This is an optimization exercise on Yosys and OpenROAD, whose aim is small area, a short achievable clock period and few clock cycles, not a production implementation.
Where RTL was checked, it was by simulation tests only, not by an equivalence proof against the original.
Not every run is shown, and edits may drop behaviour that the tests do not exercise.
Function not checked in run 11: the RTL went through the layout flow alone.

==> flow/design.v, too long to show whole: its modules and the start of the top module <==
// module filter: 1283 lines
// module filter_fa: 4 lines
// module filter_ha: 4 lines
module filter (
	input wire clk,
	input wire rst_n,
	input wire fc_valid,
	input wire [7:0] working_pixel,
	input signed [7:0] fc,
	input wire start,
	output reg [7:0] out_pixel,
	output reg out_valid,
	output wire [15:0] addr,
	output wire wen,
	output wire en,
	output wire [7:0] d
);
  // ...
==> flow/flow/run.sh <==
#!/bin/bash
# The standard layout (standard.sh), with timing repair asked to leave 7 ns of
# setup slack at the design's clock period, and larger clock-tree clusters.
set -euo pipefail
bash standard.sh SETUP_SLACK_MARGIN=7 \
  "CTS_ARGS=-sink_clustering_enable -repair_clock_nets -sink_clustering_size 25 -sink_clustering_max_diameter 100 -sink_buffer_max_cap_derate 1.0 -buf_list sky130_fd_sc_hd__clkbuf_16" \
  finish > flow_make.log 2>&1
==> flow/standard.sh <==
#!/bin/bash
# synth_recipe.tcl (not shown) runs the flow's synth.tcl, then flattens the netlist and writes it again
# the make line also repeats each setting of config.mk as NAME=value (left out here)
make -C /OpenROAD-flow-scripts/flow DESIGN_CONFIG=/design/flow/config.mk WORK_HOME=/design/flow/orfs CLKGATE_MAP_FILE= SYNTH_SCRIPT=/design/flow/synth_recipe.tcl "${@:-finish}"
==> flow/config.mk <==
export PLATFORM = sky130hd
export DESIGN_NAME = filter
export DESIGN_NICKNAME = filter
export VERILOG_FILES = /design/flow/design.v
export SDC_FILE = /design/flow/constraint.sdc
export NUM_CORES = 4
export LEC_CHECK = 0
export ABC_CLOCK_PERIOD_IN_PS = 3000
export CAP_MARGIN = 20
export CORE_MARGIN = 2
export CORE_UTILIZATION = 60
export PLACE_DENSITY = 0.7
export SLEW_MARGIN = 20
export SYNTH_HIERARCHICAL = 1
export SYNTH_MINIMUM_KEEP_SIZE = 0
==> flow/constraint.sdc <==
create_clock -name core_clock -period 10.0 [get_ports {clk}]
set_input_delay 2.0000 -clock core_clock [delete_from_list [all_inputs] [get_ports {clk}]]
set_output_delay 2.0000 -clock core_clock [all_outputs]
set_load 0.01 [all_outputs]
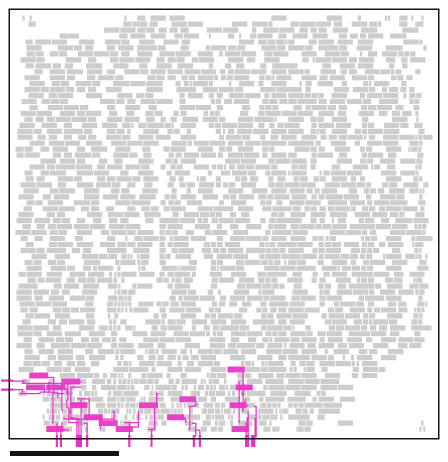
Run 1: port wiring
The bar under the picture is 50 um long.
legend:
  magenta:
    port: addr
    bits: 16
    direction: output
    edge: 14 south, 2 west
    end_cells: 16
    buffers: 16
    wire: 456 um

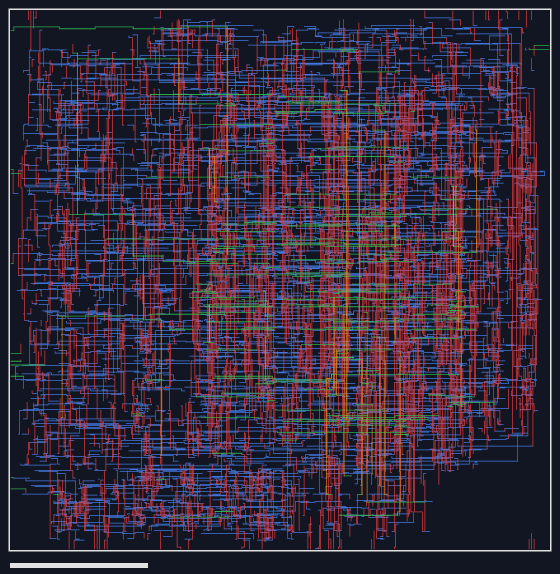
Run 1: wiring by layer
The bar under the picture is 50 um long.
legend:
  blue:
    layer: M1
    wire_length: 21.6 mm
  orange:
    layer: M4
    wire_length: 1,300 um
  green:
    layer: M3
    wire_length: 2,920 um
  red:
    layer: M2
    wire_length: 24.3 mm

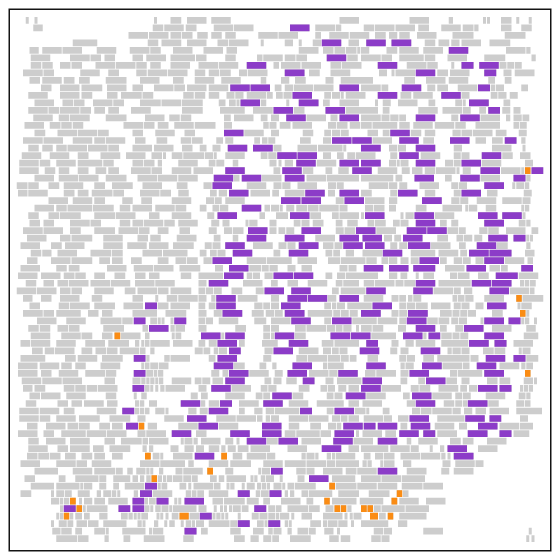
Run 1: selected gate families
legend:
  orange:
    family: and/or cells
    cells: 24
  purple:
    family: fa/ha/maj cells
    cells: 249

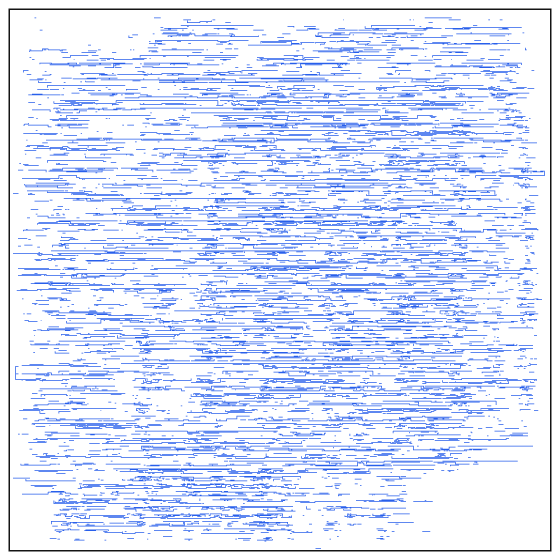
Run 1: met1 routing
share of all routed wire: 43%
main direction: horizontal

==> key figures, run 1 <==
Final layout
  • Nets: between 2k and 2.5k
  • Layout area overhead: 10.4%
  • Number of diodes: 0
  • Most frequent cells in the layout: 343 x dfxtp_1, 319 x mux2_2, 199 x fa_1
  • Final std cells w/o fill: roughly 2.3k
  • Post-route cell area: between 20,000 and 25,000 um2
  • Share of cells above drive strength 1: 0.300
  • Number of flip-flops in the largest register: 200
  • Commonest non-fill, non-tap cell in the layout: dfxtp_1

GRT
  • Global route overflow: 0
  • Global Route Usage Sum: 0.256
  • Largest net degree at the start of global routing: 125
  • Initial antenna violation count: 0
  • Vias in the first global route: approximately 14k
  • First-pass GRT wire length: around 77,000 um

Setup path
  • CP Depth: 1
  • Worst path slowest cell: dfxtp_2
  • Worst-path cell chain: buf_6
  • CP startpoint kind: register
  • Critical Path Max Stage Delay: between 0.3 and 0.4 ns
  • WS Path Type: register to primary output
  • FF-to-FF path depth: 6
  • CP max FO: 3
  • CP required: approximately 8 ns
  • Worst path top cell family by delay: flip-flops
  • Critical Path AT: between 1 and 1.5 ns
  • Worst Path Buf+Inv: 1
  • Reg2Reg Setup Slack: 7.01 ns
  • Critical Path Sink Type: primary output

Placement
  • Placed insts: about 2.2k
  • Routability Congestion: 0.795
  • Worst slack, placed: 5.84 ns
  • Port bufs: 44
  • Placed cell area: 22,500 um2
  • Placed wire-length estimate: 31,300 um

STA
  • Setup TNS: 0 ns
  • Crit share post-route: 0.303
  • Pins Over Slew Limit: 0
  • Relative slew margins: 0.624
  • Setup ws final: ~7.0 ns
  • Worst-Margin Slew: 0.564 ns
  • Clock Skew: 0.0206 ns
  • Fmax: roughly 0.33 GHz
  • Final Setup Violations: 0
  • Final Critical Period: 3.03 ns
  • Final hold viol count: 0
  • RSZ-0062 raised after global routing: true

CTS
  • Root Driver: clkbuf_16
  • Sink Count: ~410
  • CTS tree: built
  • Clock buffer depth: 3
  • Reg clk slew, reported paths: roughly 0.1 ns
  • Hold-fix buffers, CTS: 0
  • Worst skew pair latency: 0.55 ns
  • H-tree depth: 1
  • Num CTS Buffers: 20

Floorplan
  • Die Footprint: approximately 38,000 um2
  • Site Rows: 70
  • Core area: about 36,000 um2
  • Die width: roughly 200 um
  • Initial cell density of the core: 0.605
  • Die height: ~200 um
  • Io pins: 55

Logic synthesis
  • EDFF count, synth: 0
  • Post-synthesis sequential area ratio: 0.372
  • Post-Syn Area: 22,000 um2
  • Async set-reset flop share out of synthesis: 0
  • Count of cell types in the netlist: 56
  • Avg Cell Area, Syn: 12.0 um2
  • Mapped Cells: ~1.8k
  • Yosys reg bits: between 400 and 500
  • Post-synth top flop: dfxtp_1
  • YS warnings: 13

Route
  • Post-route ant nets: 0
  • Via density: between 5 and 6
  • DR vias: about 14k
  • Routed WL: 50,000 um
  • Initial drt markers: around 1,000
  • WL/cell: between 20 and 25 um
  • # DRC: 0
  • First-pass DRT Iterations: 8

Worst hold path
  • Hold depth: 0
  • Hold Crit Class: register to register

Job
  • # Max-Cap Violations: 0

Run status
  • Status: finished clean
Testbench counts for the RTL of run 1, summed over its fixed seeds: cycles 1,981,686.
==> run 1: cell type report <==
class / count / area (um2)
Tap cell: 468 / 586
Inverter: 20 / 78.8
Clock inverter: 6 / 43.8
Fill cell: 2698 / 12100
Clock buffer: 20 / 500
Timing Repair Buffer: 110 / 1550
Sequential cell: 409 / 8310
Multi-Input combinational cell: 1261 / 13200
==> run 1: layer usage <==
metal | share of wire | routed length [um] | global-route usage | up-vias
met5 | 0 | 0 | 0 | -
met4 | 0.026 | 1300 | 0.0690 | 0
met3 | 0.058 | 2920 | 0.0226 | 70
met2 | 0.48 | 24300 | 0.436 | 420
met1 | 0.43 | 21600 | 0.354 | 6903
li1 | - | - | - | 6198
==> run 1: cells in the mapped netlist (10+ instances only) <==
cell        n  area share
clkbuf_1  104       0.018
mux2i_1    10      0.0046
ha_1       46       0.026
a22oi_1   140       0.048
and2_1     13      0.0037
buf_1      38      0.0065
xor2_1     41       0.016
xnor2_1   179       0.071
nor2_1     36      0.0061
nand2_1    58      0.0099
inv_1      20      0.0034
nor2b_1    33      0.0094
fa_1      203        0.18
o21a_1     10      0.0034
buf_4      26      0.0089
dfxtp_1   409        0.37
mux2_2    319        0.16
o21ai_0    48       0.011
a21oi_1    23      0.0052
==> run 1: logic make-up after synthesis <==
logic type / share of synthesized area
flip-flops: 0.372
multiplexers: 0.168
AO/OA/AOI/OAI: 0.0814
adder cells (fa/ha/maj): 0.211
XOR/XNOR: 0.0883
buffers and inverters: 0.0365
AND/OR/NAND/NOR: 0.0420
other: 0.000341
==> run 1: timing repair <==
action	CTS	global route
gates resized for setup	229	57
endpoints found under the setup margin	186	139
pin swaps	3	29
cloned	7	8
buffers inserted	26	10
==> run 1: through the flow <==
stage,hold slack [ns],utilization
3_3_place_gp,0.322,0.619
5_1_grt,0.363,0.668
4_1_cts,0.356,0.655
2_1_floorplan,0.310,-
3_5_place_dp,0.332,0.619
6_report,0.361,0.668
--- run 2: outline of the changes from run 1 ---
flow/design.v: 1291 -> 1291 lines; modules unchanged: 2
  filter: edited, 1283 -> 1283 lines
==> flow/flow/run.sh (replaced) <==
#!/bin/bash
# The standard layout (standard.sh), with timing repair asked to leave 6.95 ns of
# setup slack at the design's clock period, and larger clock-tree clusters.
set -euo pipefail
bash standard.sh SETUP_SLACK_MARGIN=6.95 \
  "CTS_ARGS=-sink_clustering_enable -repair_clock_nets -sink_clustering_size 25 -sink_clustering_max_diameter 100 -sink_buffer_max_cap_derate 1.0 -buf_list sky130_fd_sc_hd__clkbuf_16" \
  finish > flow_make.log 2>&1
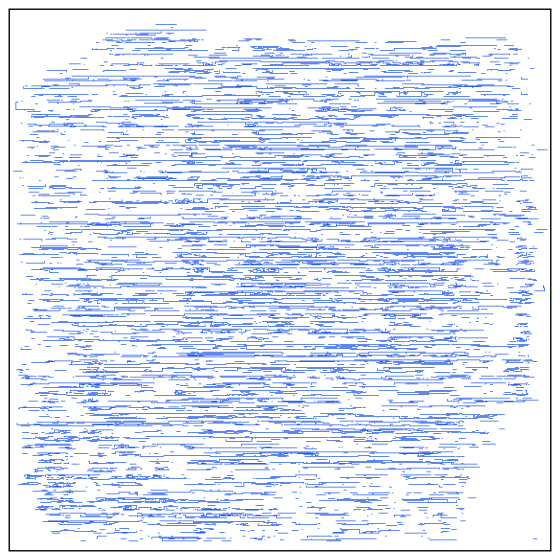
Run 2: met1 routing
Routed WL: 48,400 um
M1 GR Usage: 0.350
DR vias: 13.2k

==> run 2 against run 1 <==
  * Final cell count decreased by 3.4%
  * Via count shrank 2.5%
  * Sequential share of layout area fell by 0.43 points
  * Worst setup slack better by 0.013 ns
==> key figures, run 2 <==
CTS
  • Hold-fix buffers, CTS: 0 (unchanged)
  • Sink Count: 384 (-6.1%)
  • Clock buffer depth: 3 (unchanged)
  • Reg clk slew, reported paths: 0.10 ns (about the same)
  • Worst skew pair latency: 0.54 ns (about the same)
  • CTS tree: built
  • Num CTS Buffers: 19 (-5.0%)
  • H-tree depth: 1 (unchanged)
  • Root Driver: clkbuf_16

GRT
  • Global Route Usage Sum: 0.257 (+0.000468)
  • Vias in the first global route: 13.9k (-2.7%)
  • Global route overflow: 0 (unchanged)
  • Initial antenna violation count: 2 (+2)
  • Largest net degree at the start of global routing: 137 (+9.6%)
  • First-pass GRT wire length: 74,000 um (-3.6%)

STA
  • RSZ-0062 raised after global routing: true
  • Worst-Margin Slew: 0.802 ns (+0.238 ns)
  • Pins Over Slew Limit: 0 (unchanged)
  • Final hold viol count: 0 (unchanged)
  • Setup TNS: 0 ns (unchanged)
  • Fmax: 0.332 GHz (+0.42%)
  • Final Setup Violations: 0 (unchanged)
  • Final Critical Period: 3.02 ns (-0.0126 ns)
  • Clock Skew: 0.0182 ns (-0.00244 ns)
  • Relative slew margins: 0.463 (-0.161)
  • Crit share post-route: 0.302 (-0.00126)

Logic synthesis
  • Post-Syn Area: 21,100 um2 (-4.0%)
  • YS warnings: 13 (unchanged)
  • Adder-cell share of the synthesized area: 0.215 (+0.00368)
  • Yosys reg bits: 384 (-6.1%)
  • Most frequent cells after synthesis: 384 x dfxtp_1, 301 x mux2_2, 197 x fa_1
  • Mapped Cells: 1,780 (-3.3%)
  • Count leader, synth: dfxtp_1
  • Ranking of synthesized cells by area: dfxtp_1 36%, fa_1 19%, mux2_2 16%
  • Avg Cell Area, Syn: 11.9 um2 (-0.76%)
  • Post-synth top flop: dfxtp_1
  • Largest family of logic cells by synthesized area: adder cells
  • Count of cell types in the netlist: 59 (+5.4%)
  • Post-synthesis mux area share: 0.164 (-0.00408)
  • EDFF count, synth: 0 (unchanged)
  • Xor/xnor share of the synthesized area: 0.0887 (+0.000415)
  • Post-synthesis sequential area ratio: 0.364 (-0.00822)
  • Async set-reset flop share out of synthesis: 0 (unchanged)
  • Post-synthesis compound-gate area fraction: 0.0864 (+0.00504)
  • Post-Synth Simple-Gate Area: 0.0442 (+0.00216)
  • Cell taking the most area after synthesis: dfxtp_1

Floorplan
  • Die height: 192 um (-2.0%)
  • Initial cell density of the core: 0.610 (+0.00468)
  • Die width: 192 um (-2.0%)
  • Die Footprint: 36,700 um2 (-3.9%)
  • Io pins: 55 (unchanged)
  • Site Rows: 68 (-2.9%)
  • Core area: 34,600 um2 (-4.7%)

Setup path
  • CP required: 8.00 ns (about the same)
  • Worst path slowest cell: dfxtp_4
  • FF-to-FF path depth: 6 (unchanged)
  • Reg2Reg Setup Slack: 6.99 ns (-0.02 ns)
  • CP max FO: 4 (+1)
  • WS Path Type: register to primary output
  • Critical Path Max Stage Delay: 0.37 ns (about the same)
  • Critical Path AT: 1.02 ns (about the same)
  • Worst-path cell chain: buf_6
  • Worst Path Buf+Inv: 1 (unchanged)
  • Critical Path Sink Type: primary output
  • CP Depth: 1 (unchanged)

Worst hold path
  • Hold Crit Class: register to register
  • Hold depth: 0 (unchanged)

Run status
  • Status: finished clean

Final layout
  • Number of flip-flops in the largest register: 200 (unchanged)
  • Share of cells above drive strength 1: 0.287 (-0.0130)
  • Commonest non-fill, non-tap cell in the layout: dfxtp_1
  • Layout area overhead: 9.34%
  • Most frequent cells in the layout: 325 x dfxtp_1, 301 x mux2_2, 195 x fa_1
  • Nets: 2,020 (-3.4%)
  • Filler Cell Count: 2,621 (-2.9%)
  • Final std cells w/o fill: 2,215 (-3.4%)

Placement
  • Placed insts: 2,140 (-3.5%)
  • Port bufs: 44 (unchanged)
  • Placed wire-length estimate: 29,500 um (-5.9%)
  • Routability Congestion: 0.838 (+5.4%)

Route
  • WL/cell: 21.8 um (+0.13%)
  • Post-route ant nets: 0 (unchanged)
  • Via density: 5.98 (+0.96%)
  • Initial drt markers: 914 (-8.4%)
  • First-pass DRT Iterations: 5 (-3)
  • # DRC: 0 (unchanged)

Job
  • # Max-Cap Violations: 0 (unchanged)
Testbench counts for the RTL of run 2, summed over its fixed seeds: cycles 1,981,686.
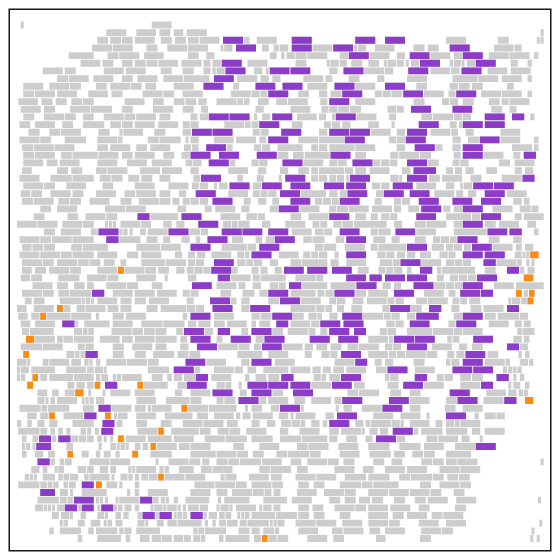
Run 2: selected gate families
legend:
  purple:
    family: fa/ha/maj cells
    cells: 244
  orange:
    family: and/or cells
    cells: 27

==> run 2: kinds of logic (layout without fill, tap and decap cells) <==
family / count (synthesis) / count (layout)
mux: 309 / 309
xor+xnor: 214 / 214
other cells: 2 / 16
compound gates: 259 / 259
buf+inv: 185 / 151
simple gates: 183 / 183
fa+ha+maj: 244 / 244
flops: 384 / 384
==> run 2: final cells by class <==
type                       instances  area, um2  share of cell area
clock buffer                      19        475              0.0206
timing repair buffer             108       1360              0.0591
multi-input combinational       1224      12800               0.553
clock inverter                     5       31.3             0.00135
antenna                            1       2.50            0.000108
tap                              455        569              0.0247
inverter                          19       75.1             0.00325
sequential                       384       7800               0.338
==> run 2: metal layers <==
metal	routed length, um	global-route usage	up-vias
li1	-	-	6040
met1	20900	0.350	6694
met2	22600	0.435	442
met3	3840	0.0336	73
met4	1030	0.0621	0
met5	0	0	-
==> run 2: metrics by stage <==
step	setup WS (ns)	utilization	area, um2	hold WS (ns)
after floorplan	6.83	-	21200	0.310
after global placement	5.89	0.623	21600	0.317
after detailed placement	5.86	0.623	21600	0.325
after CTS	6.91	0.650	22500	0.339
after global routing	6.91	0.667	23100	0.350
final	6.98	0.667	23100	0.337
==> run 2: repair_timing <==
item | CTS | global route
buffers inserted | 23 | 14
gates resized for setup | 165 | 73
setup endpoints to repair | 181 | 94
gates cloned | 3 | 10
pin swaps | 0 | 12
## Run 3: what changed since run 2
==> flow/flow/run.sh (replaced) <==
#!/bin/bash
# The standard layout (standard.sh), with timing repair asked to leave 6.8 ns of
# setup slack at the design's clock period, and larger clock-tree clusters.
set -euo pipefail
bash standard.sh SETUP_SLACK_MARGIN=6.8 \
  "CTS_ARGS=-sink_clustering_enable -repair_clock_nets -sink_clustering_size 25 -sink_clustering_max_diameter 100 -sink_buffer_max_cap_derate 1.0 -buf_list sky130_fd_sc_hd__clkbuf_16" \
  finish > flow_make.log 2>&1
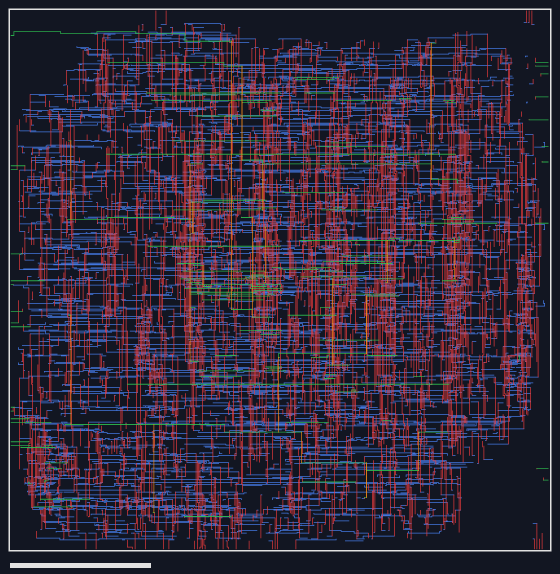
Run 3: wiring by layer
The bar under the picture is 50 um long.
Global Route Usage Sum: 0.244
WL/cell: 20.0 um
DR vias: 12.7k

==> run 3 against run 2 <==
  * Still clean
  * Sequential share of layout area is 0.90 points higher
  * Cell area is 3.3% lower
  * Non-clock buffer count is 42 lower
  * Synthesized area stayed put
  * Utilization is 2.2 points lower
  * Register-to-register slack worse by 0.13 ns
  * Global-route usage is 1.3 points lower
  * Synthesized cell count stayed put
  * Die area stayed put
  * Hold slack better by 0.029 ns
  * Highest routed layer unchanged
==> key figures, run 3 <==
Logic synthesis
  • Avg Cell Area, Syn: 11.9 um2 (unchanged)
  • Count of cell types in the netlist: 59 (unchanged)
  • Count leader, synth: dfxtp_1
  • Ranking of synthesized cells by area: dfxtp_1 36%, fa_1 19%, mux2_2 16%
  • Async set-reset flop share out of synthesis: 0 (unchanged)
  • Post-synth top flop: dfxtp_1
  • Yosys reg bits: 384 (unchanged)
  • Mapped Cells: 1,780 (unchanged)
  • Post-Syn Area: 21,100 um2 (unchanged)
  • Largest family of logic cells by synthesized area: adder cells
  • Post-Synth Simple-Gate Area: 0.0442 (unchanged)
  • YS warnings: 13 (unchanged)
  • Xor/xnor share of the synthesized area: 0.0887 (unchanged)
  • EDFF count, synth: 0 (unchanged)
  • Cell taking the most area after synthesis: dfxtp_1
  • Post-synthesis compound-gate area fraction: 0.0864 (unchanged)
  • Post-synthesis mux area share: 0.164 (unchanged)

Final layout
  • Layout Utilization: 0.645 (-0.0223)
  • Commonest non-fill, non-tap cell in the layout: dfxtp_1
  • Share of cells above drive strength 1: 0.229 (-0.0579)
  • Number of diodes: 0 (-1)
  • Post-route cell area: 22,300 um2 (-3.3%)
  • Layout area overhead: 5.69%
  • Nets: 1,978 (-2.1%)
  • Number of flip-flops in the largest register: 200 (unchanged)

STA
  • Setup TNS: 0 ns (unchanged)
  • Clock Skew: 0.0184 ns (+0.000166 ns)
  • Final Critical Period: 3.16 ns (+0.145 ns)
  • Pins Over Slew Limit: 0 (unchanged)
  • Final Setup Violations: 0 (unchanged)
  • Worst-Margin Slew: 0.803 ns (+0.000583 ns)
  • Relative slew margins: 0.463 (about the same)
  • Fmax: 0.316 GHz (-4.6%)
  • Final hold viol count: 0 (unchanged)

Route
  • Via density: 5.83 (-2.6%)
  • Initial drt markers: 766 (-16%)
  • # DRC: 0 (unchanged)
  • Routed WL: 43,600 um (-10%)

Setup path
  • Critical Path AT: 1.16 ns (+0.14 ns)
  • CP required: 8.00 ns (about the same)
  • WS Path Type: register to primary output
  • FF-to-FF path depth: 6 (unchanged)
  • Reg2Reg Setup Slack: 6.86 ns (-0.13 ns)
  • Worst path slowest cell: dfxtp_2
  • Critical Path Sink Type: primary output
  • CP Depth: 1 (unchanged)
  • Worst-path cell chain: clkdlybuf4s15_1
  • Worst Path Buf+Inv: 1 (unchanged)

Run status
  • Status: finished clean

Worst hold path
  • Hold Crit Class: register to register

CTS
  • CTS tree: built
  • H-tree depth: 1 (unchanged)
  • Worst skew pair latency: 0.54 ns (about the same)
  • Sink Count: 384 (unchanged)
  • Num CTS Buffers: 19 (unchanged)
  • Clock buffer depth: 3 (unchanged)
  • Reg clk slew, reported paths: 0.10 ns (about the same)

GRT
  • Global route overflow: 0 (unchanged)
  • Vias in the first global route: 13.6k (-2.0%)
  • First-pass GRT wire length: 70,800 um (-4.3%)

Floorplan
  • Io pins: 55 (unchanged)
  • Die width: 192 um (unchanged)
  • Core area: 34,600 um2 (unchanged)
  • Initial cell density of the core: 0.610 (unchanged)
  • Die height: 192 um (unchanged)
  • Die Footprint: 36,700 um2 (unchanged)
  • Site Rows: 68 (unchanged)

Placement
  • Placed cell area: 21,600 um2 (about the same)
  • Placed wire-length estimate: 29,300 um (-0.72%)
  • Port bufs: 44 (unchanged)

Job
  • # Max-Cap Violations: 0 (unchanged)
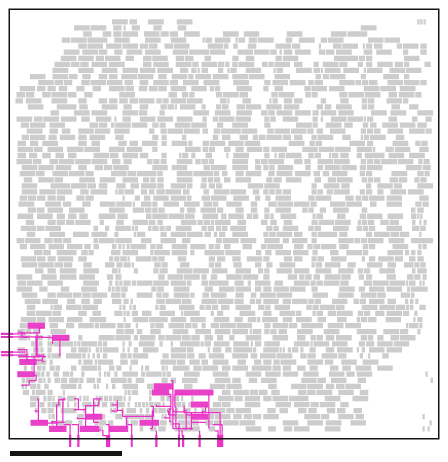
Run 3: port wiring
The bar under the picture is 50 um long.
legend:
  magenta:
    port: addr
    bits: 16
    direction: output
    edge: 12 south, 4 west
    end_cells: 16
    buffers: 16
    wire: 572 um

run 3: area by class of cell:
| type | count | area (um2) |
|---|---|---|
| Clock buffer | 19 | 475 |
| Multi-Input combinational cell | 1224 | 12700 |
| Timing Repair Buffer | 66 | 701 |
| Inverter | 19 | 71.3 |
| Fill cell | 2717 | 12300 |
| Sequential cell | 384 | 7740 |
| Clock inverter | 7 | 57.6 |
| Tap cell | 455 | 569 |
run 3: through the flow:
step	setup WS, ns	cells	hold WS [ns]
after global placement	5.89	2140	0.348
final	6.84	2174	0.366
after CTS	6.78	2171	0.366
after floorplan	6.72	1793	0.310
after detailed placement	5.85	2140	0.350
after global routing	6.76	2174	0.378
run 3: cells by family (layout without fill, tap and decap cells):
kind of cell | after synthesis | count (layout)
fa+ha+maj | 244 | 244
other cells | 2 | 15
xor+xnor | 214 | 214
flops | 384 | 384
simple gates | 183 | 183
compound gates | 259 | 259
buf+inv | 185 | 111
mux | 309 | 309
run 3: timing repair:
action | CTS | global route
gates cloned | 0 | 0
resized for setup | 65 | 41
buffers inserted | 5 | 3
endpoints found under the setup margin | 140 | 41
run 3: per-layer routing:
layer / routed length [um] / global-route usage / share of wire
met5: 0 / 0 / 0
met4: 578 / 0.0577 / 0.013
met3: 2060 / 0.0232 / 0.047
met2: 21500 / 0.423 / 0.49
met1: 19400 / 0.331 / 0.45
## Run 4: what changed since run 3
==> flow/flow/run.sh (replaced) <==
#!/bin/bash
# The standard layout (standard.sh), with timing repair asked to leave 6.6 ns of
# setup slack at the design's clock period, and larger clock-tree clusters.
set -euo pipefail
bash standard.sh SETUP_SLACK_MARGIN=6.6 \
  "CTS_ARGS=-sink_clustering_enable -repair_clock_nets -sink_clustering_size 25 -sink_clustering_max_diameter 100 -sink_buffer_max_cap_derate 1.0 -buf_list sky130_fd_sc_hd__clkbuf_16" \
  finish > flow_make.log 2>&1
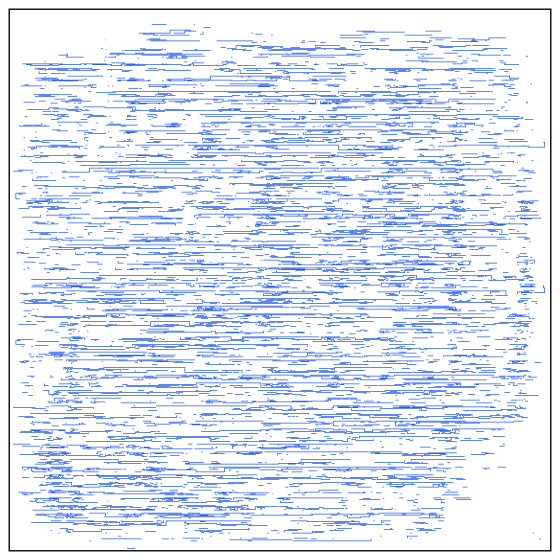
Run 4: met1 routing
M1 GR Usage: 0.332
Routed WL: 43,800 um
DR vias: 12.7k

==> run 4 against run 3 <==
  * Utilization is 0.36 points lower
  * Final cell count is 0.32% lower
  * Worst setup slack got worse by 0.13 ns
  * Hold slack better by 0.0013 ns
  * Die area stayed put
  * Synthesized area unchanged
  * Critical endpoint is now as[3][7]$_DFF_P_
  * First-iteration DRC count down 1.8%
  * Cell area is 0.57% lower
  * Clock skew hardly changed
  * Critical path type is now register to register
==> key figures, run 4 <==
STA
  • Final Critical Period: 3.29 ns (+0.133 ns)
  • Fmax: 0.304 GHz (-4.0%)
  • Pins Over Slew Limit: 0 (unchanged)
  • Setup ws final: 6.71 ns (-0.133 ns)
  • Worst-Margin Slew: 0.870 ns (+0.0666 ns)
  • Final hold viol count: 0 (unchanged)
  • WHS: 0.368 ns (+0.00133 ns)
  • Final Setup Violations: 0 (unchanged)
  • Relative slew margins: 0.420 (-0.0426)

GRT
  • Global route overflow: 0 (unchanged)
  • Global Route Usage Sum: 0.244 (about the same)
  • First-pass GRT wire length: 70,800 um (about the same)
  • Vias in the first global route: 13.6k (-0.29%)

CTS
  • Reg clk slew, reported paths: 0.10 ns (about the same)
  • H-tree depth: 1 (unchanged)
  • CTS tree: built
  • Clock buffer depth: 3 (unchanged)
  • Worst skew pair latency: 0.53 ns (about the same)

Route
  • WL/cell: 20.2 um (+0.81%)
  • # DRC: 0 (unchanged)
  • Via density: 5.85 (+0.47%)
  • Metal2 WL: 21,200 um (-1.3%)
  • Initial drt markers: 752 (-1.8%)

Placement
  • Placed wire-length estimate: 29,800 um (+1.7%)
  • Worst slack, placed: 5.81 ns (-0.0404 ns)
  • Port bufs: 44 (unchanged)

Floorplan
  • Io pins: 55 (unchanged)
  • Site Rows: 68 (unchanged)
  • Initial cell density of the core: 0.610 (unchanged)
  • Core area: 34,600 um2 (unchanged)
  • Die width: 192 um (unchanged)
  • Die height: 192 um (unchanged)
  • Die Footprint: 36,700 um2 (unchanged)

Setup path
  • Critical Path AT: 3.72 ns (+2.56 ns)
  • FF-to-FF path depth: 6 (unchanged)
  • WS Path Type: register to register
  • Critical Path Sink Type: register
  • Reg2Reg Setup Slack: 6.71 ns (-0.15 ns)

Logic synthesis
  • Avg Cell Area, Syn: 11.9 um2 (unchanged)
  • YS warnings: 13 (unchanged)
  • Async set-reset flop share out of synthesis: 0 (unchanged)
  • Cell taking the most area after synthesis: dfxtp_1
  • Count leader, synth: dfxtp_1
  • Count of cell types in the netlist: 59 (unchanged)
  • Post-synth top flop: dfxtp_1
  • Yosys reg bits: 384 (unchanged)
  • EDFF count, synth: 0 (unchanged)
  • Ranking of synthesized cells by area: dfxtp_1 36%, fa_1 19%, mux2_2 16%

Final layout
  • Layout area overhead: 5.09%
  • Commonest non-fill, non-tap cell in the layout: dfxtp_1
  • Share of cells above drive strength 1: 0.217 (-0.0119)
  • Nets: 1,972 (-0.30%)
  • Post-route cell area: 22,200 um2 (-0.57%)
  • Number of flip-flops in the largest register: 200 (unchanged)
  • Layout Utilization: 0.641 (-0.00365)
  • Filler Cell Count: 2,759 (+1.5%)
  • Number of diodes: 0 (unchanged)

Run status
  • Status: finished clean

Worst hold path
  • Hold Crit Class: register to register
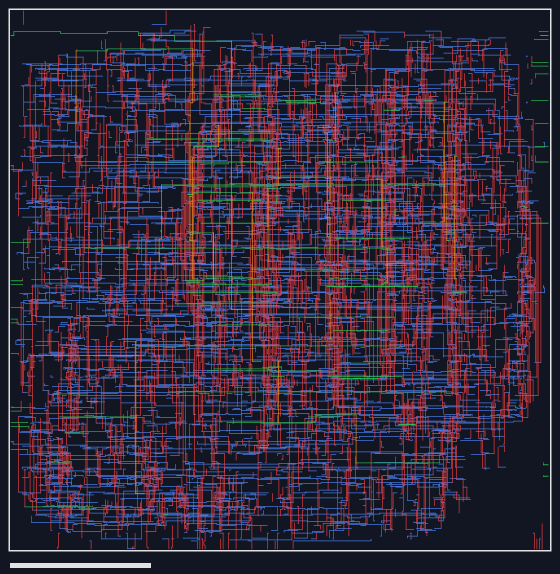
Run 4: wiring by layer
The bar under the picture is 50 um long.
legend:
  red:
    layer: M2
    wire_length: 21.2 mm
  blue:
    layer: M1
    wire_length: 19,800 um
  orange:
    layer: M4
    wire_length: 710 um
  green:
    layer: M3
    wire_length: 2,070 um

## run 4: cell counts after synthesis
No cell type changed its count.
## run 4: logic make-up (layout without fill, tap and decap cells)
group                    Yosys count  after routing  synth area share
adder cells (fa/ha/maj)          244            244             0.215
other                              2             15          0.000356
multiplexers                     309            309             0.164
flip-flops                       384            384             0.364
buffers and inverters            185            104            0.0375
XOR/XNOR                         214            214            0.0887
AO/OA/AOI/OAI                    259            259            0.0864
AND/OR/NAND/NOR                  183            183            0.0442
## run 4: layer usage
layer	vias up	GRT usage
met5	-	0
met4	0	0.0598
met3	58	0.0256
met2	285	0.419
met1	6424	0.332
li1	5920	-
## run 4: critical path, stage by stage (launching register included)
cell	delay, ns
dfxtp_4	0.60
buf_8	0.37
mux2_2	0.39
fa_1	0.49
fa_1	0.44
fa_1	0.43
fa_1	0.43
## run 4: what timing repair did
| action | CTS | global route |
|---|---|---|
| endpoints found under the setup margin | 113 | 104 |
| resized for setup | 36 | 19 |
| endpoints found under the hold margin | 0 | 0 |
| buffers inserted | 0 | 1 |
## run 4: area by class of cell
class	instances	area, um2	share of cell area
Clock inverter	6	53.8	0.00242
Timing Repair Buffer	60	614	0.0277
Clock buffer	19	475	0.0214
Sequential cell	384	7720	0.348
Inverter	19	71.3	0.00321
Tap cell	455	569	0.0256
Multi-Input combinational cell	1224	12700	0.572
## run 4: per-stage QoR
stage	cells
after floorplan	1793
after global placement	2141
after detailed placement	2141
after CTS	2166
after global routing	2167
final	2167
## Run 5: what changed since run 4
==> flow/flow/run.sh (replaced) <==
#!/bin/bash
# The standard layout (standard.sh), with timing repair asked to leave 7 ns of
# setup slack at the design's clock period, and larger clock-tree clusters.
set -euo pipefail
bash standard.sh SETUP_SLACK_MARGIN=7 \
  "CTS_ARGS=-sink_clustering_enable -repair_clock_nets -sink_clustering_size 25 -sink_clustering_max_diameter 100 -sink_buffer_max_cap_derate 1.0 -buf_list sky130_fd_sc_hd__clkbuf_16" \
  finish > flow_make.log 2>&1
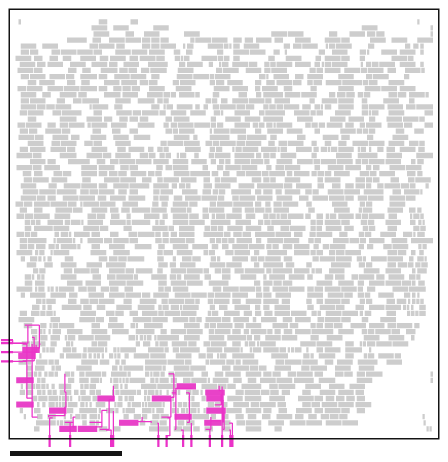
Run 5: port wiring
The bar under the picture is 50 um long.
legend:
  magenta:
    port: addr
    bits: 16
    direction: output
    edge: 12 south, 4 west
    end_cells: 16
    buffers: 16
    wire: 447 um

==> run 5 against run 4 <==
  * First-iteration DRC count increased by 59%
  * Routed wire length increased by 13%
  * Clock skew is 0.0084 ns higher
==> key figures, run 5 <==
Run status
  • Status: finished clean

STA
  • Setup ws final: 6.99 ns (+0.287 ns)
  • Relative slew margins: 0.476 (+0.0561)
  • Worst-Margin Slew: 0.783 ns (-0.0868 ns)
  • Final hold viol count: 0 (unchanged)
  • Final Setup Violations: 0 (unchanged)
  • Final Critical Period: 3.01 ns (-0.287 ns)
  • Pins Over Slew Limit: 0 (unchanged)

Final layout
  • Layout Utilization: 0.672 (+0.0311)
  • Number of diodes: 0 (unchanged)
  • Layout area overhead: 10.2%

GRT
  • Global Route Usage Sum: 0.250 (+0.00646)
  • Global route overflow: 0 (unchanged)
  • First-pass GRT wire length: 72,300 um (+2.2%)

Setup path
  • Most numerous cell on the critical path: fa_1
  • Critical Path Max Stage Delay: 0.53 ns (-0.07 ns)
  • Worst path top cell family by delay: adder cells
  • Worst-path cell chain: buf_12 -> a22oi_2 -> xnor2_1 -> fa_1 -> fa_1 -> fa_1 -> fa_1
  • Reg2Reg Setup Slack: 6.99 ns (+0.29 ns)
  • Critical Path Sink Type: register
  • Worst Path Buf+Inv: 1 (unchanged)
  • CP Depth: 7 (+1)
  • WS Path Type: register to register

Route
  • Routed WL: 49,400 um (+13%)
  • WL/cell: 22.3 um (+10%)
  • Via density: 6.02 (+2.8%)

Floorplan
  • Die Footprint: 36,700 um2 (unchanged)
  • Die width: 192 um (unchanged)
  • Site Rows: 68 (unchanged)
  • Die height: 192 um (unchanged)
  • Initial cell density of the core: 0.610 (unchanged)
  • Core area: 34,600 um2 (unchanged)

Placement
  • Port bufs: 44 (unchanged)
  • Placed wire-length estimate: 29,200 um (-1.9%)
  • Worst slack, placed: 5.77 ns (-0.0384 ns)

Logic synthesis
  • Avg Cell Area, Syn: 11.9 um2 (unchanged)
  • Ranking of synthesized cells by area: dfxtp_1 36%, fa_1 19%, mux2_2 16%
  • Count leader, synth: dfxtp_1
  • Yosys reg bits: 384 (unchanged)
  • Async set-reset flop share out of synthesis: 0 (unchanged)
  • Cell taking the most area after synthesis: dfxtp_1
  • Post-synth top flop: dfxtp_1
  • EDFF count, synth: 0 (unchanged)

CTS
  • H-tree depth: 1 (unchanged)
  • CTS tree: built

Worst hold path
  • Hold Crit Class: register to register
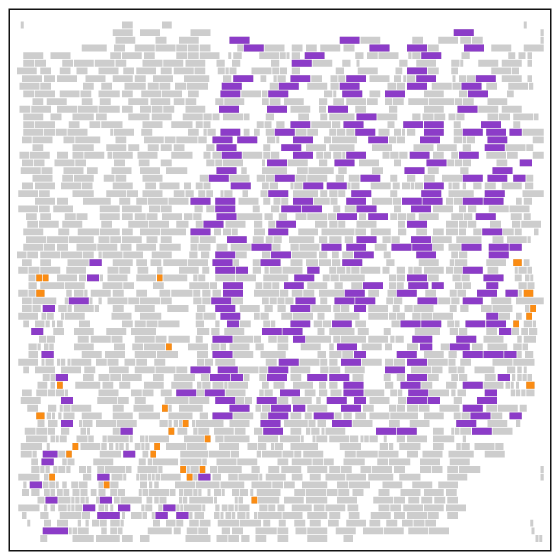
Run 5: selected gate families
final std cells w/o fill: 2,212
fraction of area in multi-input gates: 0.552
commonest non-fill, non-tap cell in the layout: dfxtp_1

==> run 5: cell counts after synthesis <==
Identical to the previous run, type by type.
==> run 5: layout make-up <==
type / count / area, um2
well taps: 455 / 569
clock buffers: 19 / 475
clock inverters: 6 / 31.3
inverters: 19 / 75.1
fillers: 2536 / 11400
repair buffers: 105 / 1450
flip-flops and latches: 384 / 7820
multi-input cells: 1224 / 12900
==> run 5: metal layers <==
metal | part of all wire | wire length (um) | track usage
met1 | 0.45 | 22000 | 0.350
met2 | 0.47 | 23100 | 0.419
met3 | 0.068 | 3330 | 0.0287
met4 | 0.020 | 984 | 0.0595
met5 | 0 | 0 | 0
==> run 5: repair_timing <==
item | in CTS | in global routing
pin swaps | 0 | 12
cloned | 1 | 15
endpoints found under the setup margin | 201 | 58
resized for setup | 201 | 87
hold buffers | 0 | 0
buffers inserted | 22 | 8
==> run 5: cells by family after synthesis <==
| family | Yosys count | synth area share |
|---|---|---|
| multiplexers | 309 | 0.164 |
| adder cells (fa/ha/maj) | 244 | 0.215 |
| XOR/XNOR | 214 | 0.0887 |
| other | 2 | 0.000356 |
| flip-flops | 384 | 0.364 |
| AO/OA/AOI/OAI | 259 | 0.0864 |
| AND/OR/NAND/NOR | 183 | 0.0442 |
| buffers and inverters | 185 | 0.0375 |
==> run 5: metrics by stage <==
stage                     hold WS [ns]  cells  instance area, um2
after detailed placement         0.354   2141               21600
after floorplan                  0.310   1793               21300
after global placement           0.351   2141               21600
after CTS                        0.372   2189               22500
final                            0.372   2212               23300
after global routing             0.376   2212               23300
## Run 6: what changed since run 5
==> flow/flow/run.sh (replaced) <==
#!/bin/bash
# The standard layout (standard.sh), with timing repair asked to leave 6.9 ns of
# setup slack at the design's clock period, and larger clock-tree clusters.
set -euo pipefail
bash standard.sh SETUP_SLACK_MARGIN=6.9 \
  "CTS_ARGS=-sink_clustering_enable -repair_clock_nets -sink_clustering_size 25 -sink_clustering_max_diameter 100 -sink_buffer_max_cap_derate 1.0 -buf_list sky130_fd_sc_hd__clkbuf_16" \
  finish > flow_make.log 2>&1
--- a/flow/config.mk
+++ b/flow/config.mk
@@ -8,8 +8,8 @@
 export ABC_CLOCK_PERIOD_IN_PS = 3000
 export CAP_MARGIN = 20
 export CORE_MARGIN = 2
-export CORE_UTILIZATION = 60
-export PLACE_DENSITY = 0.7
+export CORE_UTILIZATION = 70
+export PLACE_DENSITY = 0.8
 export SLEW_MARGIN = 20
 export SYNTH_HIERARCHICAL = 1
 export SYNTH_MINIMUM_KEEP_SIZE = 0
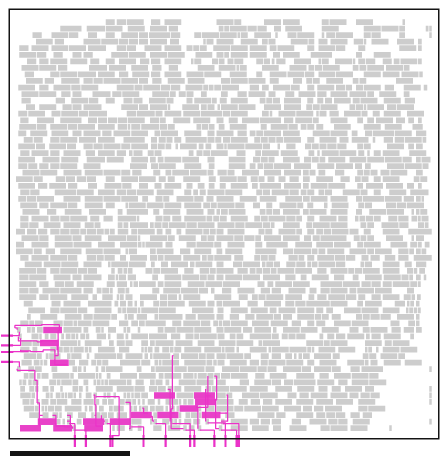
Run 6: port wiring
The bar under the picture is 50 um long.
port bufs: 44
io pins: 55

==> run 6 against run 5 <==
  * Clock skew shrank 0.0042 ns
  * Non-clock buffer count shrank 12
  * Die area shrank 14%
  * Final cell count shrank 3.6%
  * Global-route usage grew 3.3 points
  * Fmax shrank 2.2%
  * Hold slack lost 0.039 ns
  * Highest routed layer unchanged
==> key figures, run 6 <==
CTS
  • Clock buffer depth: 3
  • H-tree depth: 1 (unchanged)
  • Sink Count: 384
  • CTS tree: built
  • Hold-fix buffers, CTS: 0 (unchanged)

Logic synthesis
  • EDFF count, synth: 0 (unchanged)
  • Cell taking the most area after synthesis: dfxtp_1
  • Post-synthesis mux area share: 0.164 (unchanged)
  • Share of Yosys cell area claimed by the top area cell type: 0.364
  • Adder-cell share of the synthesized area: 0.215 (unchanged)
  • Yosys reg bits: 384 (unchanged)
  • Count leader, synth: dfxtp_1
  • Post-synthesis compound-gate area fraction: 0.0864 (unchanged)
  • Post-Synth Simple-Gate Area: 0.0442 (unchanged)
  • Largest family of logic cells by synthesized area: adder cells
  • Ranking of synthesized cells by area: dfxtp_1 36%, fa_1 19%, mux2_2 16%
  • Xor/xnor share of the synthesized area: 0.0887 (unchanged)
  • Post-synth top flop: dfxtp_1
  • Async set-reset flop share out of synthesis: 0 (unchanged)
  • Avg Cell Area, Syn: 11.9 um2 (unchanged)
  • Most frequent cells after synthesis: 384 x dfxtp_1, 301 x mux2_2, 197 x fa_1

Final layout
  • Multi-input logic area: 12,700 um2 (-1.1%)
  • Layout Utilization: 0.762 (+0.0904)
  • Sequential cell area: 7770 um2 (-0.54%)
  • Layout area overhead: 6.99%
  • Post-route cell area: 22,600 um2 (-2.9%)
  • Number of diodes: 0 (unchanged)
  • Commonest non-fill, non-tap cell in the layout: dfxtp_1
  • Number of flip-flops in the largest register: 200
  • Filler Cell Count: 1,949 (-23%)
  • Final std cells w/o fill: 2,133 (-3.6%)

GRT
  • Global route overflow: 0 (unchanged)
  • Vias in the first global route: ~14k
  • First-pass GRT wire length: 70,700 um (-2.3%)

Setup path
  • CP startpoint kind: register
  • Worst-path cell chain: clkdlybuf4s15_2
  • Worst path top cell family by delay: flip-flops
  • Worst path slowest cell: dfxtp_2
  • FF-to-FF path depth: 6
  • Reg2Reg Setup Slack: 6.97 ns (-0.02 ns)
  • Critical Path Max Stage Delay: 0.34 ns (-0.19 ns)
  • CP Depth: 1 (-6)
  • WS Path Type: register to primary output
  • Worst Path Buf+Inv: 1 (unchanged)
  • Critical Path Sink Type: primary output
  • CP required: ~8.0 ns

Floorplan
  • Core area: 29,600 um2 (-14%)
  • Site Rows: 63 (-7.4%)
  • Die width: 178 um (-7.3%)
  • Die Footprint: 31,600 um2 (-14%)
  • Initial cell density of the core: 0.713 (+0.103)
  • Die height: 178 um (-7.3%)

STA
  • Setup ws final: 6.92 ns (-0.0689 ns)
  • Pins Over Slew Limit: 0 (unchanged)
  • WHS: 0.333 ns (-0.0394 ns)
  • RSZ-0062 raised after global routing: true
  • Final hold viol count: 0 (unchanged)
  • Relative slew margins: 0.459 (-0.0177)
  • Fmax: about 0.33 GHz
  • Final Setup Violations: 0 (unchanged)
  • Worst-Margin Slew: 0.809 ns (+0.0264 ns)
  • Final Critical Period: 3.08 ns (+0.0689 ns)
  • Crit share post-route: 0.308

Route
  • DR vias: 13.0k
  • # DRC: 0
  • Initial drt markers: 941
  • Via density: 6.12 (+1.6%)

Run status
  • Status: finished clean

Placement
  • Placed cell area: 21,500 um2 (-0.37%)
  • Placed insts: 2,077 (-3.0%)
  • Worst slack, placed: 5.42 ns (-0.350 ns)
  • Placed wire-length estimate: 28,700 um (-1.6%)

Worst hold path
  • Hold Crit Class: register to register
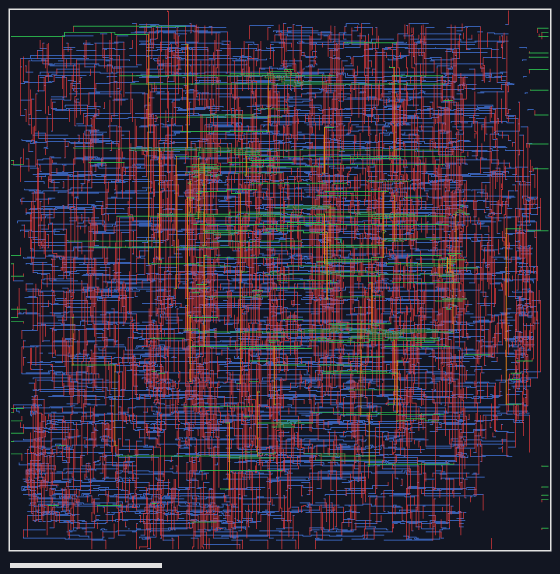
Run 6: wiring by layer
The bar under the picture is 50 um long.
Routed WL: 45,300 um
Global Route Usage Sum: 0.283
WL/cell: 21.2 um

[run 6: changes by cell type in the layout (fill, tap and decap cells not counted), sizes merged]
cell | before | now
clkinvlp | 2 | 1
clkdlybuf4s15 | 0 | 1
bufinv | 0 | 1
inv | 22 | 20
clkbuf | 35 | 33
bufbuf | 1 | 0
buf | 70 | 61
clkdlybuf4s50 | 18 | 17
[run 6: cell families after synthesis]
family,Yosys count
other cells,2
mux,309
fa+ha+maj,244
flops,384
simple gates,183
buf+inv,185
compound gates,259
xor+xnor,214
[run 6: layout make-up]
type,instances,share of cell area
clock buffers,19,0.0210
clock inverters,4,0.00238
inverters,19,0.00332
multi-input cells,1224,0.563
flip-flops and latches,384,0.344
well taps,390,0.0216
repair buffers,93,0.0451
[run 6: worst reg2reg max path, stage by stage, from the launching register on]
cell and delay [ns]:
dfxtp_1 0.62, o21ai_0 0.24, xor2_1 0.21, fa_1 0.57, fa_1 0.45, fa_1 0.43, fa_1 0.43
[run 6: layer usage]
layer  routed length, um  vias up  global-route usage
li1                    -     6003                   -
met1               19000     6522               0.374
met2               22400      442               0.492
met3                3050       78              0.0401
met4                 881        0              0.0741
met5                   0        -                   0
[run 6: what timing repair did]
item | CTS | global route
setup buffers | 22 | 5
gates cloned | 0 | 6
resized for setup | 131 | 80
pin swaps | 0 | 2
setup endpoints to repair | 247 | 128
## Run 7: what changed since run 6
--- a/flow/config.mk
+++ b/flow/config.mk
@@ -8,8 +8,8 @@
 export ABC_CLOCK_PERIOD_IN_PS = 3000
 export CAP_MARGIN = 20
 export CORE_MARGIN = 2
-export CORE_UTILIZATION = 70
-export PLACE_DENSITY = 0.8
+export CORE_UTILIZATION = 50
+export PLACE_DENSITY = 0.6
 export SLEW_MARGIN = 20
 export SYNTH_HIERARCHICAL = 1
 export SYNTH_MINIMUM_KEEP_SIZE = 0
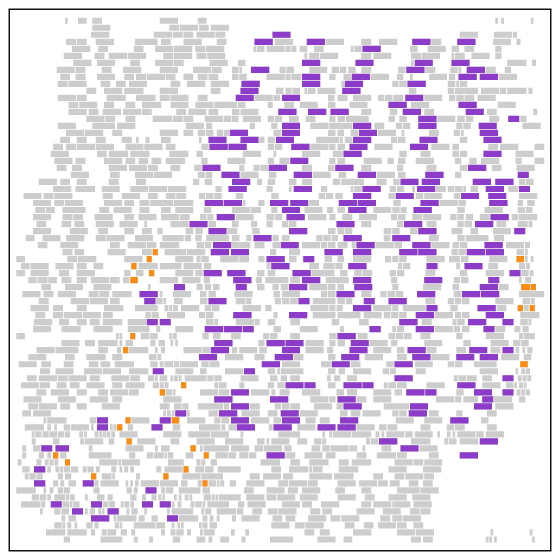
Run 7: selected gate families
legend:
  purple:
    family: fa/ha/maj cells
    cells: 244
  orange:
    family: and/or cells
    cells: 27

==> run 7 against run 6 <==
  * Still clean on timing, DRC and antenna
  * Worst setup slack improved by 0.0097 ns
  * Critical path depth unchanged
  * Global-route usage decreased by 7.4 points
  * Cell area increased by 1.3%
  * Final cell count increased by 7.1%
  * First-iteration DRC count decreased by 33%
  * Register-to-register slack improved by 0.02 ns
  * Sequential cell count unchanged
  * Synthesized area unchanged
  * Via count decreased by 0.90%
  * Largest cell class unchanged
==> key figures, run 7 <==
Run status
  • Status: finished clean

Final layout
  • Layout area overhead: 8.33%
  • Post-route cell area: 22,900 um2 (+1.3%)
  • Sequential cell area: 7800 um2 (+0.32%)
  • Multi-input logic area: 12,800 um2 (+0.31%)
  • Most frequent cells in the layout: 325 x dfxtp_1, 301 x mux2_2, 197 x fa_1
  • Number of flip-flops in the largest register: 200 (unchanged)
  • Filler Cell Count: 3,566 (+83%)
  • Commonest non-fill, non-tap cell in the layout: dfxtp_1

Logic synthesis
  • Count leader, synth: dfxtp_1
  • Yosys reg bits: 384 (unchanged)
  • Async set-reset flop share out of synthesis: 0 (unchanged)
  • EDFF count, synth: 0 (unchanged)
  • Avg Cell Area, Syn: 11.9 um2 (unchanged)
  • Post-Syn Area: approximately 21,000 um2
  • Ranking of synthesized cells by area: dfxtp_1 36%, fa_1 19%, mux2_2 16%
  • Cell taking the most area after synthesis: dfxtp_1
  • Most frequent cells after synthesis: 384 x dfxtp_1, 301 x mux2_2, 197 x fa_1
  • Share of Yosys cell area claimed by the top area cell type: 0.364 (unchanged)
  • Post-synth top flop: dfxtp_1

CTS
  • Clock buffer depth: 3 (unchanged)
  • Hold-fix buffers, CTS: 0 (unchanged)
  • H-tree depth: 1 (unchanged)
  • CTS tree: built
  • Sink Count: 384 (unchanged)

Floorplan
  • Io pins: 55 (unchanged)
  • Core area: 41,900 um2 (+41%)
  • Site Rows: 75 (+19%)
  • Die width: 210 um (+18%)
  • Die height: 210 um (+18%)
  • Initial cell density of the core: 0.505 (-0.208)
  • Die Footprint: 43,900 um2 (+39%)

Route
  • Initial drt markers: 631 (-33%)
  • WL/cell: 20.8 um (-2.3%)
  • Routed WL: 47,400 um (+4.6%)
  • Via density: 5.66 (-7.5%)
  • # DRC: 0 (unchanged)
  • DR vias: 12.9k (-0.90%)

Setup path
  • CP startpoint kind: register
  • Worst path slowest cell: dfxtp_1
  • Worst path top cell family by delay: flip-flops
  • CP max FO: 1
  • Critical Path Sink Type: primary output
  • WS Path Type: register to primary output
  • Worst-path cell chain: clkdlybuf4s15_2
  • CP required: 8.00 ns (about the same)
  • Critical Path Max Stage Delay: 0.32 ns (-0.02 ns)
  • CP Depth: 1 (unchanged)
  • Reg2Reg Setup Slack: 6.99 ns (+0.02 ns)
  • Worst Path Buf+Inv: 1 (unchanged)
  • FF-to-FF path depth: 6 (unchanged)

STA
  • RSZ-0062 raised after global routing: false
  • Fmax: 0.326 GHz (+0.31%)
  • Relative slew margins: 0.471 (+0.0124)
  • Final hold viol count: 0 (unchanged)
  • Crit share post-route: 0.307 (-0.000965)
  • Final Critical Period: 3.07 ns (-0.00965 ns)
  • Pins Over Slew Limit: 0 (unchanged)
  • Final Setup Violations: 0 (unchanged)
  • Worst-Margin Slew: 0.791 ns (-0.0186 ns)
  • Clock Skew: ~0.029 ns

Worst hold path
  • Hold Crit Class: register to register

Placement
  • Placed wire-length estimate: 30,100 um (+4.6%)
  • Placed cell area: 21,700 um2 (+0.80%)
  • Port bufs: 44 (unchanged)

GRT
  • Vias in the first global route: 13.6k (-1.6%)
  • Global route overflow: 0 (unchanged)
  • Largest net degree at the start of global routing: around 120
  • Global Route Usage Sum: 0.210 (-0.0739)
  • First-pass GRT wire length: 73,200 um (+3.7%)
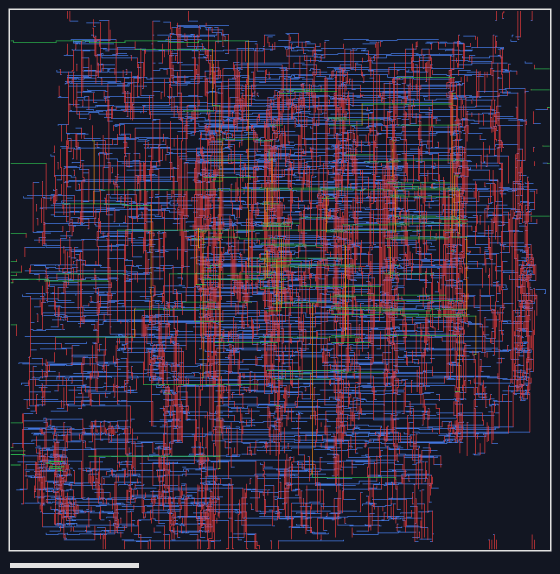
Run 7: wiring by layer
The bar under the picture is 50 um long.
legend:
  blue:
    layer: M1
    wire_length: 22.0 mm
  green:
    layer: M3
    wire_length: 2,260 um
  orange:
    layer: M4
    wire_length: 852 um
  red:
    layer: M2
    wire_length: 22.4 mm

[run 7: repair_timing]
action                                 4_1_cts  5_1_grt
endpoints found under the hold margin        0        0
gates cloned                                 0        6
setup buffers                               21        4
pin swaps                                    0        3
setup endpoints to repair                  194      113
resized for setup                          158       64
[run 7: cell families (layout without fill, tap and decap cells)]
kind of cell,after synthesis,in the layout,share of synthesized area
buf+inv,185,136,0.0375
flops,384,384,0.364
mux,309,309,0.164
xor+xnor,214,214,0.0887
simple gates,183,183,0.0442
other cells,2,17,0.000356
compound gates,259,259,0.0864
fa+ha+maj,244,244,0.215
[run 7: area by class of cell]
class	count	share of cell area
tap	539	0.0295
sequential	384	0.341
antenna	2	0.000219
clock buffer	21	0.0230
clock inverter	8	0.00257
timing repair buffer	88	0.0433
inverter	19	0.00328
multi-input combinational	1224	0.557
[run 7: through the flow]
step | setup WS [ns] | cells | util | hold slack [ns]
detailed placement | 5.78 | 2223 | 0.518 | 0.354
global placement | 5.81 | 2223 | 0.518 | 0.357
floorplan | 6.83 | 1793 | - | 0.310
global route | 6.85 | 2283 | 0.547 | 0.386
finish | 6.93 | 2285 | 0.547 | 0.370
CTS | 6.89 | 2273 | 0.539 | 0.384
[run 7: layer usage]
metal  track usage  share of wire  vias up
met5             0              0        -
met4        0.0560          0.018        0
met3        0.0232          0.048       67
met2         0.352           0.47      283
met1         0.289           0.46     6563
li1              -              -     6014
## Run 8: what changed since run 7
--- a/flow/config.mk
+++ b/flow/config.mk
@@ -8,8 +8,8 @@
 export ABC_CLOCK_PERIOD_IN_PS = 3000
 export CAP_MARGIN = 20
 export CORE_MARGIN = 2
-export CORE_UTILIZATION = 50
-export PLACE_DENSITY = 0.6
+export CORE_UTILIZATION = 60
+export PLACE_DENSITY = 0.7
 export SLEW_MARGIN = 20
 export SYNTH_HIERARCHICAL = 1
 export SYNTH_MINIMUM_KEEP_SIZE = 0
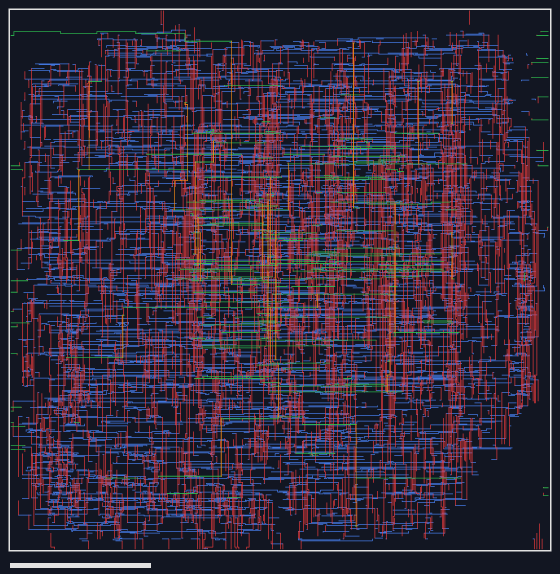
Run 8: wiring by layer
The bar under the picture is 50 um long.
legend:
  orange:
    layer: M4
    wire_length: 748 um
  green:
    layer: M3
    wire_length: 2,410 um
  red:
    layer: M2
    wire_length: 22.0 mm
  blue:
    layer: M1
    wire_length: 20.8 mm

==> run 8 against run 7 <==
  * Still clean on timing, DRC and antenna
  * Cell area down 1.1%
  * Worst setup slack improved by 0.0025 ns
  * Via count fell by 0.37%
==> key figures, run 8 <==
Final layout
  • Number of flip-flops in the largest register: 200 (unchanged)
  • Multi-input logic area: 12,700 um2 (-0.27%)
  • Filler Cell Count: 2,666 (-25%)
  • Commonest non-fill, non-tap cell in the layout: dfxtp_1
  • Most frequent cells in the layout: 331 x dfxtp_1, 301 x mux2_2, 196 x fa_1

GRT
  • Largest net degree at the start of global routing: 130 (+12%)
  • Global Route Usage Sum: 0.246 (+0.0366)
  • Busiest layer in global routing: met2
  • M1 GR Usage: 0.337 (+0.0474)
  • Met3 Use GR: 0.0212 (-0.00200)
  • Global route overflow: 0 (unchanged)
  • M2 GR Usage: 0.426 (+0.0739)

Setup path
  • WS Path Type: register to primary output
  • CP required: 8.00 ns (about the same)
  • Worst path slowest cell: dfxtp_1
  • Worst path top cell family by delay: flip-flops
  • CP startpoint kind: register
  • FF-to-FF path depth: 6 (unchanged)
  • Worst-path cell chain: clkdlybuf4s15_1
  • CP Depth: 1 (unchanged)
  • Critical Path Max Stage Delay: 0.32 ns (about the same)
  • CP max FO: 1 (unchanged)
  • Reg2Reg Setup Slack: 6.95 ns (-0.04 ns)
  • Critical Path Sink Type: primary output

CTS
  • Clock buffer depth: 3 (unchanged)
  • H-tree depth: 1 (unchanged)
  • Sink Count: 384 (unchanged)
  • Hold-fix buffers, CTS: 0 (unchanged)
  • CTS tree: built

STA
  • Final Critical Period: 3.06 ns (-0.00251 ns)
  • Pins Over Slew Limit: 0 (unchanged)
  • Final hold viol count: 0 (unchanged)
  • Fmax: 0.326 GHz (about the same)
  • Final Setup Violations: 0 (unchanged)
  • Crit share post-route: 0.306 (about the same)
  • RSZ-0062 raised after global routing: false
  • Relative slew margins: 0.459 (-0.0122)
  • Clock Skew: 0.0159 ns (-0.0130 ns)
  • Worst-Margin Slew: 0.809 ns (+0.0183 ns)

Route
  • # DRC: 0 (unchanged)
  • Initial drt markers: 860 (+36%)
  • DR vias: 12.9k (-0.37%)
  • Routed WL: 46,100 um (-2.9%)

Logic synthesis
  • Most frequent cells after synthesis: 384 x dfxtp_1, 301 x mux2_2, 197 x fa_1
  • Avg Cell Area, Syn: 11.9 um2 (unchanged)
  • EDFF count, synth: 0 (unchanged)
  • Post-synth top flop: dfxtp_1
  • Post-Syn Area: 21,100 um2 (unchanged)
  • Cell taking the most area after synthesis: dfxtp_1
  • Async set-reset flop share out of synthesis: 0 (unchanged)
  • Ranking of synthesized cells by area: dfxtp_1 36%, fa_1 19%, mux2_2 16%
  • Count leader, synth: dfxtp_1

Floorplan
  • Initial cell density of the core: 0.610 (+0.105)
  • Die Footprint: 36,700 um2 (-16%)
  • Die width: 192 um (-8.5%)
  • Site Rows: 68 (-9.3%)
  • Io pins: 55 (unchanged)

Run status
  • Status: finished clean

Placement
  • Port bufs: 44 (unchanged)
  • Placed wire-length estimate: 29,500 um (-1.8%)
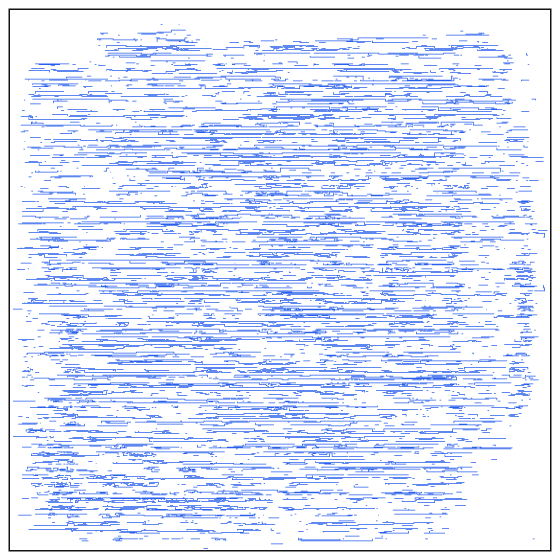
Run 8: met1 routing
share of all routed wire: 45%
longest straight run: 88.8 um

==> run 8: changes by cell type in the layout (fill, tap and decap cells not counted), moves of 4 or more <==
cell	change
a22oi_1	+4
a22oi_2	-4
buf_2	-7
buf_4	+4
clkbuf_2	+5
dfxtp_1	+6
dfxtp_4	-4
==> run 8: layer usage <==
layer | wire, um | up-vias
met1 | 20800 | 6524
met3 | 2410 | 58
met5 | 0 | -
li1 | - | 5969
met2 | 22000 | 328
met4 | 747 | 0
==> run 8: what timing repair did <==
item,in CTS,in global routing
setup endpoints to repair,163,61
gates resized for setup,134,64
pin swaps,0,3
gates cloned,0,5
setup buffers,19,7
==> run 8: cell families after synthesis <==
kind of cell               synth area share
buffers and inverters                0.0375
adders and majority gates             0.215
and+or+nand+nor                      0.0442
other                              0.000356
AOI/OAI and AO/OA                    0.0864
xor gates and xnor gates             0.0887
muxes                                 0.164
DFF                                   0.364
==> run 8: through the flow <==
step / cells / utilization / area, um2 / hold slack (ns) / setup WS [ns]
5_1_grt: 2196 / 0.653 / 22600 / 0.390 / 6.88
2_1_floorplan: 1793 / - / 21200 / 0.310 / 6.83
3_3_place_gp: 2141 / 0.623 / 21600 / 0.355 / 5.85
4_1_cts: 2184 / 0.645 / 22400 / 0.378 / 6.88
6_report: 2196 / 0.653 / 22600 / 0.367 / 6.94
3_5_place_dp: 2141 / 0.623 / 21600 / 0.356 / 5.84
==> run 8: final cells by class <==
| type | count | area share |
|---|---|---|
| multi-input cells | 1224 | 0.562 |
| clock buffers | 19 | 0.0210 |
| clock inverters | 5 | 0.00138 |
| flip-flops and latches | 384 | 0.344 |
| repair buffers | 90 | 0.0432 |
| inverters | 19 | 0.00332 |
| well taps | 455 | 0.0252 |
## Run 9: what changed since run 8
--- a/flow/config.mk
+++ b/flow/config.mk
@@ -5,7 +5,7 @@
 export SDC_FILE = /design/flow/constraint.sdc
 export NUM_CORES = 4
 export LEC_CHECK = 0
-export ABC_CLOCK_PERIOD_IN_PS = 3000
+export ABC_AREA = 1
 export CAP_MARGIN = 20
 export CORE_MARGIN = 2
 export CORE_UTILIZATION = 60
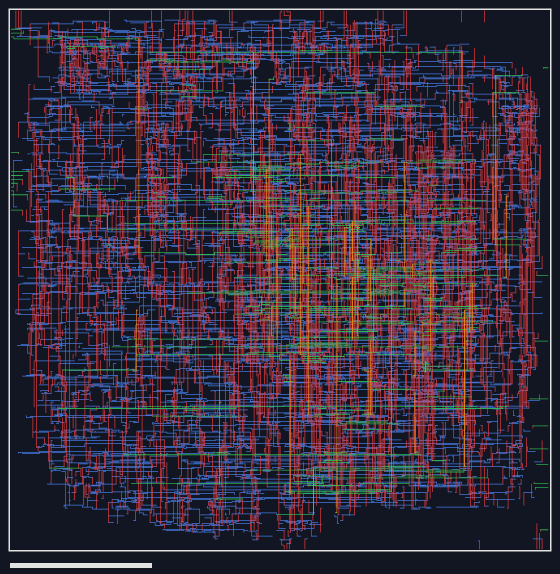
Run 9: wiring by layer
The bar under the picture is 50 um long.
legend:
  red:
    layer: M2
    wire_length: 25.1 mm
  green:
    layer: M3
    wire_length: 4,090 um
  orange:
    layer: M4
    wire_length: 1,560 um
  blue:
    layer: M1
    wire_length: 22.3 mm

==> run 9 against run 8 <==
  * Non-clock buffer count grew 30
  * Cell area grew 2.1%
  * Critical path type is now register to register
  * Via count grew 24%
  * Global-route usage grew 4.3 points
  * Die area shrank 0.93%
  * Sequential share of layout area shrank 0.84 points
  * Hold slack lost 0.026 ns
  * Critical endpoint is now as[0][7]$_DFF_P_
  * Routed wire length grew 15%
==> key figures, run 9 <==
Run status
  • Status: finished clean

CTS
  • CTS tree: built
  • Sink Count: 384 (unchanged)
  • Hold-fix buffers, CTS: 0 (unchanged)
  • Worst skew pair latency: roughly 0.56 ns
  • H-tree depth: 1 (unchanged)
  • Root Driver: clkbuf_16
  • Clock buffer depth: 3 (unchanged)
  • Reg clk slew, reported paths: approximately 0.1 ns
  • Num CTS Buffers: 19

Setup path
  • Critical Path Sink Type: register
  • CP max FO: 17 (+16)
  • Critical Path AT: around 3.6 ns
  • Worst path slowest cell: fa_1
  • Reg2Reg Setup Slack: 6.88 ns (-0.07 ns)
  • CP startpoint kind: register
  • Critical Path Max Stage Delay: 0.47 ns (+0.15 ns)
  • WS Path Type: register to register
  • Worst-path cell chain: clkinvlp_4 -> buf_12 -> clkbuf_16 -> o22ai_1 -> xor2_1 -> fa_1 -> fa_1 -> fa_1 -> fa_1
  • FF-to-FF path depth: 9 (+3)
  • CP required: 10.43 ns (+2.43 ns)

STA
  • Final Critical Period: 3.12 ns (+0.0532 ns)
  • Worst-Margin Slew: 0.754 ns (-0.0551 ns)
  • Setup ws final: 6.88 ns (-0.0532 ns)
  • Fmax: 0.321 GHz (-1.7%)
  • WHS: 0.341 ns (-0.0261 ns)
  • Clock Skew: 0.0394 ns (+0.0235 ns)
  • Relative slew margins: 0.496 (+0.0367)
  • Pins Over Slew Limit: 0 (unchanged)
  • Final hold viol count: 0 (unchanged)
  • Setup TNS: 0 ns
  • Crit share post-route: 0.312 (+0.00532)
  • RSZ-0062 raised after global routing: true
  • Final Setup Violations: 0 (unchanged)

Worst hold path
  • Hold depth: 0
  • Hold Crit Class: register to register

Final layout
  • Filler Cell Count: 2,846 (+6.8%)
  • Share of cells above drive strength 1: 0.105
  • Most frequent cells in the layout: 570 x nand2_1, 354 x dfxtp_1, 265 x o21ai_0
  • Final std cells w/o fill: 2,856 (+30%)
  • Commonest non-fill, non-tap cell in the layout: nand2_1
  • Number of flip-flops in the largest register: 200 (unchanged)
  • Layout Utilization: 0.671 (+0.0172)
  • Nets: 2,661
  • Post-route cell area: 23,100 um2 (+2.1%)

Logic synthesis
  • Count of cell types in the netlist: 39
  • Post-Syn Area: 20,900 um2 (-0.95%)
  • Cell taking the most area after synthesis: dfxtp_1
  • Avg Cell Area, Syn: 8.78 um2 (-26%)
  • Most frequent cells after synthesis: 570 x nand2_1, 384 x dfxtp_1, 266 x o21ai_0
  • Mapped Cells: about 2.4k
  • Post-synthesis sequential area ratio: 0.367
  • Async set-reset flop share out of synthesis: 0 (unchanged)
  • Post-synth top flop: dfxtp_1
  • Ranking of synthesized cells by area: dfxtp_1 37%, fa_1 19%, nand2_1 10%
  • EDFF count, synth: 0 (unchanged)
  • Yosys reg bits: between 300 and 400
  • YS warnings: 13
  • Count leader, synth: nand2_1

GRT
  • Global Route Usage Sum: 0.289 (+0.0426)
  • Initial antenna violation count: 0
  • Vias in the first global route: approximately 16k
  • Largest net degree at the start of global routing: 126 (-3.1%)
  • Global route overflow: 0 (unchanged)

Route
  • Via density: 5.58
  • # DRC: 0 (unchanged)
  • Routed WL: 53,000 um (+15%)
  • WL/cell: 18.6 um
  • First-pass DRT Iterations: 6
  • Post-route ant nets: 0
  • Initial drt markers: 1,595 (+85%)
  • DR vias: 15.9k (+24%)

Placement
  • Placed cell area: 21,400 um2 (-0.67%)
  • Placed insts: 2,770 (+29%)
  • Port bufs: 44 (unchanged)
  • Worst slack, placed: 5.89 ns (+0.0446 ns)
  • Placed wire-length estimate: 34,100 um (+16%)

Floorplan
  • Site Rows: 68 (unchanged)
  • Die Footprint: 36,400 um2 (-0.93%)
  • Die width: 191 um (-0.47%)
  • Core area: 34,500 um2
  • Die height: 191 um
  • Initial cell density of the core: 0.607 (-0.00280)
  • Io pins: 55 (unchanged)

Job
  • # Max-Cap Violations: 0
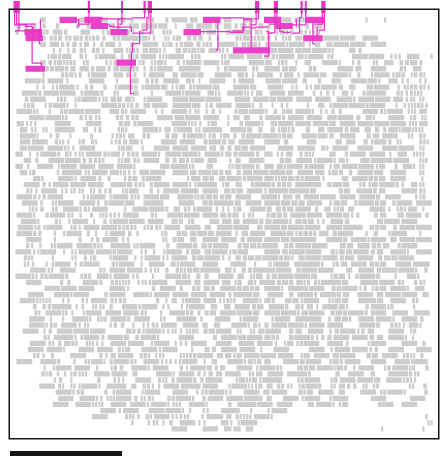
Run 9: port wiring
The bar under the picture is 50 um long.
legend:
  magenta:
    port: addr
    bits: 16
    direction: output
    edge: north
    end_cells: 16
    buffers: 16
    wire: 445 um

run 9: kinds of logic after synthesis:
group                      after synthesis  synth area share
AOI/OAI and AO/OA                      463             0.121
xor gates and xnor gates               201            0.0845
buffers and inverters                  368            0.0737
other                                    2          0.000359
DFF                                    384             0.367
and+or+nand+nor                        721             0.137
adders and majority gates              244             0.217
run 9: timing repair:
action                                  in CTS  in global routing
pin swaps                                    1                 22
endpoints found under the setup margin     246                133
buffers inserted                            26                 25
gates resized for setup                    180                 99
gates cloned                                 5                  5
run 9: per-layer routing:
metal,vias to the layer above,track usage,part of all wire
met5,-,0,0
met3,117,0.0532,0.077
li1,7587,-,-
met1,7632,0.382,0.42
met2,590,0.483,0.47
met4,0,0.0874,0.029
run 9: layout make-up:
| cell class | count | area [um2] | area share |
|---|---|---|---|
| repair buffers | 120 | 1320 | 0.0572 |
| well taps | 455 | 569 | 0.0246 |
| multi-input cells | 1644 | 12000 | 0.517 |
| inverters | 227 | 990 | 0.0428 |
| repair inverters | 1 | 7.51 | 0.000325 |
| clock buffers | 19 | 475 | 0.0206 |
| clock inverters | 5 | 33.8 | 0.00146 |
| diodes | 1 | 2.50 | 0.000108 |
| flip-flops and latches | 384 | 7750 | 0.335 |
run 9: worst max-delay path: cells and delay by family (launching register included):
family,cells,cell delay [ns]
adders and majority gates,4,1.74
xor gates and xnor gates,1,0.22
AOI/OAI and AO/OA,1,0.19
DFF,1,0.39
buffers and inverters,3,0.47
## Run 10: large edit since run 9, in outline
flow/design.v: 1291 -> 1291 lines; modules unchanged: 2
  filter: edited, 1283 -> 1283 lines
--- a/flow/config.mk
+++ b/flow/config.mk
@@ -6,5 +6,5 @@
 export NUM_CORES = 4
 export LEC_CHECK = 0
-export ABC_AREA = 1
+export ABC_CLOCK_PERIOD_IN_PS = 3000
 export CAP_MARGIN = 20
 export CORE_MARGIN = 2
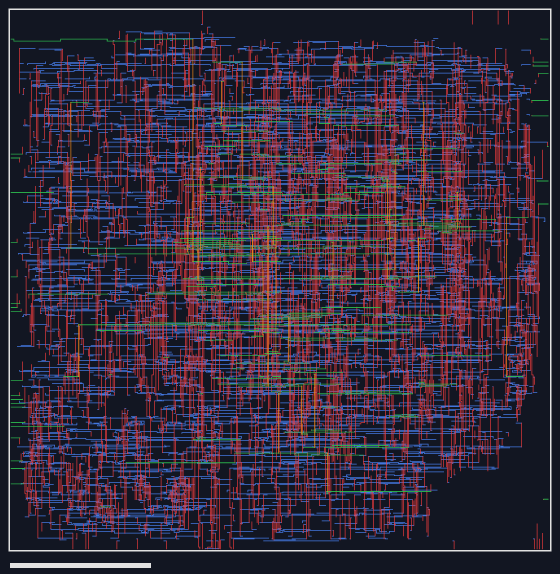
Run 10: wiring by layer
The bar under the picture is 50 um long.
DR vias: 13.0k
WL/cell: 21.4 um
Routed WL: 47,000 um

==> run 10 against run 9 <==
  * Critical endpoint is now addr[10]
  * Critical path depth fell by 8
  * Utilization fell by 1.2 points
  * Cell area fell by 1.3%
  * Register-to-register slack improved by 0.09 ns
  * Critical path type is now register to primary output
==> key figures, run 10 <==
Run status
  • Status: finished clean

STA
  • RSZ-0062 raised after global routing: true
  • Final Setup Violations: 0 (unchanged)
  • Fmax: 0.325 GHz (+1.4%)
  • Final Critical Period: 3.07 ns (-0.0433 ns)
  • Crit share post-route: 0.307 (-0.00433)
  • Final hold viol count: 0 (unchanged)
  • Clock Skew: 0.0187 ns (-0.0207 ns)
  • Setup TNS: 0 ns (unchanged)
  • Relative slew margins: 0.555 (+0.0590)
  • Worst-Margin Slew: 0.667 ns (-0.0866 ns)
  • Pins Over Slew Limit: 0 (unchanged)

Floorplan
  • Die Footprint: 36,700 um2 (+0.88%)
  • Io pins: 55 (unchanged)
  • Core area: 34,600 um2 (+0.49%)
  • Site Rows: 68 (unchanged)
  • Die width: 192 um (+0.44%)
  • Initial cell density of the core: 0.610 (+0.00244)
  • Die height: 192 um (+0.44%)

GRT
  • Largest net degree at the start of global routing: 122 (-3.2%)
  • Vias in the first global route: 13.9k (-12%)
  • Global Route Usage Sum: 0.248 (-0.0406)
  • First-pass GRT wire length: roughly 70,000 um
  • Initial antenna violation count: 0 (unchanged)
  • Global route overflow: 0 (unchanged)

Logic synthesis
  • Cell taking the most area after synthesis: dfxtp_1
  • Post-synthesis sequential area ratio: 0.359 (-0.00801)
  • Ranking of synthesized cells by area: dfxtp_1 36%, fa_1 18%, mux2_2 16%
  • Count of cell types in the netlist: 60 (+54%)
  • Count leader, synth: dfxtp_1
  • Async set-reset flop share out of synthesis: 0 (unchanged)
  • Post-synth top flop: dfxtp_1
  • Most frequent cells after synthesis: 379 x dfxtp_1, 299 x mux2_2, 192 x fa_1
  • Mapped Cells: 1,781 (-25%)
  • Share of Yosys cell area claimed by the top area cell type: 0.359
  • Yosys reg bits: 379 (-1.3%)
  • EDFF count, synth: 0 (unchanged)
  • Post-Syn Area: 21,100 um2 (+0.90%)
  • YS warnings: 13 (unchanged)
  • Avg Cell Area, Syn: 11.9 um2 (+35%)

Placement
  • Placed wire-length estimate: 29,300 um (-14%)
  • Port bufs: 44 (unchanged)
  • Routability Congestion: 0.786

CTS
  • CTS tree: built
  • H-tree depth: 1 (unchanged)
  • Reg clk slew, reported paths: 0.09 ns (about the same)
  • Root Driver: clkbuf_16
  • Num CTS Buffers: 19 (unchanged)
  • Sink Count: 379 (-1.3%)
  • Clock buffer depth: 3 (unchanged)
  • Worst skew pair latency: 0.54 ns (-0.02 ns)

Final layout
  • Commonest non-fill, non-tap cell in the layout: dfxtp_1
  • Number of diodes: 0 (-1)
  • Layout area overhead: 8.11%
  • Sequential cell area: 7700 um2 (-0.69%)
  • Share of cells above drive strength 1: 0.275 (+0.169)
  • Multi-input logic area: 12,700 um2 (+6.4%)
  • Nets: 2,004 (-25%)
  • Most frequent cells in the layout: 318 x dfxtp_1, 299 x mux2_2, 192 x fa_1
  • Filler Cell Count: 2,600 (-8.6%)
  • Number of flip-flops in the largest register: 200 (unchanged)

Setup path
  • CP startpoint kind: register
  • Critical Path Sink Type: primary output
  • CP max FO: 2 (-15)
  • Worst path top cell family by delay: flip-flops
  • Worst-path cell chain: clkdlybuf4s15_2
  • Worst Path Buf+Inv: 1 (-2)
  • CP required: 8.00 ns (-2.43 ns)
  • FF-to-FF path depth: 6 (-3)
  • Critical Path AT: 1.07 ns (-2.48 ns)
  • Critical Path Max Stage Delay: 0.34 ns (-0.13 ns)
  • Worst path slowest cell: dfxtp_2
  • CP Depth: 1 (-8)
  • WS Path Type: register to primary output
  • Reg2Reg Setup Slack: 6.97 ns (+0.09 ns)

Job
  • # Max-Cap Violations: 0 (unchanged)

Worst hold path
  • Hold Crit Class: register to register
  • Hold depth: 0 (unchanged)

Route
  • Initial drt markers: 868 (-46%)
  • First-pass DRT Iterations: 6 (unchanged)
  • # DRC: 0 (unchanged)
  • Post-route ant nets: 0 (unchanged)
  • Via density: 5.92 (+6.2%)
Testbench counts for the RTL of run 10, summed over its fixed seeds: cycles 1,981,686.
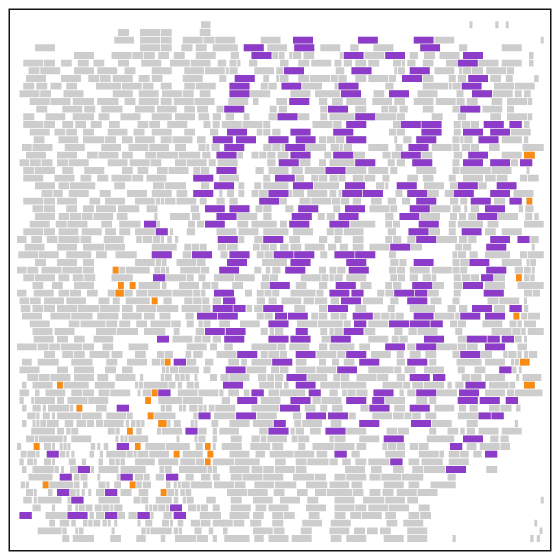
Run 10: selected gate families
legend:
  purple:
    family: fa/ha/maj cells
    cells: 244
  orange:
    family: and/or cells
    cells: 28

[run 10: cell types whose count changed in the layout (fill, tap and decap cells not counted), moves of 29 or more]
cell     change
mux2_2     +299
nand3_1     -29
o22ai_1    -121
a22oi_1    +140
o21ai_0    -231
xnor2_1    +164
inv_1      -160
nor2_1      -39
dfxtp_1     -36
nand2_1    -509
a21oi_1     -30
xor2_1     -144
[run 10: final cells by class]
class                   count  share of cell area
inverters                  16             0.00263
flip-flops and latches    379               0.337
clock buffers              19              0.0208
multi-input cells        1225               0.558
repair buffers             99              0.0543
well taps                 455              0.0249
clock inverters             3             0.00219
[run 10: what timing repair did]
action	4_1_cts	5_1_grt
cloned	0	13
resized for setup	134	84
endpoints found under the setup margin	169	95
hold buffers	0	0
buffers inserted	20	6
pin swaps	0	3
[run 10: logic make-up (layout without fill, tap and decap cells)]
| family | Yosys count | in the layout | synth area share |
|---|---|---|---|
| flops | 379 | 379 | 0.359 |
| mux | 310 | 310 | 0.165 |
| compound gates | 248 | 248 | 0.0853 |
| fa+ha+maj | 244 | 244 | 0.213 |
| xor+xnor | 213 | 213 | 0.0884 |
| simple gates | 200 | 200 | 0.0488 |
| buf+inv | 185 | 137 | 0.0401 |
| other cells | 2 | 10 | 0.000356 |
[run 10: per-layer routing]
metal | vias up | GRT usage | routed length [um]
li1 | 5997 | - | -
met4 | 0 | 0.0663 | 741
met2 | 403 | 0.425 | 22600
met5 | - | 0 | 0
met3 | 59 | 0.0253 | 3040
met1 | 6544 | 0.336 | 20600
[run 10: stage by stage]
step / util / cells / cell area, um2 / hold slack, ns / setup WS (ns)
floorplan: - / 1789 / 21200 / 0.310 / 6.88
global placement: 0.621 / 2135 / 21500 / 0.312 / 5.83
detailed placement: 0.621 / 2135 / 21500 / 0.312 / 5.80
CTS: 0.646 / 2177 / 22400 / 0.329 / 6.90
global route: 0.659 / 2196 / 22800 / 0.346 / 6.87
finish: 0.659 / 2196 / 22800 / 0.329 / 6.93
--- run 11: outline of the changes from run 10 ---
flow/design.v: 1291 -> 1305 lines; modules unchanged: 2
  filter: edited, 1283 -> 1297 lines
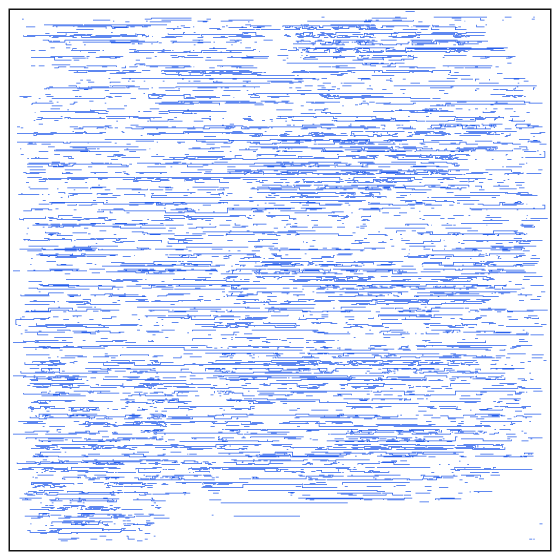
Run 11: met1 routing
nets with wire on the layer: 1,906
longest straight run: 78.7 um
main direction: horizontal
share of all routed wire: 44%
wire length on this layer: 20.7 mm

==> run 11 against run 10 <==
  * Largest cell class unchanged
  * Clock skew is 0.011 ns higher
  * Via count is 2.0% higher
  * Fmax is 0.52% higher
  * Still clean
  * Critical endpoint is now as[4][7]$_DFF_P_
==> key figures, run 11 <==
Placement
  • Routability Congestion: 0.811 (+3.1%)

Setup path
  • CP max FO: 53 (+51)
  • WS Path Type: register to register
  • Critical Path Sink Type: register
  • CP required: 10.43 ns (+2.43 ns)
  • Critical Path AT: 3.49 ns (+2.42 ns)
  • CP startpoint kind: register

CTS
  • CTS tree: built
  • Clock buffer depth: 3 (unchanged)
  • Sink Count: 396 (+4.5%)
  • Num CTS Buffers: 20 (+1)
  • H-tree depth: 1 (unchanged)
  • Reg clk slew, reported paths: 0.11 ns (+0.02 ns)

Route
  • First-pass DRT Iterations: 5 (-1)
  • Initial drt markers: 1,006 (+16%)
  • WL/cell: 20.8 um (-3.0%)
  • # DRC: 0 (unchanged)
  • Post-route ant nets: 0 (unchanged)

Floorplan
  • Io pins: 55 (unchanged)
  • Die height: 192 um (+0.47%)
  • Die Footprint: 37,000 um2 (+0.94%)
  • Initial cell density of the core: 0.604 (-0.00603)
  • Site Rows: 69 (+1.5%)
  • Core area: 35,300 um2 (+2.0%)

Logic synthesis
  • EDFF count, synth: 0 (unchanged)
  • Async set-reset flop share out of synthesis: 0 (unchanged)
  • Yosys reg bits: 396 (+4.5%)
  • Post-Syn Area: 21,300 um2 (+0.96%)
  • Cell taking the most area after synthesis: dfxtp_1
  • Most frequent cells after synthesis: 396 x dfxtp_1, 279 x mux2_2, 197 x fa_1
  • Avg Cell Area, Syn: 11.5 um2 (-2.9%)
  • YS warnings: 13 (unchanged)

STA
  • Final hold viol count: 0 (unchanged)
  • Clock Skew: 0.0293 ns (+0.0106 ns)
  • WHS: 0.332 ns (+0.00289 ns)
  • Final Critical Period: 3.06 ns (-0.0160 ns)
  • Fmax: 0.327 GHz (+0.52%)
  • Worst-Margin Slew: 0.803 ns (+0.136 ns)
  • Relative slew margins: 0.461 (-0.0937)

Worst hold path
  • Hold depth: 0 (unchanged)
  • Hold Crit Class: register to register

Final layout
  • Share of cells above drive strength 1: 0.246 (-0.0284)
  • Most frequent cells in the layout: 338 x dfxtp_1, 279 x mux2_2, 197 x fa_1
  • Commonest non-fill, non-tap cell in the layout: dfxtp_1

GRT
  • First-pass GRT wire length: 74,800 um (+4.1%)
  • Initial antenna violation count: 0 (unchanged)
  • Global Route Usage Sum: 0.260 (+0.0118)

Run status
  • Status: finished clean
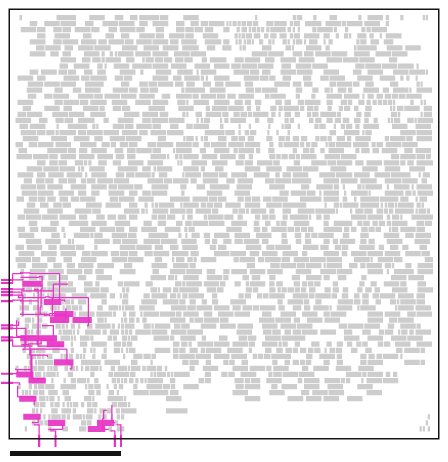
Run 11: port wiring
The bar under the picture is 50 um long.
legend:
  magenta:
    port: addr
    bits: 16
    direction: output
    edge: 12 west, 4 south
    end_cells: 16
    buffers: 16
    wire: 530 um

run 11: per-stage QoR:
step | setup slack, ns | instance area, um2 | cells | util
finish | 6.94 | 22800 | 2285 | 0.645
detailed placement | 5.82 | 21800 | 2229 | 0.617
global route | 6.82 | 22800 | 2285 | 0.645
CTS | 6.82 | 22600 | 2278 | 0.640
floorplan | 6.87 | 21400 | 1864 | -
global placement | 5.85 | 21800 | 2229 | 0.617
run 11: area by class of cell:
type / count / area (um2)
multi-input combinational: 1259 / 12600
inverter: 59 / 250
clock buffer: 20 / 500
clock inverter: 7 / 95.1
fill: 2855 / 12500
timing repair buffer: 83 / 754
tap: 461 / 577
sequential: 396 / 8040
run 11: critical path, cell delays in order, from the launching register on:
cell,delay [ns]
dfxtp_4,0.44
buf_16,0.27
mux2_2,0.38
fa_1,0.50
fa_1,0.44
fa_1,0.41
fa_1,0.44
run 11: per-layer routing:
metal  part of all wire  vias to the layer above  GRT usage
met5                  0                        -          0
met4              0.033                        0     0.0828
met3              0.052                       75     0.0396
met2               0.48                      379      0.431
met1               0.44                     6629      0.351
li1                   -                     6175          -
run 11: what timing repair did:
item                       CTS  global route
gates resized for setup    160            41
cloned                       0             0
setup buffers               22             7
setup endpoints to repair  192           107
pin swaps                    0             3
run 11: cells by family (layout without fill, tap and decap cells):
family                   count (synthesis)  after routing  synth area share
AO/OA/AOI/OAI                          265            265            0.0813
XOR/XNOR                               214            214            0.0879
adder cells (fa/ha/maj)                244            244             0.213
buffers and inverters                  209            169            0.0419
flip-flops                             396            396             0.372
multiplexers                           287            287             0.151
other                                    2             15          0.000352
AND/OR/NAND/NOR                        234            234            0.0527

## static timing again, ports no longer ideal
No port has a modelled driver above. Below, the same layouts with a new extraction and two added sets of constraints.
Step 1 (the two cells are an assumption about what drives the block):
set clk [get_ports {clk}]
set_driving_cell -lib_cell sky130_fd_sc_hd__clkbuf_16 $clk
set_driving_cell -lib_cell sky130_fd_sc_hd__buf_2 [delete_from_list [all_inputs] $clk]
Step 2 also shifts input and output timing later by t, the mid clock arrival at the registers, as if the neighbouring blocks saw the same clock.
a / b / c = ideal ports / drivers / drivers and shift; a / b = the first two.
run | t (ns) | setup slack, ns | worst setup path after step 2 | worst slew at a driven data input, ns | cell pins on the clock port's net
run 1 | 0.595 | 6.971 / 6.920 / 6.495 | input to register | 0.05 | 1
run 2 | 0.585 | 6.984 / 6.929 / 6.453 | input to register | 0.06 | 1
run 3 | 0.581 | 6.839 / 6.784 / 6.286 | input to register | 0.06 | 1
run 4 | 0.577 | 6.706 / 6.706 / 6.176 | input to register | 0.05 | 1
run 5 | 0.577 | 6.993 / 6.950 / 6.483 | input to register | 0.06 | 1
run 6 | 0.572 | 6.924 / 6.874 / 6.431 | input to register | 0.05 | 1
run 7 | 0.593 | 6.934 / 6.880 / 6.462 | input to register | 0.05 | 1
run 8 | 0.577 | 6.936 / 6.885 / 6.446 | input to register | 0.05 | 1
run 9 | 0.595 | 6.883 / 6.883 / 6.471 | input to register | 0.05 | 1
run 10 | 0.579 | 6.926 / 6.875 / 6.463 | input to register | 0.05 | 1
run 11 | 0.602 | 6.942 / 6.891 / 6.412 | input to register | 0.05 | 1
After both steps every run listed still meets setup and hold. The setup slack of run 3, which loses most, moves by -0.055 ns with the drivers and by -0.553 ns with both steps.
